This is an optimization exercise on Yosys and OpenROAD, whose aim is small area, a short achievable clock period and few clock cycles per item, not a production implementation. RTL that was checked went through simulation tests only; none was proved equivalent to the original. Some runs may be left out. An edit can pass the tests and still lose a function that they never use. Only the layout flow was run in runs 1 to 3 and 18 to 20; the RTL was not checked for function there.

## flow/design.v in outline (module list and top-level ports)
// module conv_1d: 5374 lines
// module conv_fa: 4 lines
// module conv_ha: 4 lines
// module conv_ha1: 4 lines
module conv_1d #(
    parameter DATA_WIDTH  = 8,
    parameter KERNEL_SIZE = 16
) (
    input logic clk,
    input logic arst_n,
    input  logic [DATA_WIDTH-1:0] signal_data,
    input  logic                  signal_vld,
    input  logic                  signal_last,
    output logic                  signal_rdy,
    input  logic [KERNEL_SIZE*DATA_WIDTH-1:0] kernel,
    output logic [DATA_WIDTH*2+$clog2(KERNEL_SIZE)-1:0] result_data,
    output logic                    result_vld,
    output logic                    result_last,
    input  logic                    result_rdy
);
  // ...
==> flow/run.sh <==
#!/bin/bash
# synth_recipe.tcl (not shown) runs the flow's synth.tcl, then flattens the netlist and writes it again
# the make line also repeats each setting of config.mk as NAME=value (left out here)
make -C /OpenROAD-flow-scripts/flow DESIGN_CONFIG=/design/flow/config.mk WORK_HOME=/design/flow/orfs CLKGATE_MAP_FILE= SYNTH_SCRIPT=/design/flow/synth_recipe.tcl finish
==> flow/config.mk <==
export PLATFORM = sky130hd
export DESIGN_NAME = conv_1d
export DESIGN_NICKNAME = conv_1d
export VERILOG_FILES = /design/flow/design.v
export SDC_FILE = /design/flow/constraint.sdc
export NUM_CORES = 4
export LEC_CHECK = 0
export CAP_MARGIN = 20
export CORE_MARGIN = 2
export CORE_UTILIZATION = 40
export SLEW_MARGIN = 20
export SYNTH_HIERARCHICAL = 1
==> flow/constraint.sdc <==
create_clock -name core_clock -period 6.0 [get_ports {clk}]
set_input_delay 1.2000 -clock core_clock [delete_from_list [all_inputs] [get_ports {clk}]]
set_output_delay 1.2000 -clock core_clock [all_outputs]
set_load 0.01 [all_outputs]
Figure 1. M1 wires (run 1).
Supply wires on this layer in gray.
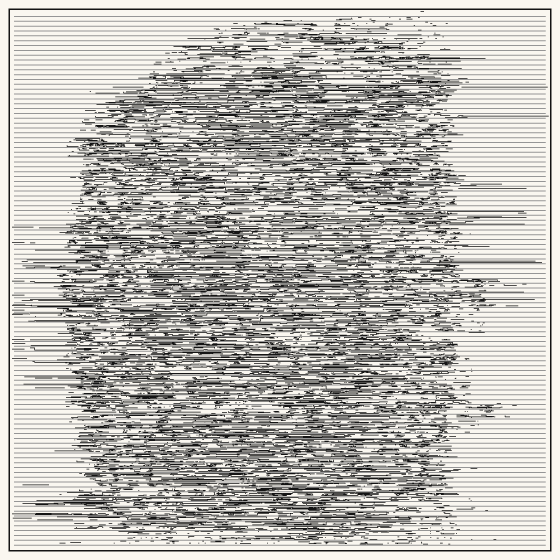
The longest straight run is 103 um. The layer carries 47.0 mm of wire. 3,659 nets have wire on it.

Figure 2. Metal 2 (run 1).
The bar under the picture is 100 um long.
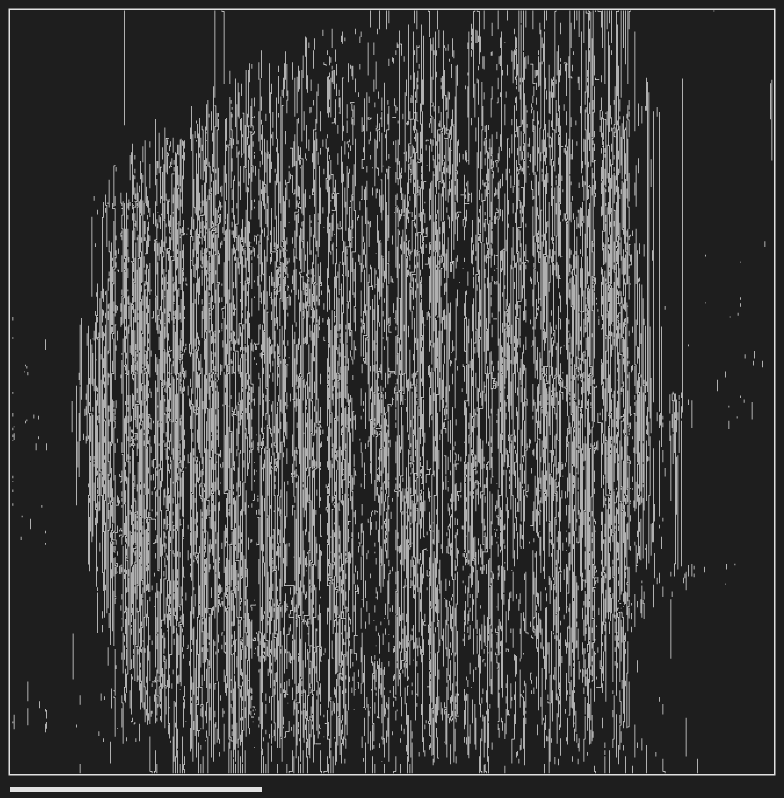
The layer holds 49% of the routed length. The layer carries 59.2 mm of wire. The longest straight run is 132 um.

Figure 3. The metal 3 layer (run 1).
The bar under the picture is 100 um long.
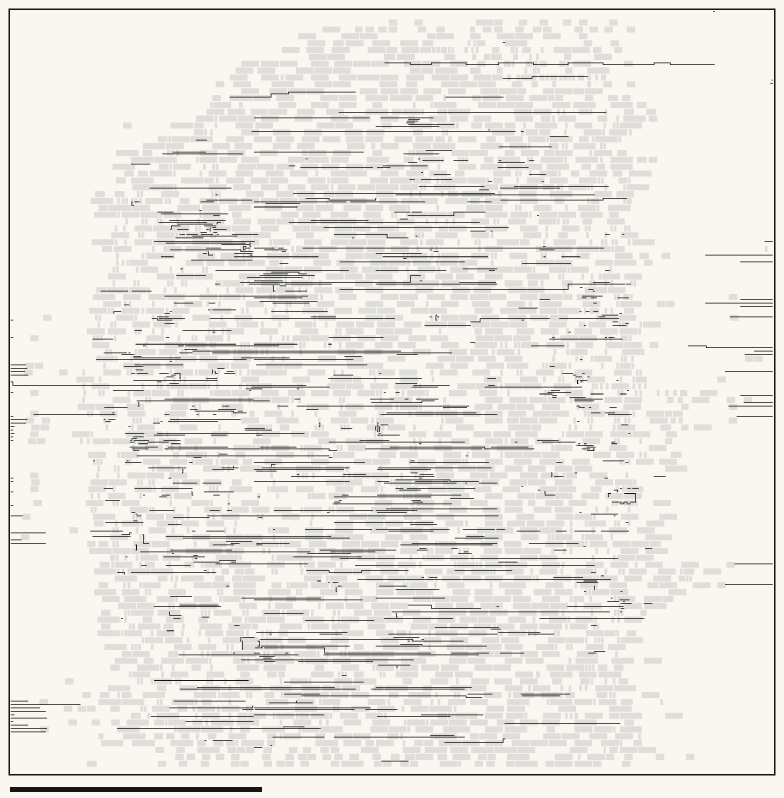
The layer carries 10,200 um of wire. The layer holds 8.4% of the routed length. 454 nets have wire on it.

==> out/metrics.cfg, run 1 <==
[global_routing]
grt_pass1_vias=25553
grtUsageMet2=0.4605
use_met1=0.3552
grt_pass1_wl_um=176400

[synth]
synth-main-ff-cell=dfxtp_1
synth_nets=4132
synth_area_um2=35720
syn_area_per_cell_um2=12.06
synth.most_common_cell=nand2_1
synthCells=2962
yosysTopAreaCell=fa_1
synth_top_area_frac=0.5565
async_flop_share=0.3575
synthAdderAreaFrac=0.5691

[sta]
fmax_ghz=0.2194
finalHoldViolCount=0
post-route-min-period_ns=4.558
setup_violations=0
tightest_slew_ns=0.8198

[cells_and_area]
n_all_buffers=165
largest_register_ffs=151
inverters=54
largest_class=multi-input combinational cells
nMultiInputCombCells=2251
clkbuf_count=62
drive_gt1_frac=0.07546

[drt]
via_per_inst=5.471
drc=0
drt_iter0_drc=2097
dr.max_layer_used=met5
route.met2.wl_um=59190
antenna_left=0
vias=22471

[critical_path]
worstRegToRegCells=6
cp_data_required_time_ns=6.47
start_kind=input port
worst-setup-path-type=in -> reg

[clocking]
post_cts_resized=0
hold_buffers=0
clk_pin_slew_ns=0.07
cts.sinks=386

[worst_hold_path]
min_path_cells=0

[placement]
dpl.hpwl_um=104300
placed_cells=4021

[floorplanning]
die_y_um=302.8
die_width_um=302.8

[run_status]
status=timing/DRC/antenna clean

[job]
maxCapViolCount=0

--- run 2: outline of the changes from run 1 ---
flow/design.v: 5386 -> 5466 lines; modules unchanged: 3
  conv_1d: edited, 5374 -> 5454 lines
Figure 4. M1 wires (run 2).
Supply wires on this layer in gray.
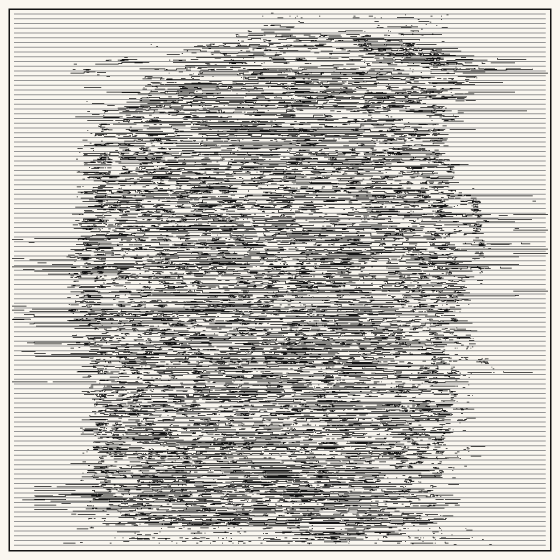
The longest straight run is 100 um. The layer carries 47.8 mm of wire. 3,740 nets have wire on it. The layer holds 38% of the routed length. The wires run mostly horizontal.

Figure 5. Wires after detailed routing (run 2).
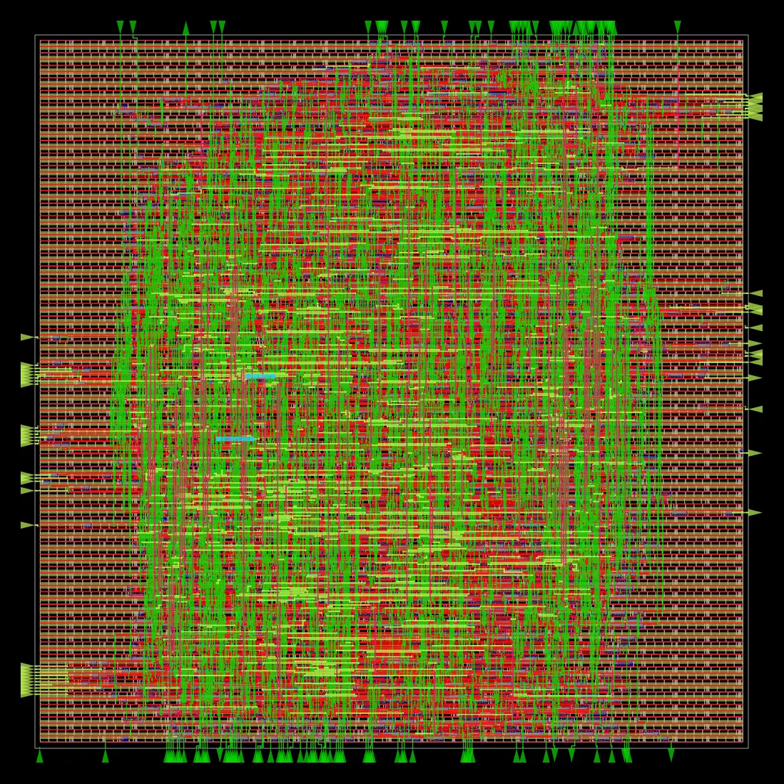
WL met1: 47,820 um
total number of vias: 23.12k
final WL: 125,100 um

==> run 2 against run 1 <==
Effect of this change:
- sequential share of layout area rose by 2.9 points
- cell count rose by 4.8%
- critical endpoint is now r1_q[73]$_DFF_P_
- still clean on timing, DRC and antenna
- via count rose by 2.9%
- highest routed layer unchanged
==> out/metrics.cfg, run 2 <==
[synth]
synth_top_area_frac=0.5308  ; -0.02577
synth-main-ff-cell=dfxtp_1
synthCells=3057  ; +3.2%
synthAdderAreaFrac=0.5442  ; -0.02499
synth.most_common_cell=nand2_1
synth_area_um2=37380  ; +4.6%
synth_nets=4229  ; +2.3%
async_flop_share=0.2961  ; -0.06138
syn_area_per_cell_um2=12.23  ; +1.4%

[clocking]
clk_pin_slew_ns=0.06  ; about the same
hold_buffers=0  ; unchanged
cts.sinks=466  ; +21%
post_cts_resized=0  ; unchanged

[cells_and_area]
clkbuf_count=76  ; +23%
drive_gt1_frac=0.07407  ; -0.001385
largest_class=multi-input combinational cells
inverters=58  ; +7.4%
largest_register_ffs=216  ; +43%
nMultiInputCombCells=2261  ; +0.44%

[sta]
post-route-min-period_ns=4.050  ; -0.5072 ns
finalHoldViolCount=0  ; unchanged
tightest_slew_ns=0.9879  ; +0.1681 ns
fmax_ghz=0.2469  ; +13%

[drt]
drc=0  ; unchanged
route.met2.wl_um=61320  ; +3.6%
dr.max_layer_used=met5
antenna_left=0  ; unchanged

[global_routing]
use_met1=0.3441  ; -0.01102

[critical_path]
start_kind=input port
worstRegToRegCells=5  ; -1

[run_status]
status=timing/DRC/antenna clean

[floorplanning]
die_y_um=309.7  ; +2.3%
die_width_um=309.7  ; +2.3%

[job]
maxCapViolCount=0  ; unchanged

==> run 3: changes to the inputs <==
--- a/flow/config.mk
+++ b/flow/config.mk
@@ -8,5 +8,6 @@
 export CAP_MARGIN = 20
 export CORE_MARGIN = 2
 export CORE_UTILIZATION = 40
+export SETUP_SLACK_MARGIN = 3.0
 export SLEW_MARGIN = 20
 export SYNTH_HIERARCHICAL = 1
Figure 6. Metal 2 (run 3).
The bar under the picture is 100 um long.
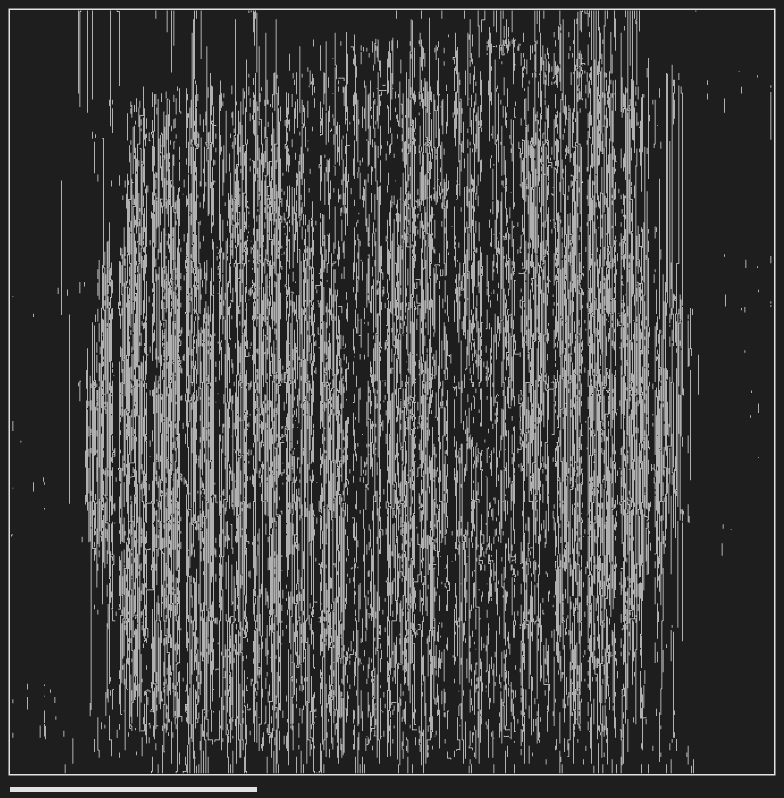
The wires run mostly vertical. The layer carries 64.2 mm of wire.

Figure 7. Met4 routing (run 3).
Supply wires on this layer in gray.
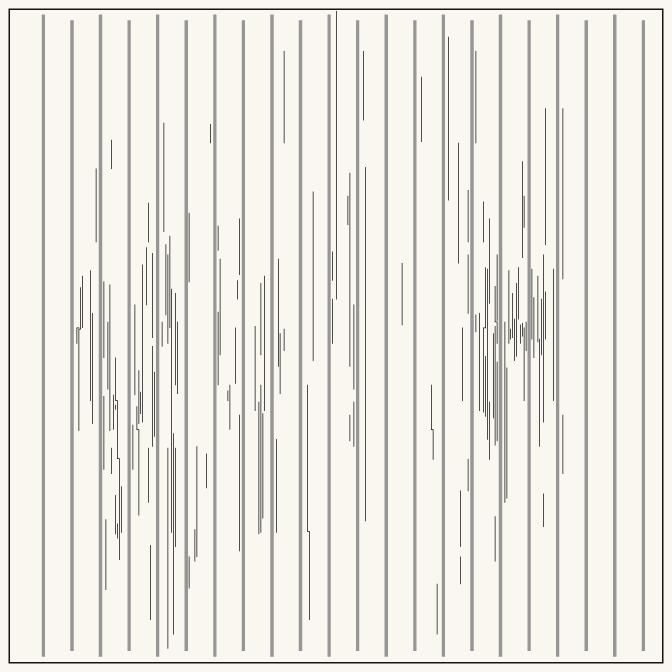
The wires run mostly vertical. 90 nets have wire on it. The layer carries 5,240 um of wire. The layer holds 4.0% of the routed length.

==> run 3 against run 2 <==
Effect of this change:
- die area unchanged
- sequential share of layout area fell by 1.3 points
- hold slack better by 0.00052 ns
- area after synthesis stayed put
- utilization rose by 3.3 points
- routed wire length increased by 4.2%
- setup slack better by 0.94 ns
- fmax grew 30%
- critical path type unchanged
- critical endpoint unchanged
- highest routed layer is now met4
==> out/metrics.cfg, run 3 <==
[run_status]
status=timing/DRC/antenna clean

[sta]
finalHoldViolCount=0  ; unchanged
post-route-min-period_ns=3.111  ; -0.9398 ns

[floorplanning]
die_y_um=309.7  ; unchanged
die_width_um=309.7  ; unchanged

[synth]
synth_area_um2=37380  ; unchanged
synth.most_common_cell=nand2_1
synthCells=3057  ; unchanged
async_flop_share=0.2961  ; unchanged
synth_top_area_frac=0.5308  ; unchanged
synth-main-ff-cell=dfxtp_1
synthAdderAreaFrac=0.5442  ; unchanged
syn_area_per_cell_um2=12.23  ; unchanged
synth_nets=4229  ; unchanged

[drt]
wl_met1_um=51080  ; +6.8%
dr.max_layer_used=met4
vias=23160  ; +0.16%

[cells_and_area]
largest_class=multi-input combinational cells
largest_register_ffs=216  ; unchanged
drive_gt1_frac=0.3883  ; +0.3142
inverters=58  ; unchanged

[job]
maxCapViolCount=0  ; unchanged

[critical_path]
worstRegToRegCells=5  ; unchanged
start_kind=input port

[clocking]
hold_buffers=0  ; unchanged
post_cts_resized=1093  ; +1,093

[global_routing]
use_met1=0.3598  ; +0.01566

==> run 4: too many edits to list; what changed since run 3 <==
flow/design.v: 5466 -> 5587 lines; modules unchanged: 3
  conv_1d: edited, 5454 -> 5575 lines
--- a/flow/config.mk
+++ b/flow/config.mk
@@ -9,5 +9,5 @@
 export CORE_MARGIN = 2
 export CORE_UTILIZATION = 40
-export SETUP_SLACK_MARGIN = 3.0
+export SETUP_SLACK_MARGIN = 3.4
 export SLEW_MARGIN = 20
 export SYNTH_HIERARCHICAL = 1
Figure 8. Met4 routing (run 4).
Supply wires on this layer in gray.
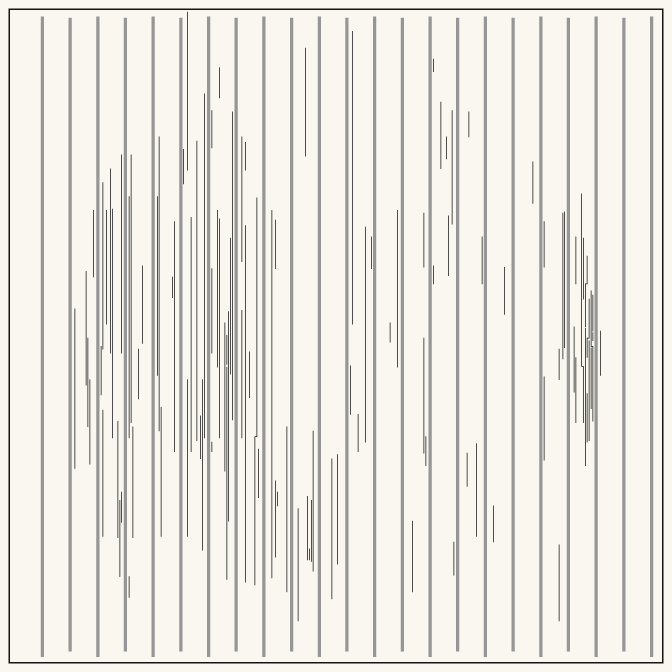
The longest straight run is 180 um. The layer holds 4.5% of the routed length. The wires run mostly vertical. The layer carries 6,080 um of wire.

Figure 9. The metal 3 layer (run 4).
The bar under the picture is 100 um long.
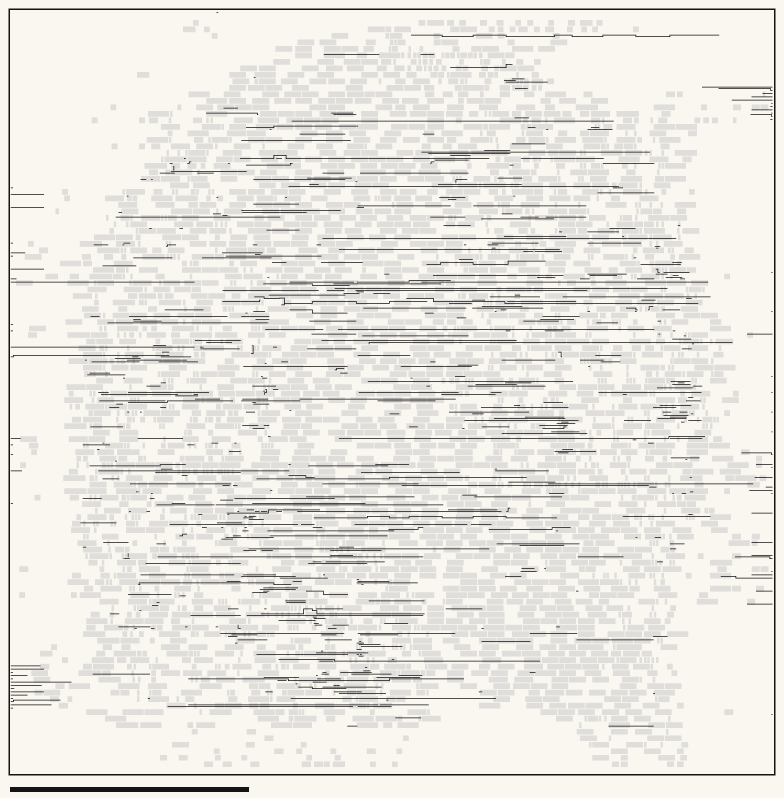
The longest straight run is 152 um. The wires run mostly horizontal. The layer carries 10,300 um of wire. The layer holds 7.6% of the routed length. 439 nets have wire on it.

==> run 4 against run 3 <==
Effect of this change:
- still clean on timing, DRC and antenna
- fmax grew 18%
- area after synthesis rose by 6.5%
- register-to-register slack better by 0.43 ns
- critical path depth down 1
- setup slack gained 0.46 ns
- first-iteration DRC count is 16% higher
- synthesized cell count rose by 3.9%
- critical path type unchanged
==> out/metrics.cfg, run 4 <==
[floorplanning]
initial_core_util=0.4040
die_width_um=319.5  ; +3.2%
die_y_um=319.5  ; +3.2%

[cells_and_area]
area_growth_syn_to_layout_pct=17.16
drive_gt1_frac=0.3432  ; -0.04508
fin_nets=4312
buffer_area_frac=0.03424
largest_class=multi-input combinational cells
largest_register_ffs=316  ; +46%
inverters=63  ; +8.6%

[synth]
synthCells=3176  ; +3.9%
synth-main-ff-cell=dfxtp_1
synth_compound_area_frac=0.006095
syn_area_per_cell_um2=12.54  ; +2.6%
synth_seq_area_share=0.3124
synth.most_common_cell=nand2_1
synth_area_um2=39820  ; +6.5%
async_flop_share=0.2351  ; -0.06104
synth_nets=4346  ; +2.8%
synth_top_area_frac=0.4992  ; -0.03160
synthAdderAreaFrac=0.5105  ; -0.03367

[job]
maxCapViolCount=0  ; unchanged

[critical_path]
start_kind=input port
worstRegToRegCells=4  ; -1

[drt]
via_per_inst=5.287
drt_pass1_iterations=5
wl_met1_um=56570  ; +11%
wl_met3_um=10260
dr.max_layer_used=met4
vias=23734  ; +2.5%

[global_routing]
grtUsageMet3=0.05902
use_met1=0.3736  ; +0.01382
busiest_layer=met2

[run_status]
status=timing/DRC/antenna clean

[sta]
finalHoldViolCount=0  ; unchanged
post-route-period-util=0.4411
fmax_ghz=0.3779
post-route-min-period_ns=2.646  ; -0.4641 ns

[clocking]
hold_buffers=0  ; unchanged

Testbench counts for the RTL of run 4, summed over its fixed seeds: cycles 16,040, items 16,000.
==> run 5: changes to the inputs <==
--- a/flow/config.mk
+++ b/flow/config.mk
@@ -8,6 +8,6 @@
 export CAP_MARGIN = 20
 export CORE_MARGIN = 2
 export CORE_UTILIZATION = 40
-export SETUP_SLACK_MARGIN = 3.4
+export SETUP_SLACK_MARGIN = 3.8
 export SLEW_MARGIN = 20
 export SYNTH_HIERARCHICAL = 1
Figure 10. Met4 routing (run 5).
Supply wires on this layer in gray.
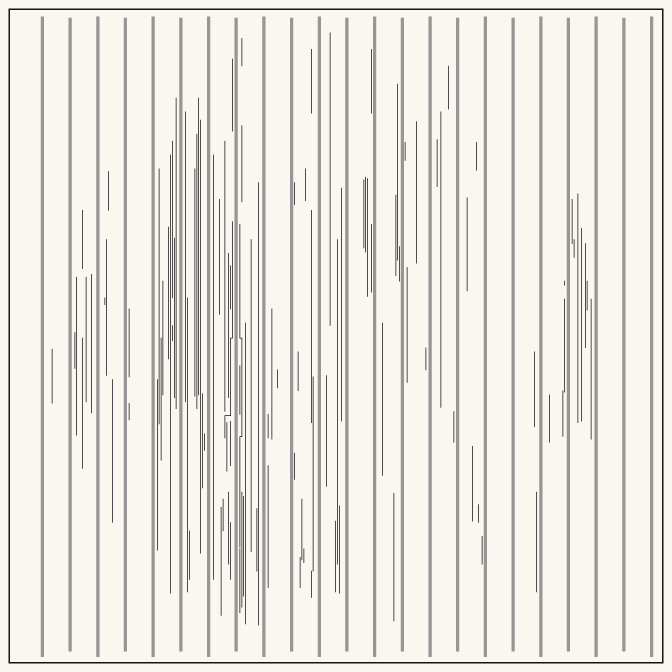
The longest straight run is 217 um. 85 nets have wire on it. The layer holds 4.8% of the routed length.

Figure 11. Metal 2 (run 5).
The bar under the picture is 100 um long.
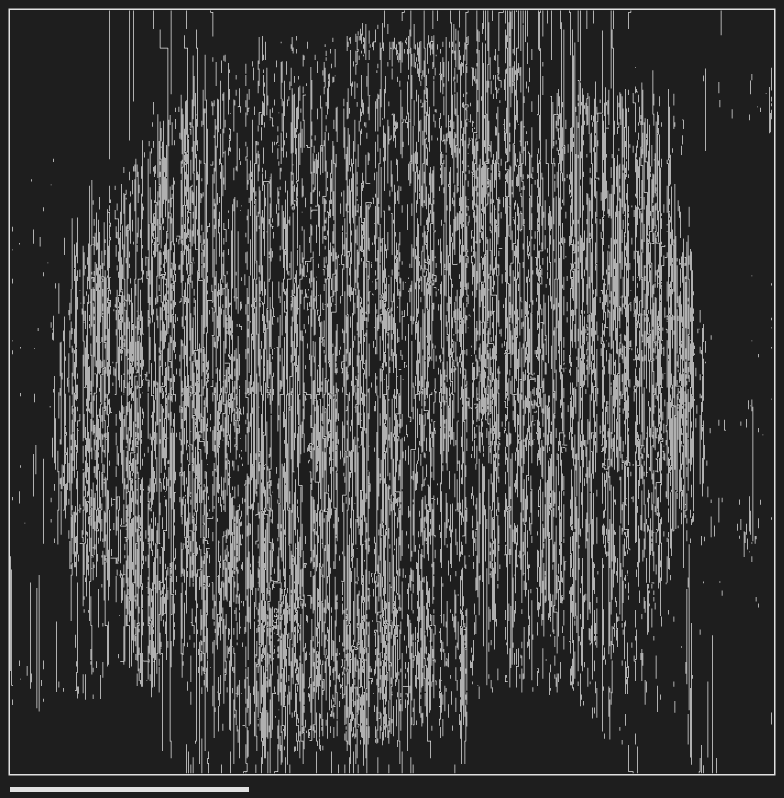
The longest straight run is 190 um. 4,029 nets have wire on it. The layer holds 47% of the routed length. The wires run mostly vertical.

==> run 5 against run 4 <==
Effect of this change:
- still clean
- critical path depth is the same
- highest routed layer unchanged
- design area is 12% higher
==> out/metrics.cfg, run 5 <==
[run_status]
status=timing/DRC/antenna clean

[synth]
synth_compound_area_frac=0.006095  ; unchanged
synth_nets=4346  ; unchanged
async_flop_share=0.2351  ; unchanged
syn_area_per_cell_um2=12.54  ; unchanged
synthCells=3176  ; unchanged
synth_top_area_frac=0.4992  ; unchanged
synth.most_common_cell=nand2_1
synth_area_um2=39820  ; unchanged
synth-main-ff-cell=dfxtp_1
synthAdderAreaFrac=0.5105  ; unchanged

[job]
maxCapViolCount=0  ; unchanged

[global_routing]
busiest_layer=met2
grtUsageMet3=0.06345  ; +0.004433

[cells_and_area]
inverters=63  ; unchanged
largest_register_ffs=316  ; unchanged
drive_gt1_frac=0.6757  ; +0.3325

[sta]
post-route-period-util=0.4348  ; -0.006237
fmax_ghz=0.3833  ; +1.4%
finalHoldViolCount=0  ; unchanged
post-route-min-period_ns=2.609  ; -0.03742 ns

[floorplanning]
initial_core_util=0.4040  ; unchanged
die_y_um=319.5  ; unchanged
die_width_um=319.5  ; unchanged

[drt]
drt_pass1_iterations=5  ; unchanged
wl_met1_um=56520  ; about the same
wl_met3_um=10850  ; +5.8%
via_per_inst=5.311  ; +0.46%
vias=24204  ; +2.0%

[clocking]
hold_buffers=0  ; unchanged

[critical_path]
start_kind=input port

==> run 6: changes to the inputs <==
--- a/flow/config.mk
+++ b/flow/config.mk
@@ -8,6 +8,9 @@
 export CAP_MARGIN = 20
 export CORE_MARGIN = 2
 export CORE_UTILIZATION = 40
-export SETUP_SLACK_MARGIN = 3.8
+export CTS_BUF_LIST = sky130_fd_sc_hd__clkbuf_4 sky130_fd_sc_hd__clkbuf_8
+export CTS_CLUSTER_SIZE = 24
+export PLACE_DENSITY = 0.75
+export SETUP_SLACK_MARGIN = 3.3
 export SLEW_MARGIN = 20
 export SYNTH_HIERARCHICAL = 1
Figure 12. M1 wires (run 6).
Supply wires on this layer in gray.
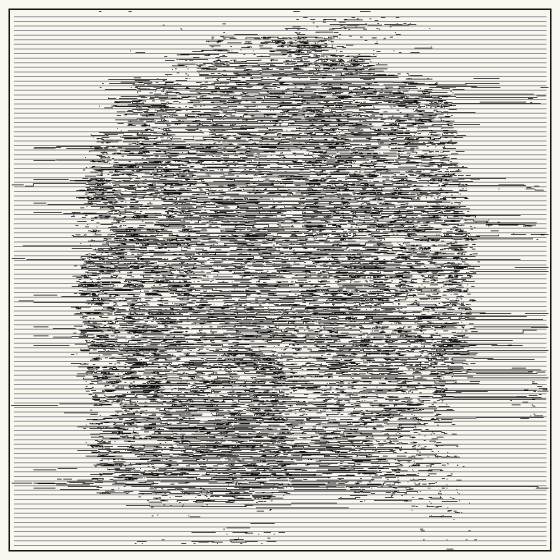
The layer holds 38% of the routed length. The longest straight run is 134 um.

Figure 13. Met4 routing (run 6).
Supply wires on this layer in gray.
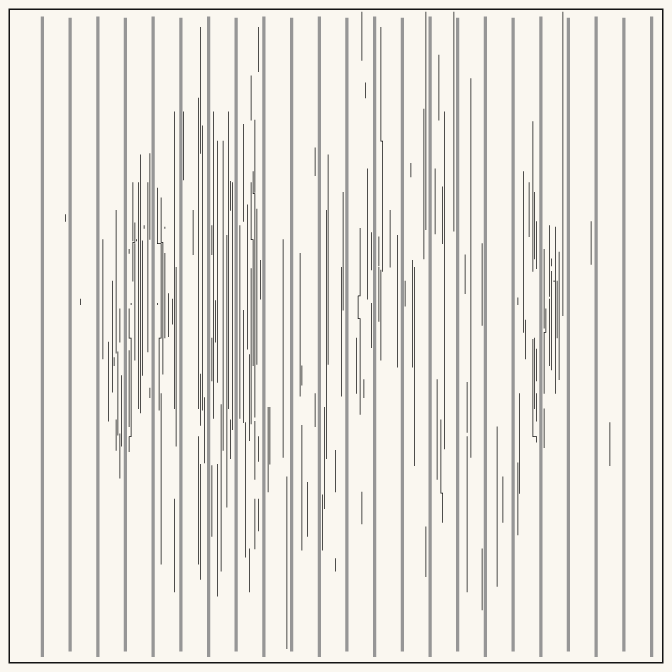
The layer carries 8,110 um of wire. 121 nets have wire on it.

==> run 6 against run 5 <==
Effect of this change:
- global-route usage fell by 1.5 points
- cell count fell by 0.33%
- routed wire length fell by 5.8%
- via count rose by 0.81%
- area after synthesis did not move
- hold slack got worse by 0.0031 ns
- first-iteration DRC count rose by 12%
- critical path type unchanged
==> out/metrics.cfg, run 6 <==
[synth]
synth_compound_area_frac=0.006095  ; unchanged
synth_nets=4346  ; unchanged
synth-main-ff-cell=dfxtp_1
synthCells=3176  ; unchanged
syn_area_per_cell_um2=12.54  ; unchanged
synthAdderAreaFrac=0.5105  ; unchanged
synth.most_common_cell=nand2_1
async_flop_share=0.2351  ; unchanged
synth_area_um2=39820  ; unchanged
synth_top_area_frac=0.4992  ; unchanged

[floorplanning]
die_y_um=319.5  ; unchanged
initial_core_util=0.4040  ; unchanged
die_width_um=319.5  ; unchanged
boundaryPins=164

[sta]
post-route-period-util=0.4592  ; +0.02440
finalHoldViolCount=0  ; unchanged
post-route-min-period_ns=2.755  ; +0.1464 ns
fmax_ghz=0.3629  ; -5.3%

[run_status]
status=timing/DRC/antenna clean

[global_routing]
grt_pass1_vias=27367
grtUsageMet3=0.06826  ; +0.004813
busiest_layer=met2

[job]
maxCapViolCount=0  ; unchanged

[cells_and_area]
drive_gt1_frac=0.3238  ; -0.3519
inverters=63  ; unchanged
nFlopsAndLatches=587
largest_register_ffs=316  ; unchanged

[clocking]
hold_buffers=0  ; unchanged
cts_root_buf=clkbuf_8

[critical_path]
start_kind=input port

[drt]
via_per_inst=5.372  ; +1.1%
vias=24401  ; +0.81%
drt_pass1_iterations=7  ; +2
route.met2.wl_um=61290
wl_met1_um=49400  ; -13%
wl_um=130700
wl_met3_um=11830  ; +9.0%

[placement]
port_buffers=161

==> run 7: changes to the inputs <==
--- a/flow/config.mk
+++ b/flow/config.mk
@@ -10,7 +10,6 @@
 export CORE_UTILIZATION = 40
 export CTS_BUF_LIST = sky130_fd_sc_hd__clkbuf_4 sky130_fd_sc_hd__clkbuf_8
 export CTS_CLUSTER_SIZE = 24
-export PLACE_DENSITY = 0.75
-export SETUP_SLACK_MARGIN = 3.3
+export SETUP_SLACK_MARGIN = 3.4
 export SLEW_MARGIN = 20
 export SYNTH_HIERARCHICAL = 1
Figure 14. Metal 2 (run 7).
The bar under the picture is 100 um long.
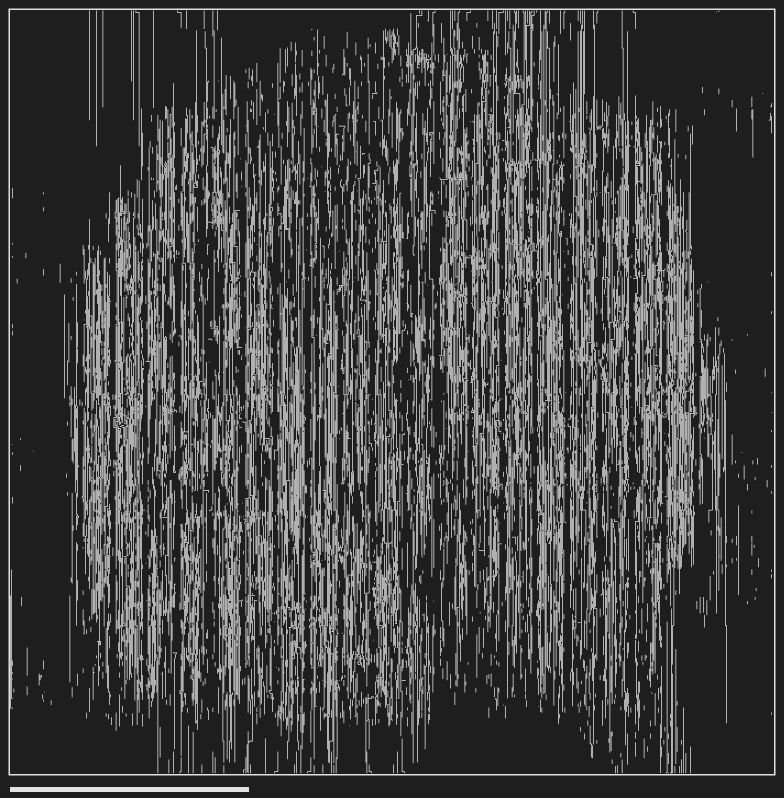
The layer holds 46% of the routed length. The longest straight run is 155 um. The layer carries 62.9 mm of wire.

Figure 15. M1 wires (run 7).
Supply wires on this layer in gray.
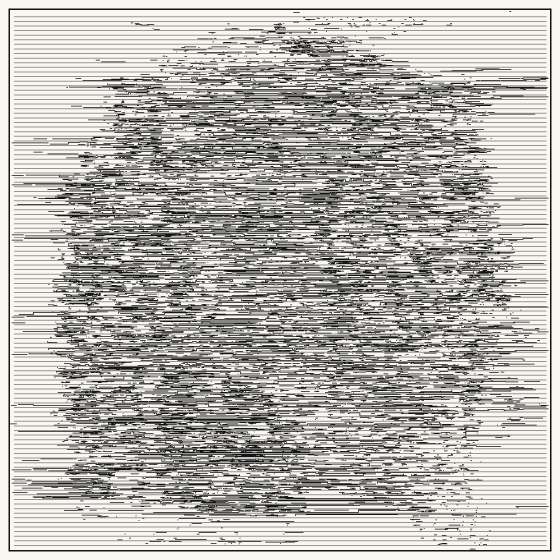
The layer carries 55.7 mm of wire. 3,910 nets have wire on it. The wires run mostly horizontal. The longest straight run is 149 um.

==> run 7 against run 6 <==
Effect of this change:
- global-route usage grew 1.3 points
- register-to-register slack better by 0.10 ns
- cell count increased by 0.35%
- fmax is 3.7% higher
- critical path type unchanged
- clock skew about the same
- routed wire length grew 4.1%
- hold slack better by 0.0069 ns
- count of clock-buffer cells in the layout is 9 higher
- setup slack gained 0.098 ns
- largest cell class unchanged
==> out/metrics.cfg, run 7 <==
[cells_and_area]
nFlopsAndLatches=587  ; unchanged
mostFrequentLayoutCells=nand2_1, fa_1, dfxtp_1
largest_class=multi-input combinational cells
drive_gt1_frac=0.3523  ; +0.02854
largest_register_ffs=316  ; unchanged

[floorplanning]
die_y_um=319.5  ; unchanged
boundaryPins=164  ; unchanged
die_width_um=319.5  ; unchanged
initial_core_util=0.4040  ; unchanged

[sta]
post-route-min-period_ns=2.657  ; -0.09812 ns
finalHoldViolCount=0  ; unchanged
fmax_ghz=0.3763  ; +3.7%
post-route-period-util=0.4429  ; -0.01635
slew_headroom=0.4689

[synth]
synth_area_um2=39820  ; unchanged
syn_area_per_cell_um2=12.54  ; unchanged
synth_nets=4346  ; unchanged
synth_compound_area_frac=0.006095  ; unchanged
synth_top_area_frac=0.4992  ; unchanged
synth_seq_area_share=0.3124
synthCells=3176  ; unchanged
synth.yosys.warnings=8
synth_commonest_cells=nand2_1, fa_1, dfxtp_1
synthAdderAreaFrac=0.5105  ; unchanged
async_flop_share=0.2351  ; unchanged
yosysTopAreaCell=fa_1
synth.most_common_cell=nand2_1

[drt]
vias=24046  ; -1.5%
via_per_inst=5.276  ; -1.8%
drt_pass1_iterations=7  ; unchanged
wl_um=136000  ; +4.1%
route.met2.wl_um=62890  ; +2.6%
wl_met3_um=11170  ; -5.6%
wl_met1_um=55690  ; +13%

[clocking]
hold_buffers=0  ; unchanged
post_cts_resized=581
htree_num_levels=3
cts_root_buf=clkbuf_8

[placement]
dpl.hpwl_um=113600
port_buffers=161  ; unchanged

[critical_path]
arrival_ns=3.28
start_kind=input port

[global_routing]
busiest_layer=met2
grtUsageMet3=0.06529  ; -0.002976
grt_pass1_vias=26902  ; -1.7%

[run_status]
status=timing/DRC/antenna clean

[job]
maxCapViolCount=0  ; unchanged

==> run 8: changes to the inputs <==
--- a/flow/config.mk
+++ b/flow/config.mk
@@ -8,8 +8,9 @@
 export CAP_MARGIN = 20
 export CORE_MARGIN = 2
 export CORE_UTILIZATION = 40
-export CTS_BUF_LIST = sky130_fd_sc_hd__clkbuf_4 sky130_fd_sc_hd__clkbuf_8
-export CTS_CLUSTER_SIZE = 24
+export CTS_BUF_LIST = sky130_fd_sc_hd__clkbuf_16
+export CTS_CLUSTER_DIAMETER = 60
+export CTS_CLUSTER_SIZE = 20
 export SETUP_SLACK_MARGIN = 3.4
 export SLEW_MARGIN = 20
 export SYNTH_HIERARCHICAL = 1
Figure 16. Wires after detailed routing (run 8).
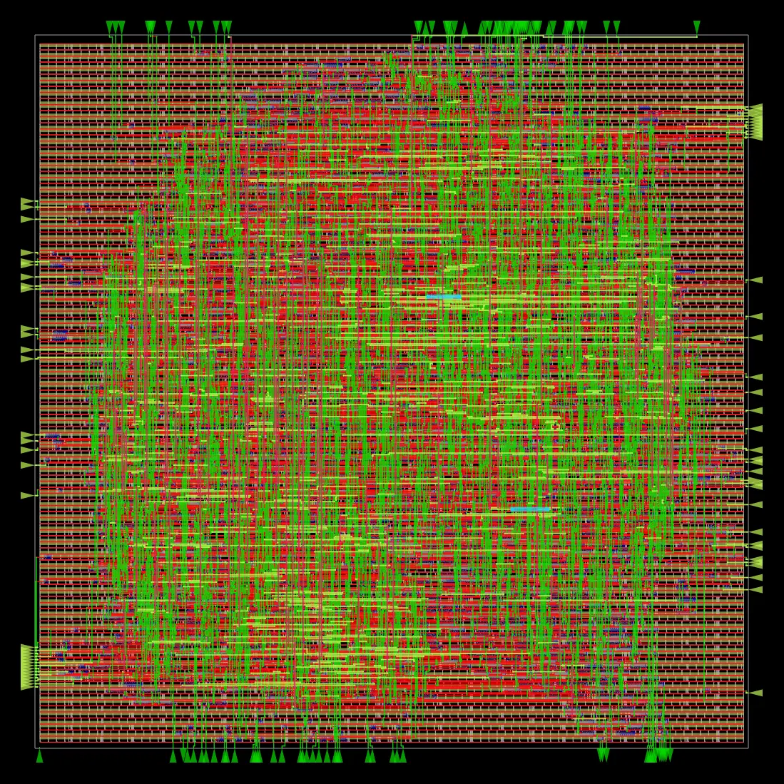
met3 WL: 10,800 um
final WL: 135,500 um
met2 routed WL: 62,730 um

Figure 17. Metal 2 (run 8).
The bar under the picture is 100 um long.
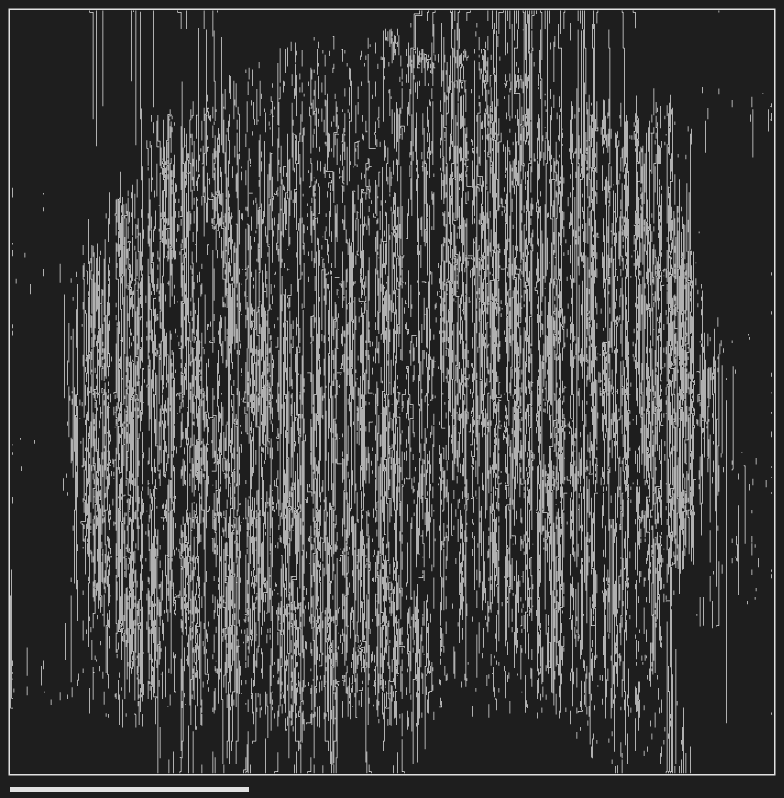
3,921 nets have wire on it. The longest straight run is 209 um. The wires run mostly vertical.

==> run 8 against run 7 <==
Effect of this change:
- largest cell class unchanged
- critical path type unchanged
- still clean
- cell count down 1.6%
- routed wire length down 0.39%
- count of clock-buffer cells in the layout down 90
==> out/metrics.cfg, run 8 <==
[synth]
synth.most_common_cell=nand2_1
synth_seq_area_share=0.3124  ; unchanged
synth_nets=4346  ; unchanged
yosysTopAreaCell=fa_1
synthSimpleGateAreaFrac=0.1009
async_flop_share=0.2351  ; unchanged
synth_commonest_cells=nand2_1, fa_1, dfxtp_1
synthCells=3176  ; unchanged
synth_compound_area_frac=0.006095  ; unchanged
synth_area_um2=39820  ; unchanged
synthAdderAreaFrac=0.5105  ; unchanged
synth.yosys.warnings=8  ; unchanged

[global_routing]
grtUsageMet3=0.06440  ; -0.0008865
grt_pass1_vias=26554  ; -1.3%
busiest_layer=met2

[job]
maxCapViolCount=0  ; unchanged

[cells_and_area]
mostFrequentLayoutCells=nand2_1, fa_1, dfxtp_1
largest_class=multi-input combinational cells
drive_gt1_frac=0.3414  ; -0.01096
nFlopsAndLatches=587  ; unchanged

[clocking]
hold_buffers=0  ; unchanged
htree_num_levels=3  ; unchanged

[sta]
finalHoldViolCount=0  ; unchanged
slew_headroom=0.4631  ; -0.005853
fin_hold_ws_ns=0.3292
post-route-period-util=0.4394  ; -0.003467

[floorplanning]
die_width_um=319.5  ; unchanged
boundaryPins=164  ; unchanged
initial_core_util=0.4040  ; unchanged
die_y_um=319.5  ; unchanged

[critical_path]
arrival_ns=3.21  ; -0.07 ns

[drt]
vias=23721  ; -1.4%
via_per_inst=5.289  ; +0.25%
wl_met1_um=55760  ; +0.13%
drt_pass1_iterations=5  ; -2
drt_iter0_drc=2076

[placement]
dpl.hpwl_um=113600  ; unchanged
placed_cells=4353
port_buffers=161  ; unchanged

[run_status]
status=timing/DRC/antenna clean

==> run 9: changes to the inputs <==
==> flow/flow/run.sh (new file) <==
#!/bin/bash
# The standard layout, with two changes: ports are buffered with plain
# buffers (buf_2, which the resizer may then size) instead of delay cells,
# and clock tree synthesis inserts no dummy loads.
set -euo pipefail
export BUFFER_PORTS_ARGS="-buffer_cell sky130_fd_sc_hd__buf_2"
export CTS_ARGS="-sink_clustering_enable -repair_clock_nets -dont_use_dummy_load"
bash standard.sh > standard.log 2>&1
==> flow/standard.sh (new file) <==
#!/bin/bash
# synth_recipe.tcl (not shown) runs the flow's synth.tcl, then flattens the netlist and writes it again
# the make line also repeats each setting of config.mk as NAME=value (left out here)
make -C /OpenROAD-flow-scripts/flow DESIGN_CONFIG=/design/flow/config.mk WORK_HOME=/design/flow/orfs CLKGATE_MAP_FILE= SYNTH_SCRIPT=/design/flow/synth_recipe.tcl "${@:-finish}"
--- a/flow/config.mk
+++ b/flow/config.mk
@@ -8,9 +8,6 @@
 export CAP_MARGIN = 20
 export CORE_MARGIN = 2
 export CORE_UTILIZATION = 40
-export CTS_BUF_LIST = sky130_fd_sc_hd__clkbuf_16
-export CTS_CLUSTER_DIAMETER = 60
-export CTS_CLUSTER_SIZE = 20
 export SETUP_SLACK_MARGIN = 3.4
 export SLEW_MARGIN = 20
 export SYNTH_HIERARCHICAL = 1
removed: flow/run.sh
Figure 18. Met4 routing (run 9).
Supply wires on this layer in gray.
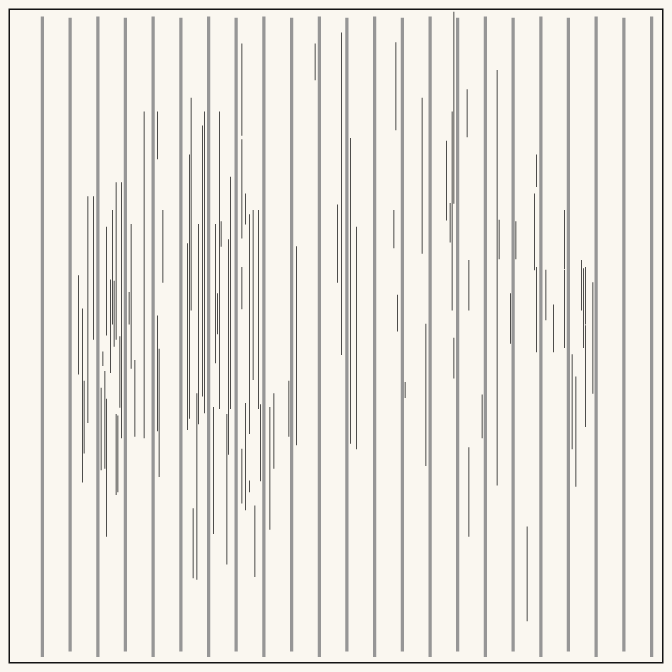
The layer holds 4.2% of the routed length. The wires run mostly vertical. 82 nets have wire on it. The longest straight run is 203 um.

Figure 19. The metal 3 layer (run 9).
The bar under the picture is 100 um long.
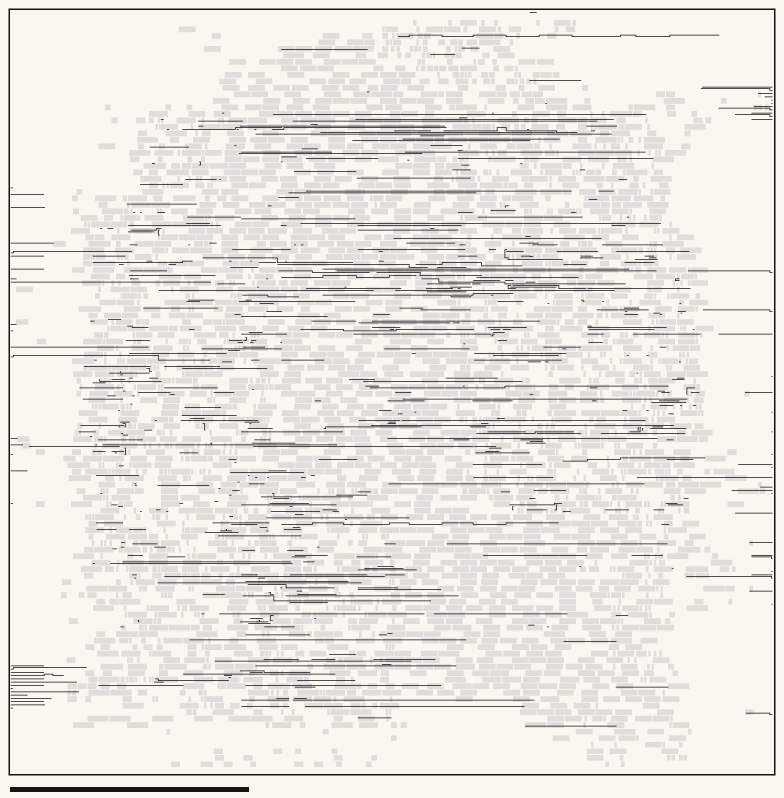
The layer holds 8.3% of the routed length. The longest straight run is 156 um. The layer carries 11,200 um of wire.

==> run 9 against run 8 <==
Effect of this change:
- die area unchanged
- sequential share of layout area up 0.39 points
- critical path depth unchanged
- area after synthesis unchanged
==> out/metrics.cfg, run 9 <==
[global_routing]
grt_pass1_vias=26703  ; +0.56%
use_met1=0.3530
busiest_layer=met2
grtUsageMet3=0.07244  ; +0.008042

[floorplanning]
boundaryPins=164  ; unchanged
die_width_um=319.5  ; unchanged
die_y_um=319.5  ; unchanged
initial_core_util=0.4040  ; unchanged

[synth]
async_flop_share=0.2351  ; unchanged
synth.yosys.warnings=8  ; unchanged
yosysTopAreaCell=fa_1
synth.most_common_cell=nand2_1
synthAdderAreaFrac=0.5105  ; unchanged
synthCells=3176  ; unchanged
synth_compound_area_frac=0.006095  ; unchanged
synth_seq_area_share=0.3124  ; unchanged

[cells_and_area]
mostFrequentLayoutCells=nand2_1, fa_1, dfxtp_1
largest_class=multi-input combinational cells
drive_gt1_frac=0.3436  ; +0.002276

[clocking]
htree_num_levels=3  ; unchanged
hold_buffers=0  ; unchanged

[drt]
wl_met1_um=54110  ; -3.0%
vias=23551  ; -0.72%
drc=0
wl_met3_um=11160  ; +3.4%
drt_iter0_drc=1889  ; -9.0%
route.met2.wl_um=62950  ; +0.36%
drt_pass1_iterations=7  ; +2
via_per_inst=5.322  ; +0.63%

[run_status]
status=timing/DRC/antenna clean

[job]
maxCapViolCount=0  ; unchanged

[worst_hold_path]
min_path_cells=0

[sta]
fin_hold_ws_ns=0.3266  ; -0.002544 ns
post-route-period-util=0.4388  ; -0.0005933
slew_headroom=0.4458  ; -0.01725
finalHoldViolCount=0  ; unchanged

[placement]
dpl.hpwl_um=112800  ; -0.69%
placed_cells=4352  ; -0.023%

[critical_path]
arrival_ns=3.10  ; -0.11 ns

==> run 10: changes to the inputs <==
--- a/flow/flow/run.sh
+++ b/flow/flow/run.sh
@@ -4,5 +4,5 @@
 # and clock tree synthesis inserts no dummy loads.
 set -euo pipefail
 export BUFFER_PORTS_ARGS="-buffer_cell sky130_fd_sc_hd__buf_2"
-export CTS_ARGS="-sink_clustering_enable -repair_clock_nets -dont_use_dummy_load"
+export CTS_ARGS="-sink_clustering_enable -repair_clock_nets -dont_use_dummy_load -sink_clustering_size 25 -sink_clustering_max_diameter 80"
 bash standard.sh > standard.log 2>&1
--- a/flow/config.mk
+++ b/flow/config.mk
@@ -8,6 +8,7 @@
 export CAP_MARGIN = 20
 export CORE_MARGIN = 2
 export CORE_UTILIZATION = 40
+export PLACE_DENSITY = 0.7
 export SETUP_SLACK_MARGIN = 3.4
 export SLEW_MARGIN = 20
 export SYNTH_HIERARCHICAL = 1
Figure 20. Wires after detailed routing (run 10).
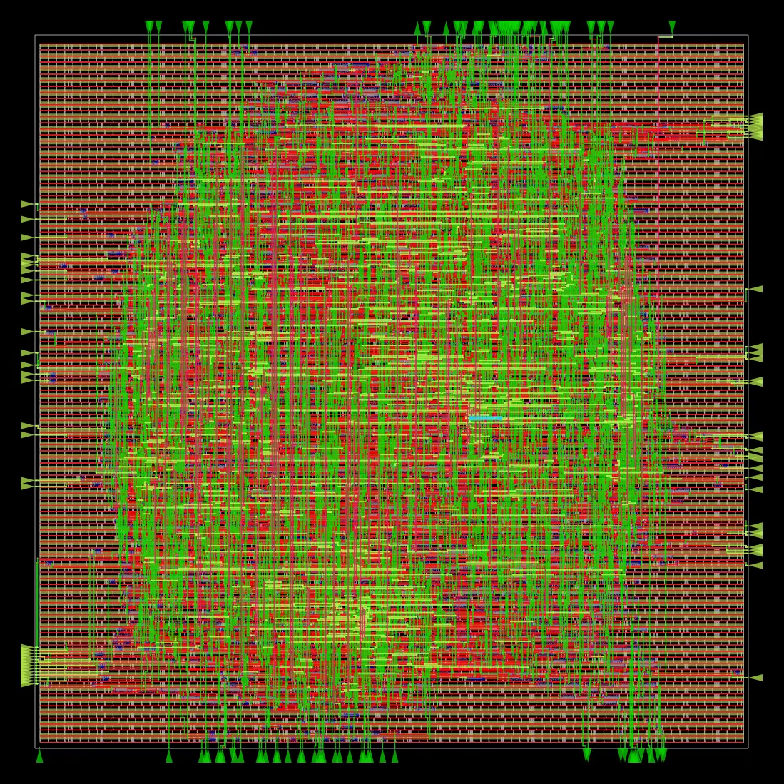
Top Layer Used: met5
met2 routed WL: 61,810 um
met3 WL: 11,460 um

Figure 21. Met4 routing (run 10).
Supply wires on this layer in gray.
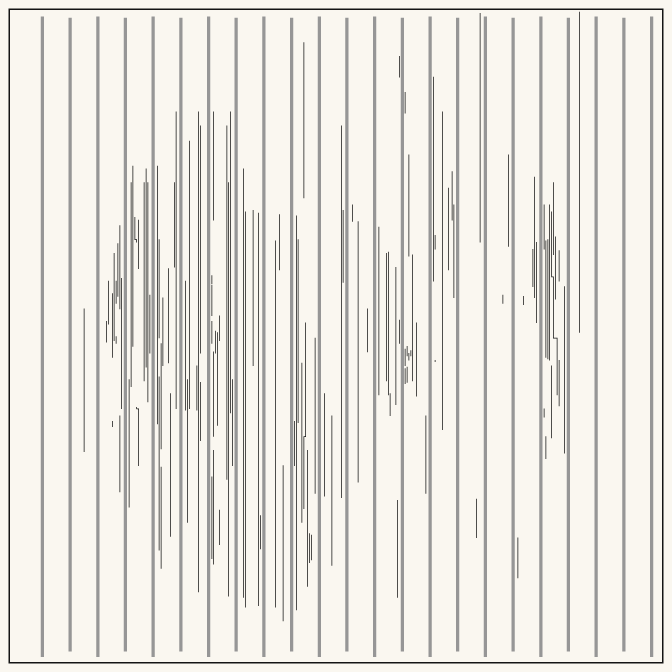
The wires run mostly vertical. The layer holds 5.6% of the routed length. 109 nets have wire on it. The longest straight run is 235 um. The layer carries 7,410 um of wire.

==> run 10 against run 9 <==
Effect of this change:
- critical path depth stayed put
- clock skew barely moved
- still clean on timing, DRC and antenna
- routed wire length down 1.3%
- area after synthesis unchanged
==> out/metrics.cfg, run 10 <==
[run_status]
status=timing/DRC/antenna clean

[sta]
fin_hold_ws_ns=0.3309  ; +0.004205 ns
finalHoldViolCount=0  ; unchanged

[drt]
drc=0  ; unchanged
vias=23895  ; +1.5%
drt_iter0_drc=2490  ; +32%
via_per_inst=5.441  ; +2.2%
wl_met1_um=51390  ; -5.0%
drt_pass1_iterations=6  ; -1

[synth]
synthCells=3176  ; unchanged
synth_seq_area_share=0.3124  ; unchanged
synth.yosys.warnings=8  ; unchanged
yosysTopAreaCell=fa_1
synth.most_common_cell=nand2_1
async_flop_share=0.2351  ; unchanged
synth_compound_area_frac=0.006095  ; unchanged
synthAdderAreaFrac=0.5105  ; unchanged

[placement]
placed_cells=4353  ; +0.023%
dpl.hpwl_um=111000  ; -1.6%

[clocking]
hold_buffers=0  ; unchanged
htree_num_levels=2  ; -1

[global_routing]
grtUsageMet3=0.05446  ; -0.01798
grt_pass1_vias=26254  ; -1.7%
busiest_layer=met2

[critical_path]
crit_path_max_fanout=8

[cells_and_area]
mostFrequentLayoutCells=nand2_1, fa_1, dfxtp_1
largest_class=multi-input combinational cells
clkbuf_count=38
drive_gt1_frac=0.3367  ; -0.006978

[floorplanning]
die_y_um=319.5  ; unchanged
die_width_um=319.5  ; unchanged
boundaryPins=164  ; unchanged
initial_core_util=0.4040  ; unchanged

[worst_hold_path]
min_path_cells=0  ; unchanged

[job]
maxCapViolCount=0  ; unchanged

==> run 11: changes to the inputs <==
--- a/flow/config.mk
+++ b/flow/config.mk
@@ -8,7 +8,6 @@
 export CAP_MARGIN = 20
 export CORE_MARGIN = 2
 export CORE_UTILIZATION = 40
-export PLACE_DENSITY = 0.7
 export SETUP_SLACK_MARGIN = 3.4
 export SLEW_MARGIN = 20
 export SYNTH_HIERARCHICAL = 1
Figure 22. Met4 routing (run 11).
Supply wires on this layer in gray.
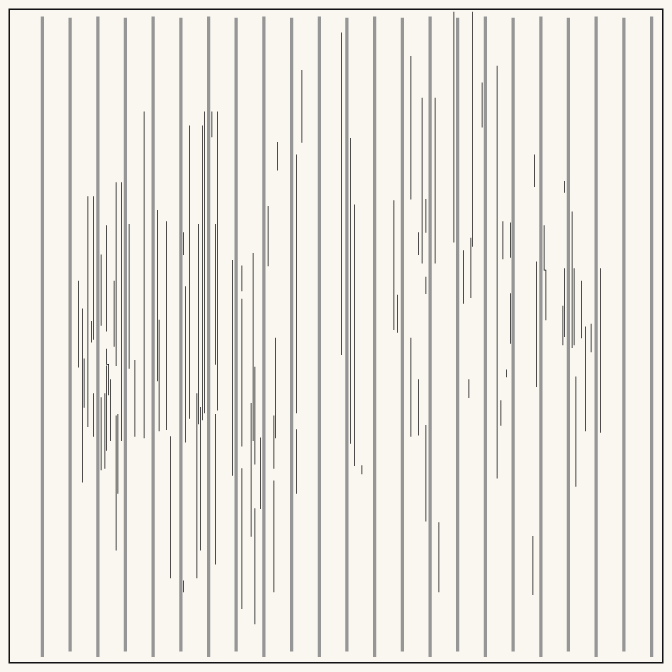
The layer carries 5,630 um of wire. 78 nets have wire on it. The longest straight run is 202 um. The layer holds 4.2% of the routed length.

Figure 23. M1 wires (run 11).
Supply wires on this layer in gray.
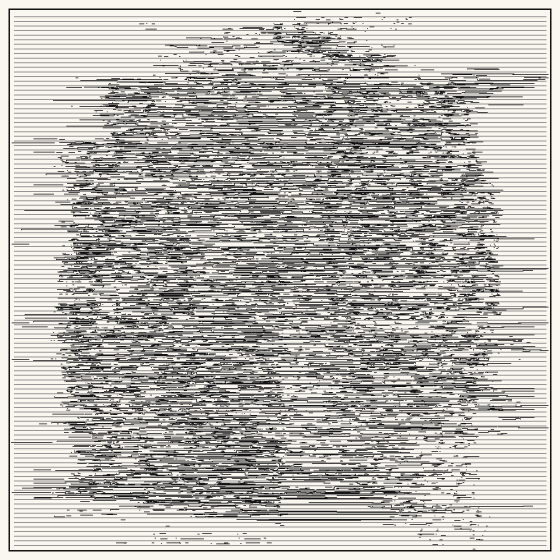
3,838 nets have wire on it. The longest straight run is 119 um. The wires run mostly horizontal.

==> run 11 against run 10 <==
Effect of this change:
- sequential share of layout area decreased by 0.052 points
- fmax grew 1.7%
- critical path type unchanged
- still clean on timing, DRC and antenna
==> out/metrics.cfg, run 11 <==
[clocking]
htree_num_levels=2  ; unchanged

[drt]
drt_pass1_iterations=5  ; -1
wl_met3_um=10550  ; -8.0%
wl_met1_um=54230  ; +5.5%
drc=0  ; unchanged
dr.max_layer_used=met4
via_per_inst=5.311  ; -2.4%
drt_iter0_drc=2008  ; -19%
route.met2.wl_um=62520  ; +1.2%

[synth]
synth_seq_area_share=0.3124  ; unchanged
synthAdderAreaFrac=0.5105  ; unchanged
yosysTopAreaCell=fa_1
synth.yosys.warnings=8  ; unchanged
synth_compound_area_frac=0.006095  ; unchanged
async_flop_share=0.2351  ; unchanged
synthCells=3176  ; unchanged

[floorplanning]
boundaryPins=164  ; unchanged
initial_core_util=0.4040  ; unchanged
die_y_um=319.5  ; unchanged
die_width_um=319.5  ; unchanged

[cells_and_area]
mostFrequentLayoutCells=nand2_1, fa_1, dfxtp_1
clkbuf_count=39  ; +2.6%
drive_gt1_frac=0.3368  ; about the same

[job]
maxCapViolCount=0  ; unchanged

[sta]
fin_hold_ws_ns=0.3278  ; -0.003086 ns
finalHoldViolCount=0  ; unchanged

[global_routing]
grtUsageMet3=0.06218  ; +0.007725
grt_pass1_vias=26384  ; +0.50%
busiest_layer=met2

[placement]
placed_cells=4352  ; -0.023%

[run_status]
status=timing/DRC/antenna clean

==> run 12: changes to the inputs <==
--- a/flow/config.mk
+++ b/flow/config.mk
@@ -11,3 +11,4 @@
 export SETUP_SLACK_MARGIN = 3.4
 export SLEW_MARGIN = 20
 export SYNTH_HIERARCHICAL = 1
+export TNS_END_PERCENT = 2
Figure 24. Wires after detailed routing (run 12).
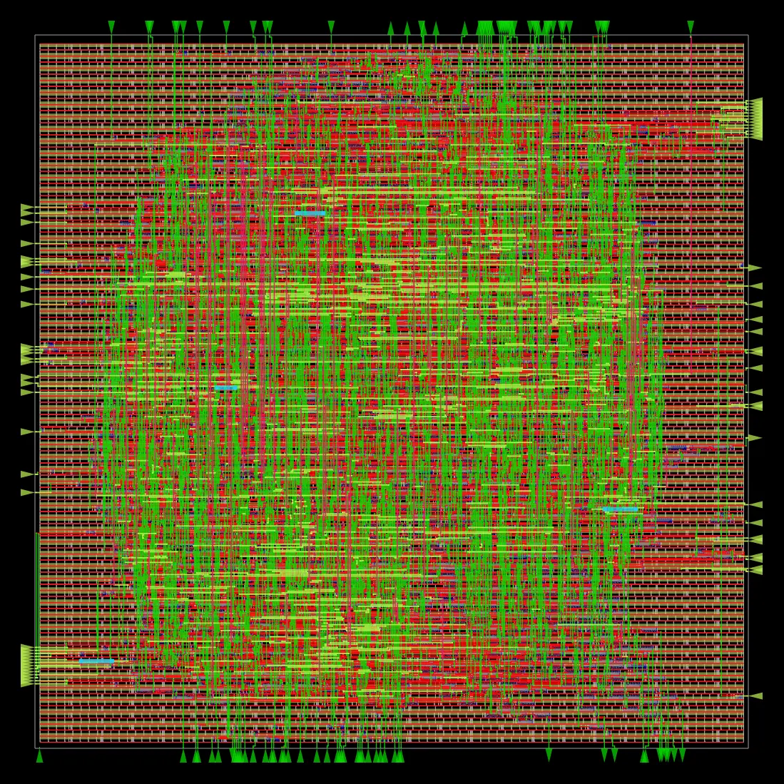
GRT Overall Usage: 0.2657
met2 routed WL: 62,210 um
met3 WL: 10,880 um

Figure 25. The metal 3 layer (run 12).
The bar under the picture is 100 um long.
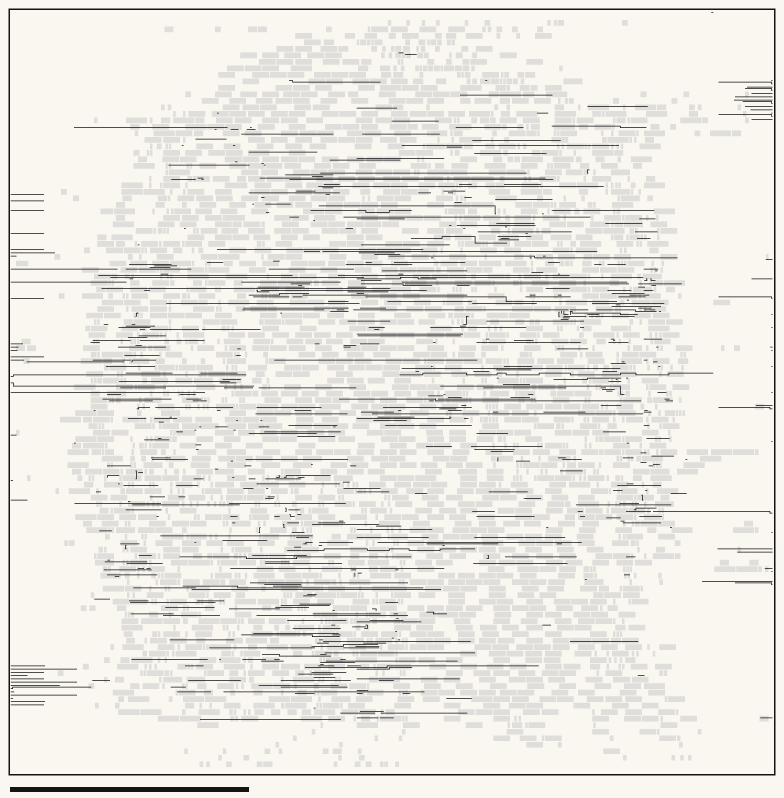
The layer holds 8.3% of the routed length. The wires run mostly horizontal. The layer carries 10,900 um of wire. The longest straight run is 121 um.

==> run 12 against run 11 <==
Effect of this change:
- still clean
- design area shrank 4.6%
- fmax shrank 3.1%
- hold slack gained 0.0020 ns
- flip-flop and latch count is the same
- via count grew 0.54%
- register-to-register slack lost 0.05 ns
- cell count is essentially flat
==> out/metrics.cfg, run 12 <==
[cells_and_area]
mostFrequentLayoutCells=fa_1, nand2_1, dfxtp_1
nFillCells=8898
drive_gt1_frac=0.1625  ; -0.1742
seq_area_um2=12450
clkbuf_count=41  ; +5.1%

[global_routing]
grt_pass1_vias=26274  ; -0.42%
busiest_layer=met2
grtUsageMet3=0.06313  ; +0.0009498

[placement]
placed_cells=4353  ; +0.023%

[synth]
synthAdderAreaFrac=0.5105  ; unchanged
async_flop_share=0.2351  ; unchanged
synthCells=3176  ; unchanged
synth_compound_area_frac=0.006095  ; unchanged
yosysTopAreaCell=fa_1
synth.yosys.warnings=8  ; unchanged

[drt]
via_per_inst=5.343  ; +0.61%
drt_iter0_drc=2046  ; +1.9%
vias=23484
dr.max_layer_used=met5
drt_pass1_iterations=5  ; unchanged
drc=0  ; unchanged

[sta]
finalHoldViolCount=0  ; unchanged
fin_hold_ws_ns=0.3298  ; +0.002042 ns

[run_status]
status=timing/DRC/antenna clean

[floorplanning]
die_y_um=319.5  ; unchanged
boundaryPins=164  ; unchanged
die_width_um=319.5  ; unchanged
initial_core_util=0.4040  ; unchanged

[clocking]
htree_num_levels=2  ; unchanged

[critical_path]
start_kind=input port

[job]
maxCapViolCount=0  ; unchanged

==> run 13: changes to the inputs <==
--- a/flow/config.mk
+++ b/flow/config.mk
@@ -8,7 +8,7 @@
 export CAP_MARGIN = 20
 export CORE_MARGIN = 2
 export CORE_UTILIZATION = 40
-export SETUP_SLACK_MARGIN = 3.4
+export SETUP_SLACK_MARGIN = 3.6
 export SLEW_MARGIN = 20
 export SYNTH_HIERARCHICAL = 1
-export TNS_END_PERCENT = 2
+export TNS_END_PERCENT = 10
Figure 26. Metal 2 (run 13).
The bar under the picture is 100 um long.
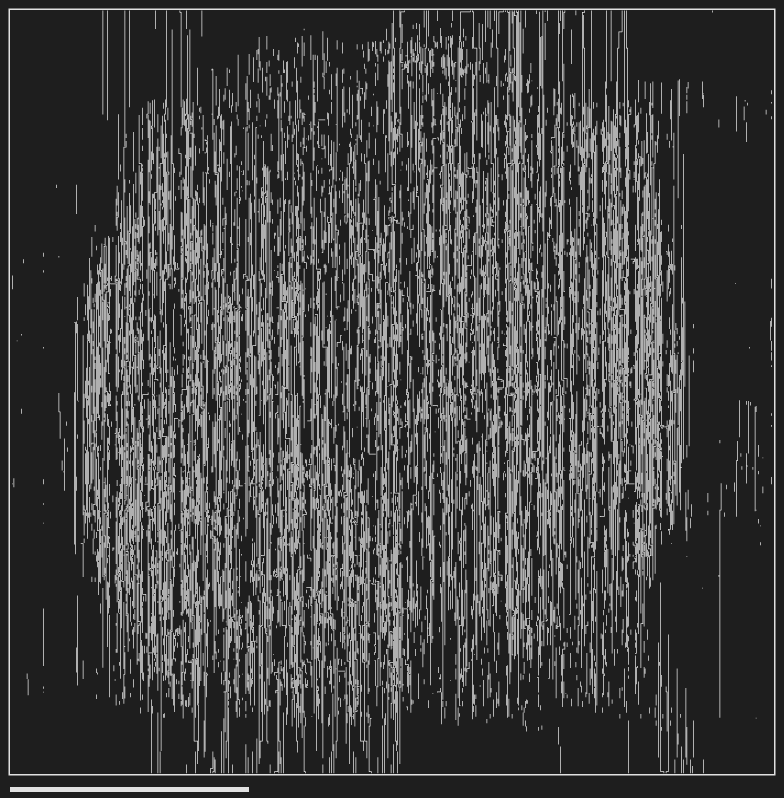
The wires run mostly vertical. The layer carries 62.2 mm of wire. 3,901 nets have wire on it.

Figure 27. The metal 3 layer (run 13).
The bar under the picture is 100 um long.
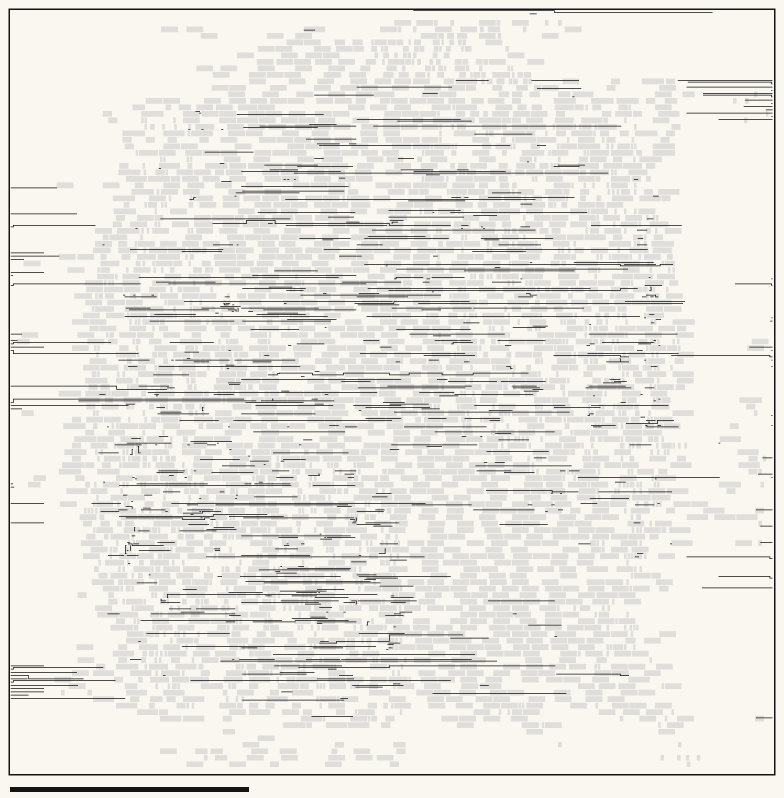
The layer holds 8.3% of the routed length. The layer carries 11,000 um of wire.

==> run 13 against run 12 <==
Effect of this change:
- global-route usage is 0.19 points higher
- die area stayed put
- area after synthesis stayed put
- still clean on timing, DRC and antenna
- largest cell class unchanged
- via count is 0.93% higher
- sequential share of layout area is 1.3 points lower
- utilization is 2.6 points higher
- cell count is 0.46% higher
==> out/metrics.cfg, run 13 <==
[run_status]
status=timing/DRC/antenna clean

[clocking]
htree_num_levels=2  ; unchanged
hold_buffers=0
clockBufferDepth=3
clk_pin_slew_ns=0.10
cts_root_buf=clkbuf_16

[cells_and_area]
seq_area_um2=12580  ; +1.0%
multi_input_area_share=0.6075
buffer_area_frac=0.05419
mostFrequentLayoutCells=fa_1, nand2_1, dfxtp_1
clkbuf_count=40  ; -2.4%
drive_gt1_frac=0.2896  ; +0.1271

[floorplanning]
initial_core_util=0.4040  ; unchanged
die_y_um=319.5  ; unchanged
boundaryPins=164  ; unchanged

[critical_path]
crit_cells=5

[drt]
antenna_left=0
via_per_inst=5.369  ; +0.48%
drt_iter0_drc=1948  ; -4.8%
drc=0  ; unchanged
wl_met3_um=10990  ; +1.0%
vias=23703  ; +0.93%
dr.max_layer_used=met4
drt_pass1_iterations=5  ; unchanged

[global_routing]
grtUsageMet3=0.05579  ; -0.007345
busiest_layer=met2
grt_pass1_vias=26213  ; -0.23%
grtUsageTotal=0.2675  ; +0.001854

[job]
maxCapViolCount=0  ; unchanged

[synth]
synth_compound_area_frac=0.006095  ; unchanged
async_flop_share=0.2351  ; unchanged
synthCells=3176  ; unchanged
synth_top_family_by_area=adder cells
synthAdderAreaFrac=0.5105  ; unchanged
synthSimpleGateAreaFrac=0.1009
synth.yosys.warnings=8  ; unchanged
yosysTopAreaCell=fa_1

[placement]
placed_cells=4354  ; +0.023%

[sta]
finalHoldViolCount=0  ; unchanged
fin_hold_ws_ns=0.3287  ; -0.001106 ns
setup-tns-final_ns=0

==> run 14: changes to the inputs <==
--- a/flow/config.mk
+++ b/flow/config.mk
@@ -8,7 +8,7 @@
 export CAP_MARGIN = 20
 export CORE_MARGIN = 2
 export CORE_UTILIZATION = 40
-export SETUP_SLACK_MARGIN = 3.6
+export SETUP_SLACK_MARGIN = 3.2
 export SLEW_MARGIN = 20
 export SYNTH_HIERARCHICAL = 1
 export TNS_END_PERCENT = 10
Figure 28. The metal 3 layer (run 14).
The bar under the picture is 100 um long.
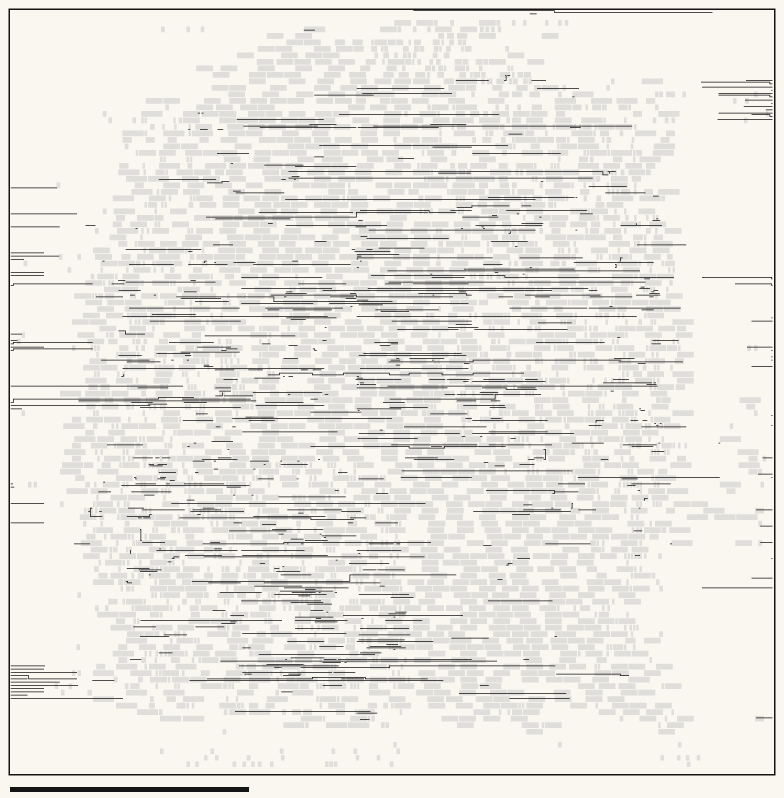
The layer carries 10,700 um of wire. 476 nets have wire on it.

Figure 29. M1 wires (run 14).
Supply wires on this layer in gray.
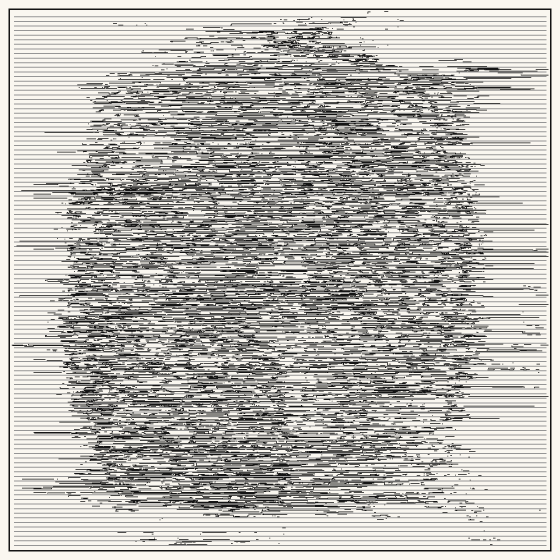
The wires run mostly horizontal. The longest straight run is 124 um. 3,832 nets have wire on it. The layer holds 40% of the routed length. The layer carries 52.9 mm of wire.

==> run 14 against run 13 <==
Effect of this change:
- synthesized cell count is the same
- global-route usage shrank 0.13 points
- register-to-register slack lost 0.23 ns
- largest cell class unchanged
- highest routed layer is now met5
==> out/metrics.cfg, run 14 <==
[sta]
fin_hold_ws_ns=0.3274  ; -0.001279 ns
finalHoldViolCount=0  ; unchanged

[floorplanning]
boundaryPins=164  ; unchanged
initial_core_util=0.4040  ; unchanged

[drt]
drc=0  ; unchanged
vias=23499  ; -0.86%
dr.max_layer_used=met5
via_per_inst=5.346  ; -0.43%
drt_pass1_iterations=5  ; unchanged

[synth]
yosysTopAreaCell=fa_1
synth.yosys.warnings=8  ; unchanged
synthCells=3176  ; unchanged
async_flop_share=0.2351  ; unchanged
synthSimpleGateAreaFrac=0.1009  ; unchanged
synthAdderAreaFrac=0.5105  ; unchanged

[global_routing]
grt_pass1_vias=26063  ; -0.57%
grtUsageMet3=0.06016  ; +0.004369
grtUsageTotal=0.2662  ; -0.001298

[placement]
placed_cells=4354  ; unchanged

[cells_and_area]
multi_input_area_share=0.6226  ; +0.01508
seq_area_um2=12440  ; -1.1%
drive_gt1_frac=0.1474  ; -0.1422

[run_status]
status=timing/DRC/antenna clean

[clocking]
clk_pin_slew_ns=0.08  ; -0.02 ns
clockBufferDepth=3  ; unchanged

[job]
maxCapViolCount=0  ; unchanged

==> run 15: changes to the inputs <==
--- a/flow/config.mk
+++ b/flow/config.mk
@@ -5,10 +5,11 @@
 export SDC_FILE = /design/flow/constraint.sdc
 export NUM_CORES = 4
 export LEC_CHECK = 0
+export ABC_AREA = 1
 export CAP_MARGIN = 20
 export CORE_MARGIN = 2
 export CORE_UTILIZATION = 40
-export SETUP_SLACK_MARGIN = 3.2
+export SETUP_SLACK_MARGIN = 3.4
 export SLEW_MARGIN = 20
 export SYNTH_HIERARCHICAL = 1
 export TNS_END_PERCENT = 10
Figure 30. Wires after detailed routing (run 15).
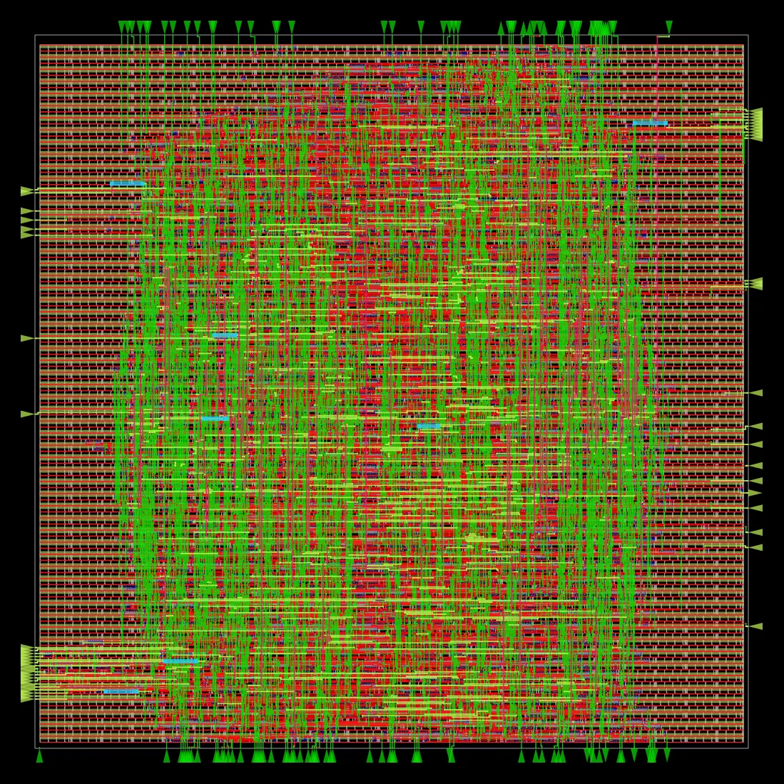
met3 WL: 9973 um
WL met1: 50,470 um

Figure 31. M1 wires (run 15).
Supply wires on this layer in gray.
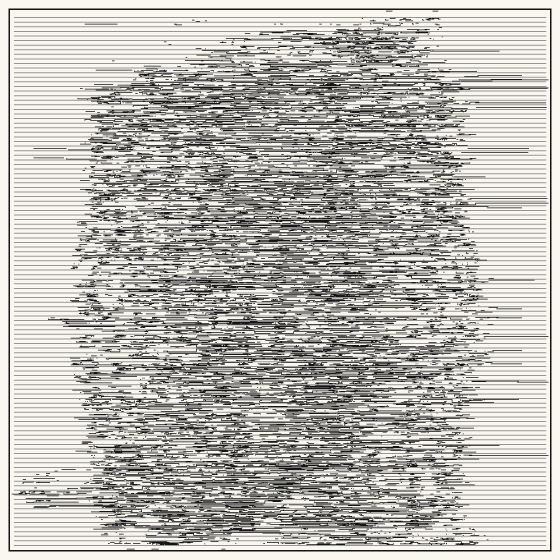
The longest straight run is 180 um. 4,038 nets have wire on it. The layer carries 50.5 mm of wire. The wires run mostly horizontal. The layer holds 39% of the routed length.

==> run 15 against run 14 <==
Effect of this change:
- routed wire length is 2.3% lower
- flip-flop and latch count stayed put
- area after synthesis is 0.32% higher
- design area is 1.1% higher
- critical endpoint is now r1_q[190]$_DFF_P_
==> out/metrics.cfg, run 15 <==
[critical_path]
worst-path-buf-inv=1
cp_data_required_time_ns=6.46
arrival_ns=3.19
crit_path_cell_trace=buf_2 -> nand2_1 -> fa_1 -> fa_1 -> fa_1

[cells_and_area]
largest_class=multi-input combinational cells
drive_gt1_frac=0.1433  ; -0.004119
buffer_area_frac=0.02817
multi_input_area_share=0.6115  ; -0.01112
multiInputGateArea_um2=26450
mostFrequentLayoutCells=nand2_1, fa_1, dfxtp_1
seq_area_um2=12490  ; +0.37%
final_util=0.4382

[floorplanning]
initial_core_util=0.4047  ; +0.0006913
boundaryPins=164  ; unchanged

[global_routing]
grtUsageTotal=0.2613  ; -0.004912
grtUsageMet3=0.05990  ; -0.0002533
grt_pass1_vias=27435  ; +5.3%

[run_status]
status=timing/DRC/antenna clean

[drt]
dr.max_layer_used=met5
avgRoutedWirePerCell_um=28.06
via_per_inst=5.205  ; -2.6%
vias=23914  ; +1.8%
drc=0  ; unchanged
drt_pass1_iterations=9  ; +4

[synth]
synth.yosys.warnings=8  ; unchanged
synth_top_family_by_area=adder cells
synth_area_um2=39950
synthSimpleGateAreaFrac=0.1142  ; +0.01337
synth-xor-area-share=0.001315
synth_edf_count=0
async_flop_share=0.2351  ; unchanged
synth_seq_area_share=0.3114
synthCells=3382  ; +6.5%
synthAdderAreaFrac=0.5089  ; -0.001615
yosysTopAreaCell=fa_1

[clocking]
htree_num_levels=2
worstSkewPairLatency_ns=0.63
cts_tree=built
clk_pin_slew_ns=0.09  ; about the same

[job]
maxCapViolCount=0  ; unchanged

[sta]
finalHoldViolCount=0  ; unchanged
fin_hold_ws_ns=0.3239  ; -0.003555 ns

[placement]
placed_cells=4550  ; +4.5%

==> run 16: changes to the inputs <==
--- a/flow/config.mk
+++ b/flow/config.mk
@@ -5,7 +5,6 @@
 export SDC_FILE = /design/flow/constraint.sdc
 export NUM_CORES = 4
 export LEC_CHECK = 0
-export ABC_AREA = 1
 export CAP_MARGIN = 20
 export CORE_MARGIN = 2
 export CORE_UTILIZATION = 40
Figure 32. The metal 3 layer (run 16).
The bar under the picture is 100 um long.
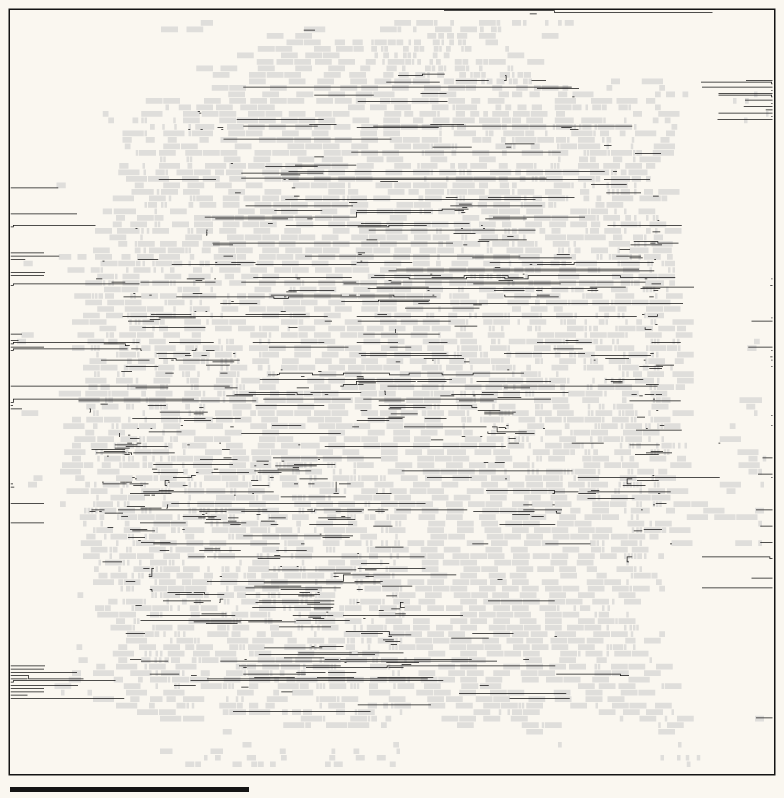
The longest straight run is 137 um. The layer carries 11,200 um of wire. The wires run mostly horizontal. 480 nets have wire on it. The layer holds 8.5% of the routed length.

Figure 33. Metal 2 (run 16).
The bar under the picture is 100 um long.
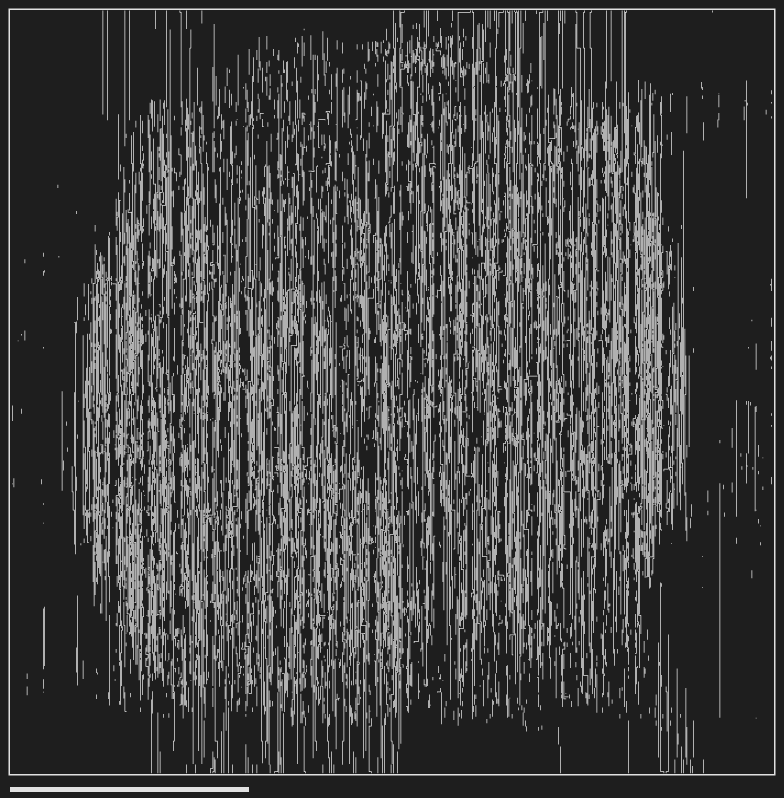
The wires run mostly vertical. 3,866 nets have wire on it.

==> run 16 against run 15 <==
Effect of this change:
- global-route usage rose by 0.49 points
- hold slack improved by 0.0045 ns
- fmax rose by 1.6%
- non-clock buffer count rose by 3
- largest cell class unchanged
- via count fell by 1.6%
- flip-flop and latch count did not move
- area after synthesis fell by 0.32%
- critical path depth did not move
- cell count fell by 4.3%
- count of clock-buffer cells in the layout rose by 2
- clock skew fell by 0.032 ns
- register-to-register slack improved by 0.05 ns
==> out/metrics.cfg, run 16 <==
[run_status]
status=timing/DRC/antenna clean

[placement]
placed_cells=4354  ; -4.3%
placed_area_um2=41760
gp_congestion=0.9521

[synth]
synthSimpleGateAreaFrac=0.1009  ; -0.01337
synth.yosys.warnings=8  ; unchanged
synth-xor-area-share=0.001320  ; +0.000004174
synth_edf_count=0  ; unchanged
synth_seq_area_share=0.3124  ; +0.0009882
synth_top_family_by_area=adder cells
async_flop_share=0.2351  ; unchanged
synth_area_um2=39820  ; -0.32%
synth-main-ff-cell=dfxtp_1
synthAdderAreaFrac=0.5105  ; +0.001615
yosys-top-cells-area=fa_1, dfxtp_1, nand2_1
synthCells=3176  ; -6.1%
yosysTopAreaCell=fa_1

[critical_path]
cpPeakStageDelay_ns=0.72
cp_data_required_time_ns=6.49  ; +0.03 ns
worst-path-buf-inv=1  ; unchanged
arrival_ns=3.18  ; about the same
crit_path_cell_trace=buf_6 -> nand2_2 -> fa_1 -> fa_2 -> fa_1

[cells_and_area]
buffer_area_frac=0.03421  ; +0.006036
design_area_um2=43670
multi_input_area_share=0.6150  ; +0.003513
clkbuf_count=40
drive_gt1_frac=0.1789  ; +0.03560
mostFrequentLayoutCells=fa_1, nand2_1, dfxtp_1
final_util=0.4430  ; +0.004842
largest_class=multi-input combinational cells
seq_area_um2=12460  ; -0.20%
n_all_buffers=166

[clocking]
htree_num_levels=2  ; unchanged
worstSkewPairLatency_ns=0.61  ; -0.02 ns
cts_tree=built
cts_root_buf=clkbuf_16
clk_pin_slew_ns=0.08  ; about the same

[floorplanning]
boundaryPins=164  ; unchanged
row_count=115

[sta]
setup_violations=0
fin_hold_ws_ns=0.3284  ; +0.004519 ns
finalHoldViolCount=0  ; unchanged
setup_ws_ns=3.308

[drt]
dr.max_layer_used=met5
drc=0  ; unchanged
avgRoutedWirePerCell_um=30.00  ; +6.9%
wl_met1_um=52300  ; +3.6%
antenna_left=0
via_per_inst=5.352  ; +2.8%
vias=23538  ; -1.6%
wl_met3_um=11180  ; +12%

[global_routing]
grtUsageTotal=0.2662  ; +0.004922
grtUsageMet3=0.05718  ; -0.002723
grt_pass1_vias=25975  ; -5.3%

[job]
maxCapViolCount=0  ; unchanged

==> run 17: changes to the inputs <==
--- a/flow/config.mk
+++ b/flow/config.mk
@@ -7,7 +7,8 @@
 export LEC_CHECK = 0
 export CAP_MARGIN = 20
 export CORE_MARGIN = 2
-export CORE_UTILIZATION = 40
+export CORE_UTILIZATION = 55
+export PLACE_DENSITY = 0.65
 export SETUP_SLACK_MARGIN = 3.4
 export SLEW_MARGIN = 20
 export SYNTH_HIERARCHICAL = 1
Figure 34. The metal 3 layer (run 17).
The bar under the picture is 100 um long.
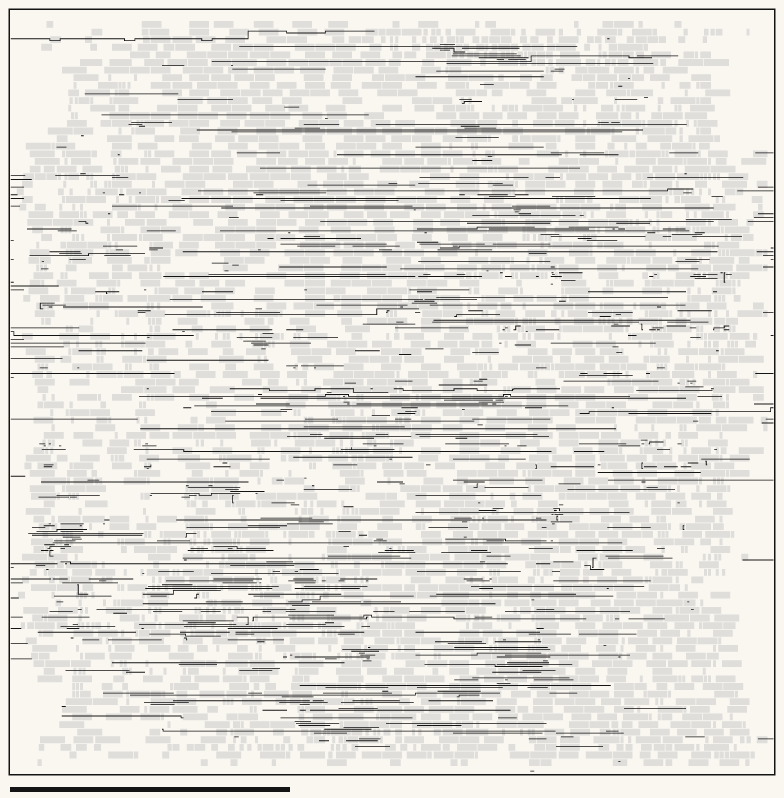
The wires run mostly horizontal. The longest straight run is 203 um. 509 nets have wire on it.

Figure 35. Metal 2 (run 17).
The bar under the picture is 100 um long.
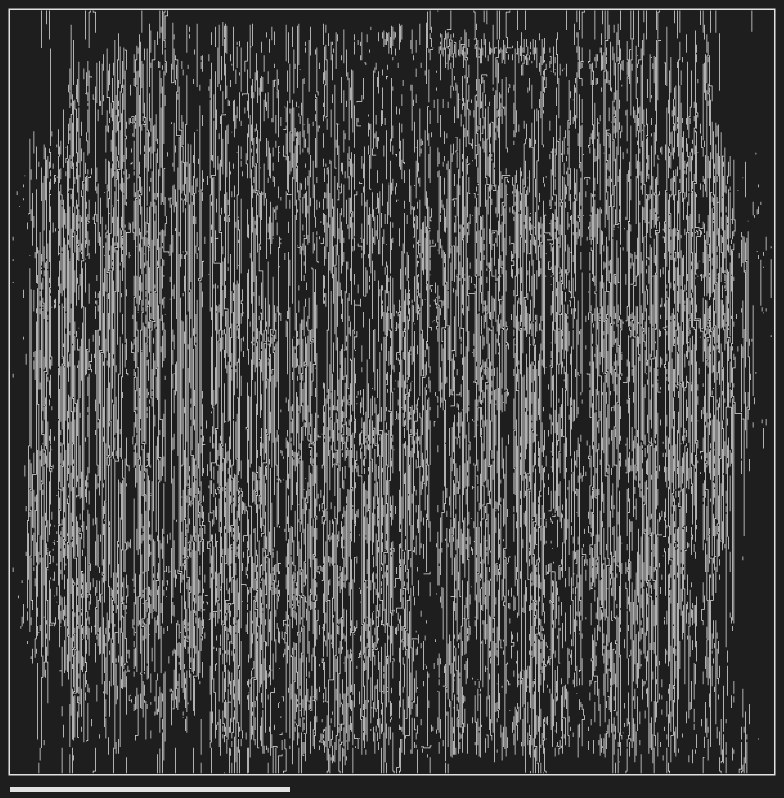
The layer holds 48% of the routed length. The longest straight run is 125 um. The layer carries 63.1 mm of wire.

==> run 17 against run 16 <==
Effect of this change:
- via count grew 1.8%
- utilization grew 16 points
==> out/metrics.cfg, run 17 <==
[drt]
antenna_left=0  ; unchanged
vias=23952  ; +1.8%
drc=0  ; unchanged
avgRoutedWirePerCell_um=32.33  ; +7.8%
wl_met1_um=48830  ; -6.6%

[synth]
synthCells=3176  ; unchanged
synth-main-ff-cell=dfxtp_1
synthAdderAreaFrac=0.5105  ; unchanged
synthSimpleGateAreaFrac=0.1009  ; unchanged
synth_edf_count=0  ; unchanged
async_flop_share=0.2351  ; unchanged
synth.yosys.warnings=8  ; unchanged
synth_seq_area_share=0.3124  ; unchanged
synth_top_family_by_area=adder cells

[cells_and_area]
seq_area_um2=12460  ; about the same
buffer_area_frac=0.03064  ; -0.003572
largest_class=multi-input combinational cells
n_all_buffers=165  ; -0.60%
final_util=0.6011  ; +0.1580
mostFrequentLayoutCells=fa_1, nand2_1, dfxtp_1
drive_gt1_frac=0.1725  ; -0.006435

[clocking]
worstSkewPairLatency_ns=0.62  ; about the same
clk_pin_slew_ns=0.09  ; about the same
cts_root_buf=clkbuf_16
htree_num_levels=2  ; unchanged

[placement]
placed_area_um2=41340  ; -1.0%
placed_cells=4017  ; -7.7%

[run_status]
status=timing/DRC/antenna clean

[critical_path]
arrival_ns=3.21  ; +0.03 ns
cp_data_required_time_ns=6.48  ; about the same
crit_path_cell_trace=buf_2 -> nand2_4 -> fa_1 -> fa_1 -> fa_1
worst-path-buf-inv=1  ; unchanged

[job]
maxCapViolCount=0  ; unchanged

[sta]
finalHoldViolCount=0  ; unchanged

[global_routing]
grt_pass1_vias=27201  ; +4.7%
grtUsageTotal=0.3691  ; +0.1029

[floorplanning]
row_count=98  ; -15%

## Run 18: large edit since run 17, in outline
flow/design.v: 5587 -> 5659 lines; modules unchanged: 3
  conv_1d: edited, 5575 -> 5647 lines
==> flow/run.sh (new file) <==
#!/bin/bash
# synth_recipe.tcl (not shown) runs the flow's synth.tcl, then flattens the netlist and writes it again
# the make line also repeats each setting of config.mk as NAME=value (left out here)
make -C /OpenROAD-flow-scripts/flow DESIGN_CONFIG=/design/flow/config.mk WORK_HOME=/design/flow/orfs CLKGATE_MAP_FILE= SYNTH_SCRIPT=/design/flow/synth_recipe.tcl finish
--- a/flow/config.mk
+++ b/flow/config.mk
@@ -8,8 +8,6 @@
 export CAP_MARGIN = 20
 export CORE_MARGIN = 2
-export CORE_UTILIZATION = 55
-export PLACE_DENSITY = 0.65
-export SETUP_SLACK_MARGIN = 3.4
+export CORE_UTILIZATION = 40
+export SETUP_SLACK_MARGIN = 3.6
 export SLEW_MARGIN = 20
 export SYNTH_HIERARCHICAL = 1
-export TNS_END_PERCENT = 10
removed: flow/flow/run.sh
removed: flow/standard.sh
Figure 36. Metal 2 (run 18).
The bar under the picture is 100 um long.
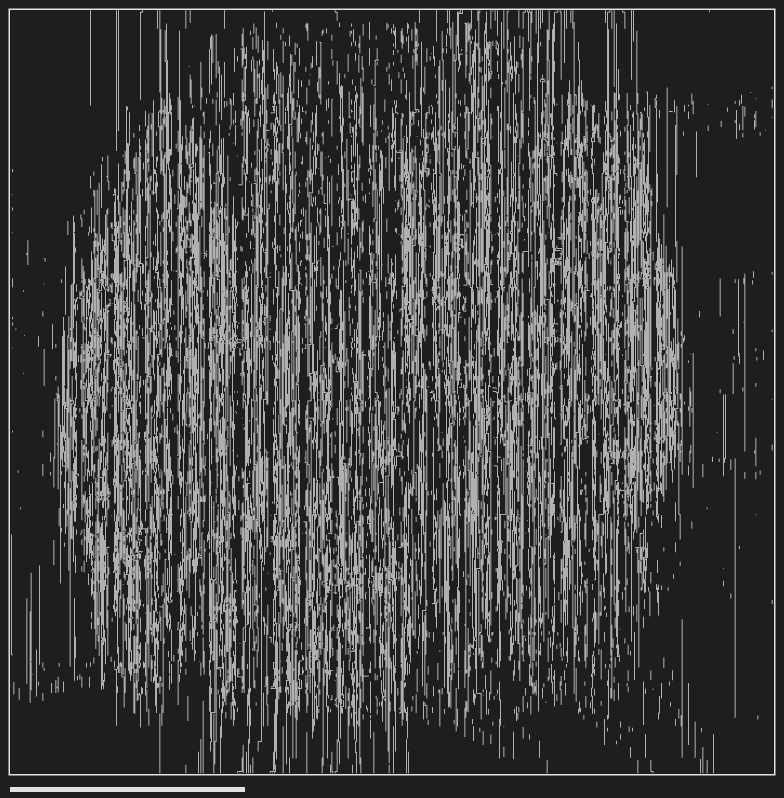
The layer carries 65.1 mm of wire. 4,024 nets have wire on it. The longest straight run is 189 um.

Figure 37. Wires after detailed routing (run 18).
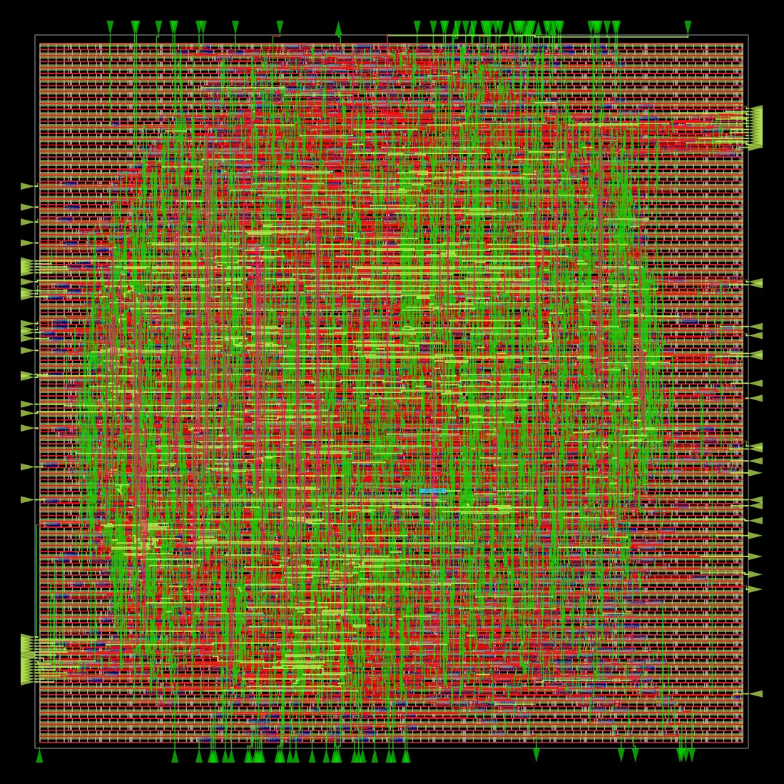
total number of vias: 24.46k
GRT Overall Usage: 0.2705
WL met1: 57,160 um
final WL: 139,500 um
met2 routed WL: 65,080 um

==> run 18 against run 17 <==
Effect of this change:
- still clean on timing, DRC and antenna
- routed wire length up 6.3%
- critical path depth unchanged
- non-clock buffer count up 31
- flip-flop and latch count up 72
- global-route usage down 9.9 points
- setup slack better by 0.17 ns
- synthesized cell count up 1.9%
- highest routed layer unchanged
==> out/metrics.cfg, run 18 <==
[synth]
synth.yosys.warnings=8  ; unchanged
synth-main-ff-cell=dfxtp_1
synthCells=3235  ; +1.9%
synthSimpleGateAreaFrac=0.09753  ; -0.003324
synth_edf_count=0  ; unchanged
synthAdderAreaFrac=0.4935  ; -0.01698
synth_seq_area_share=0.3373  ; +0.02484
synth_top_family_by_area=adder cells

[cells_and_area]
drive_gt1_frac=0.4682  ; +0.2957
largest_class=multi-input combinational cells
buffer_area_frac=0.05838  ; +0.02774
final_util=0.5013  ; -0.09980
mostFrequentLayoutCells=nand2_1, dfxtp_1, fa_2

[placement]
placed_cells=4495  ; +12%
placed_area_um2=45500  ; +10%

[run_status]
status=timing/DRC/antenna clean

[critical_path]
arrival_ns=3.08  ; -0.13 ns
cp_data_required_time_ns=6.51  ; +0.03 ns
crit_path_cell_trace=buf_12 -> nand2_1 -> fa_2 -> fa_2 -> fa_2

[clocking]
clk_pin_slew_ns=0.06  ; -0.03 ns
htree_num_levels=3  ; +1

[drt]
avgRoutedWirePerCell_um=29.85  ; -7.7%
antenna_left=0  ; unchanged

[floorplanning]
row_count=117  ; +19%

[sta]
finalHoldViolCount=0  ; unchanged

[global_routing]
grt_pass1_vias=26968  ; -0.86%

[job]
maxCapViolCount=0  ; unchanged

--- run 19: outline of the changes from run 18 ---
flow/design.v: 5659 -> 5711 lines; modules unchanged: 3
  conv_1d: edited, 5647 -> 5699 lines
==> flow/flow/run.sh (new file) <==
#!/bin/bash
# The standard layout, with two changes: ports are buffered with plain
# buffers (buf_2, which the resizer may then size) instead of delay cells,
# and clock tree synthesis inserts no dummy loads.
set -euo pipefail
export BUFFER_PORTS_ARGS="-buffer_cell sky130_fd_sc_hd__buf_2"
export CTS_ARGS="-sink_clustering_enable -repair_clock_nets -dont_use_dummy_load"
bash standard.sh > standard.log 2>&1
==> flow/standard.sh (new file) <==
#!/bin/bash
# synth_recipe.tcl (not shown) runs the flow's synth.tcl, then flattens the netlist and writes it again
# the make line also repeats each setting of config.mk as NAME=value (left out here)
make -C /OpenROAD-flow-scripts/flow DESIGN_CONFIG=/design/flow/config.mk WORK_HOME=/design/flow/orfs CLKGATE_MAP_FILE= SYNTH_SCRIPT=/design/flow/synth_recipe.tcl "${@:-finish}"
removed: flow/run.sh
Figure 38. M1 wires (run 19).
Supply wires on this layer in gray.
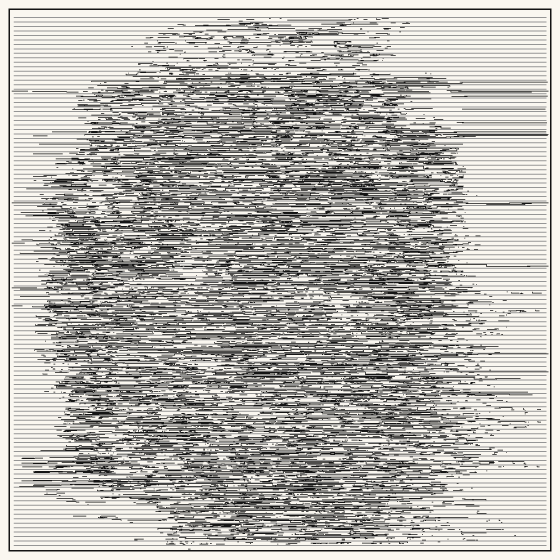
The wires run mostly horizontal. The layer holds 40% of the routed length. The longest straight run is 135 um.

Figure 39. The metal 3 layer (run 19).
The bar under the picture is 100 um long.
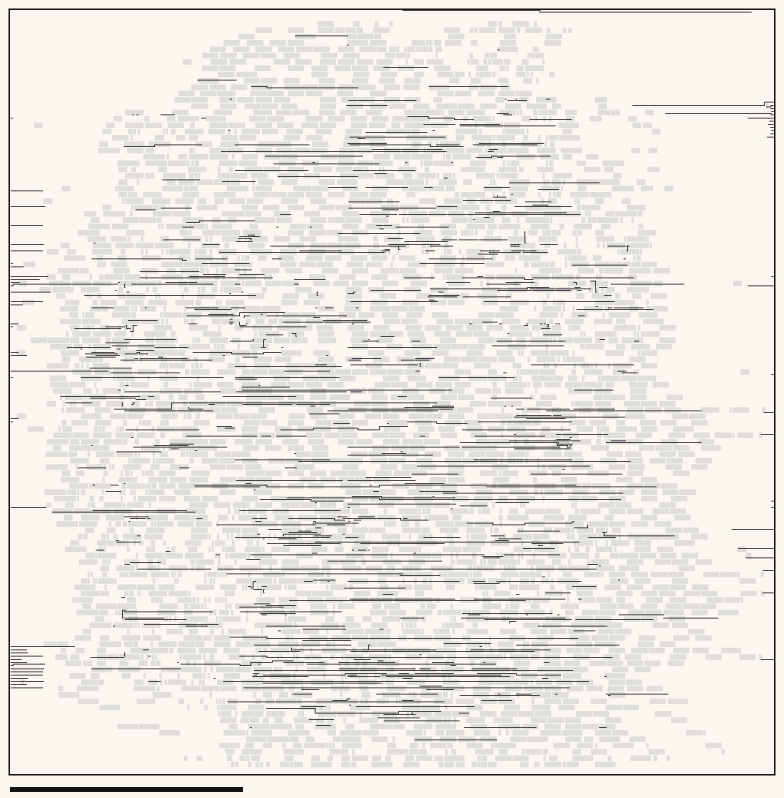
The wires run mostly horizontal. The layer holds 8.1% of the routed length.

==> run 19 against run 18 <==
Effect of this change:
- register-to-register slack better by 0.03 ns
- setup slack better by 0.058 ns
- design area down 2.5%
- highest routed layer is now met4
- cell count down 1.1%
- global-route usage up 1.2 points
- fmax up 2.3%
==> out/metrics.cfg, run 19 <==
[synth]
synth_top_family_by_area=adder cells
synthSimpleGateAreaFrac=0.09331  ; -0.004217
synth-main-ff-cell=dfxtp_1
synth_seq_area_share=0.3550  ; +0.01778
async_flop_share=0.1969
yosys-top-cells-area=fa_1, dfxtp_1, nand2_1
synthAdderAreaFrac=0.4829  ; -0.01056
synth.yosys.warnings=8  ; unchanged
syn_area_per_cell_um2=12.91
synthCells=3258  ; +0.71%
synth_edf_count=0  ; unchanged

[run_status]
status=timing/DRC/antenna clean

[drt]
antenna_left=0  ; unchanged
avgRoutedWirePerCell_um=31.82  ; +6.6%
wl_um=147000  ; +5.4%
route.met2.wl_um=68860  ; +5.8%
wl_met3_um=11920
vias=24499  ; +0.18%
wl_met1_um=58360  ; +2.1%

[floorplanning]
die_width_um=328.3
row_count=118  ; +0.85%
boundaryPins=164

[global_routing]
grt_pass1_wl_um=208800
grtUsageTotal=0.2823  ; +0.01183
grt_start_max_net_pins=75
grtUsageMet3=0.05656
grt_pass1_vias=27312  ; +1.3%

[critical_path]
worst-setup-path-type=in -> reg
crit_path_cell_trace=buf_12 -> nand2_4 -> fa_2 -> fa_2 -> fa_2
cp_data_required_time_ns=6.51  ; about the same
arrival_ns=3.02  ; -0.06 ns
setup.worst_path.end_class=flop
start_kind=input port

[cells_and_area]
mostFrequentLayoutCells=nand2_1, dfxtp_1, fa_2
finalNonFillerCells=4621
largest_class=multi-input combinational cells
design_area_um2=49790
buffer_area_frac=0.03664  ; -0.02174
final_util=0.4790  ; -0.02223
drive_gt1_frac=0.4375  ; -0.03072
area_growth_syn_to_layout_pct=18.37

[placement]
placed_cells=4530  ; +0.78%
placed_area_um2=46320  ; +1.8%

[sta]
fmax_ghz=0.3996
finalHoldViolCount=0  ; unchanged
setup_violations=0
drv_slew=0

[clocking]
cts_root_buf=clkbuf_16
hold_buffers=0
clk_pin_slew_ns=0.06  ; about the same
htree_num_levels=3  ; unchanged

[job]
maxCapViolCount=0  ; unchanged

==> run 20: changes to the inputs <==
--- a/flow/flow/run.sh
+++ b/flow/flow/run.sh
@@ -4,5 +4,5 @@
 # and clock tree synthesis inserts no dummy loads.
 set -euo pipefail
 export BUFFER_PORTS_ARGS="-buffer_cell sky130_fd_sc_hd__buf_2"
-export CTS_ARGS="-sink_clustering_enable -repair_clock_nets -dont_use_dummy_load"
+export CTS_ARGS="-sink_clustering_enable -repair_clock_nets -dont_use_dummy_load -sink_clustering_size 25 -sink_clustering_max_diameter 80"
 bash standard.sh > standard.log 2>&1
--- a/flow/config.mk
+++ b/flow/config.mk
@@ -11,3 +11,4 @@
 export SETUP_SLACK_MARGIN = 3.6
 export SLEW_MARGIN = 20
 export SYNTH_HIERARCHICAL = 1
+export TNS_END_PERCENT = 10
Figure 40. Metal 2 (run 20).
The bar under the picture is 100 um long.
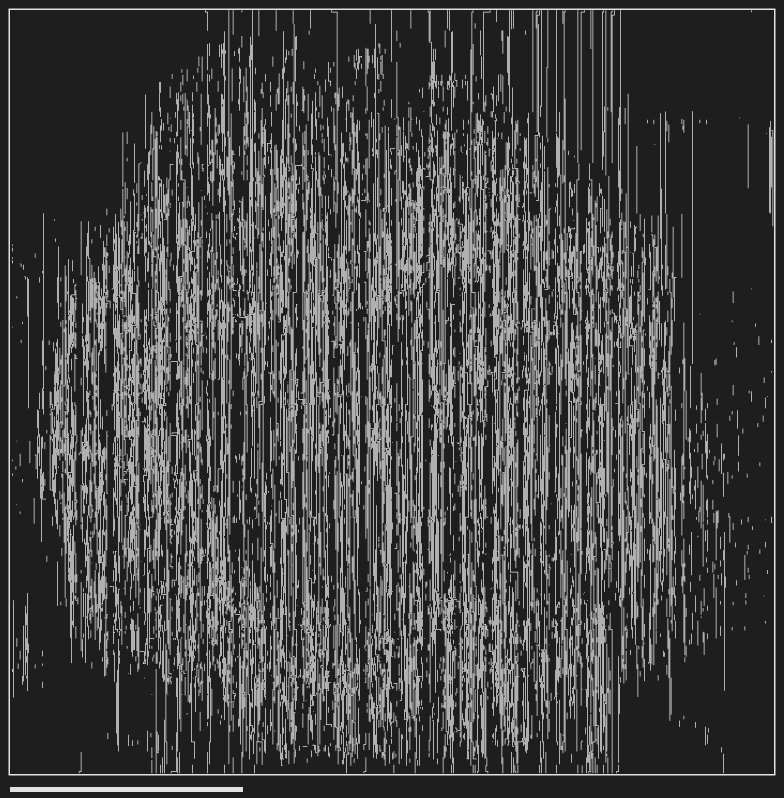
The layer carries 67.4 mm of wire. 3,972 nets have wire on it. The longest straight run is 125 um.

Figure 41. Met4 routing (run 20).
Supply wires on this layer in gray.
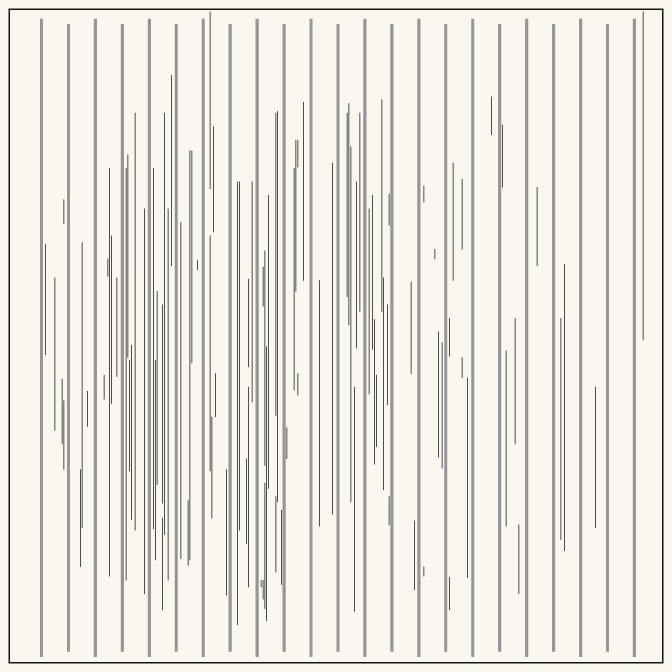
The wires run mostly vertical. 84 nets have wire on it. The layer holds 5.7% of the routed length.

==> run 20 against run 19 <==
Effect of this change:
- still clean
- via count shrank 0.59%
- design area shrank 4.7%
- count of clock-buffer cells in the layout shrank 37
- area after synthesis is the same
- global-route usage shrank 0.31 points
- routed wire length shrank 0.65%
- critical path type unchanged
==> out/metrics.cfg, run 20 <==
[cells_and_area]
area_growth_syn_to_layout_pct=12.83
drive_gt1_frac=0.3281  ; -0.1093
buffer_area_frac=0.03409  ; -0.002551
design_area_um2=47460  ; -4.7%
final_util=0.4566  ; -0.02241
largest_class=multi-input combinational cells

[synth]
synth_top_family_by_area=adder cells
synth.yosys.warnings=8  ; unchanged
synth_seq_area_share=0.3550  ; unchanged
syn_area_per_cell_um2=12.91  ; unchanged
synth_edf_count=0  ; unchanged
synthSimpleGateAreaFrac=0.09331  ; unchanged
synth-main-ff-cell=dfxtp_1
synthAdderAreaFrac=0.4829  ; unchanged

[drt]
vias=24354  ; -0.59%
wl_um=146100  ; -0.65%
route.met2.wl_um=67440  ; -2.1%

[critical_path]
arrival_ns=3.00  ; -0.02 ns
cp_data_required_time_ns=6.52  ; about the same
setup.worst_path.end_class=flop
worst-setup-path-type=in -> reg
crit_path_cell_trace=buf_4 -> nand2_1 -> fa_1 -> fa_1 -> fa_1

[global_routing]
grtUsageTotal=0.2792  ; -0.003074
grtUsageMet3=0.06489  ; +0.008322
grt_start_max_net_pins=60  ; -20%

[floorplanning]
die_width_um=328.3  ; unchanged
boundaryPins=164  ; unchanged

[placement]
placed_cells=4532  ; +0.044%

[sta]
setup_violations=0  ; unchanged

[clocking]
hold_buffers=0  ; unchanged
htree_num_levels=2  ; -1
cts_root_buf=clkbuf_16

[job]
maxCapViolCount=0  ; unchanged

[run_status]
status=timing/DRC/antenna clean

afterwards: timing with drivers on the ports:
Ports are ideal in the flow. The routed layouts listed here were re-timed in OpenROAD. Step 1 sets driving cells, clkbuf_16 on the clock port and buf_2 on the other inputs (assumed; they add their load-dependent delay and slew). Step 2 moves the port delays by t, midway between the first and last clock arrival at a register: inputs arrive t later, outputs are due t later. That takes back most of the time a late clock gives input paths. Three values: ideal ports, drivers, drivers and shift; two values: the first two.
| run | t (ns) | setup WS [ns] | worst slew at a driven data input, ns | pins driven straight from the clock port |
|---|---|---|---|---|
| run 1 | 0.654 | 1.442 / 1.458 / 0.804 | 0.14 | 1 |
| run 2 | 0.698 | 1.950 / 1.977 / 1.280 | 0.13 | 1 |
| run 3 | 0.699 | 2.889 / 2.859 / 2.160 | 0.13 | 1 |
| run 4 | 0.694 | 3.354 / 3.347 / 2.653 | 0.12 | 1 |
| run 5 | 0.695 | 3.391 / 3.390 / 2.696 | 0.14 | 1 |
| run 6 | 0.795 | 3.245 / 3.246 / 2.451 | 0.12 | 1 |
| run 7 | 0.821 | 3.343 / 3.364 / 2.543 | 0.13 | 1 |
| run 8 | 0.705 | 3.363 / 3.361 / 2.656 | 0.13 | 1 |
| run 9 | 0.674 | 3.367 / 3.350 / 2.675 | 0.14 | 1 |
| run 10 | 0.651 | 3.316 / 3.337 / 2.686 | 0.12 | 1 |
| run 11 | 0.660 | 3.362 / 3.337 / 2.677 | 0.14 | 1 |
| run 12 | 0.658 | 3.278 / 3.293 / 2.635 | 0.12 | 1 |
| run 13 | 0.658 | 3.376 / 3.334 / 2.676 | 0.15 | 1 |
| run 14 | 0.655 | 3.122 / 3.120 / 2.464 | 0.11 | 1 |
| run 15 | 0.659 | 3.265 / 3.287 / 2.643 | 0.10 | 1 |
| run 16 | 0.655 | 3.308 / 3.286 / 2.631 | 0.12 | 1 |
| run 17 | 0.654 | 3.266 / 3.302 / 2.648 | 0.11 | 1 |
| run 18 | 0.714 | 3.439 / 3.410 / 2.696 | 0.12 | 1 |
| run 19 | 0.709 | 3.497 / 3.476 / 2.767 | 0.12 | 1 |
| run 20 | 0.712 | 3.521 / 3.535 / 2.823 | 0.12 | 1 |
After both steps setup and hold are still met in every run listed. The setup slack of run 7, which loses most, moves by +0.021 ns with the drivers and by -0.800 ns with both steps.
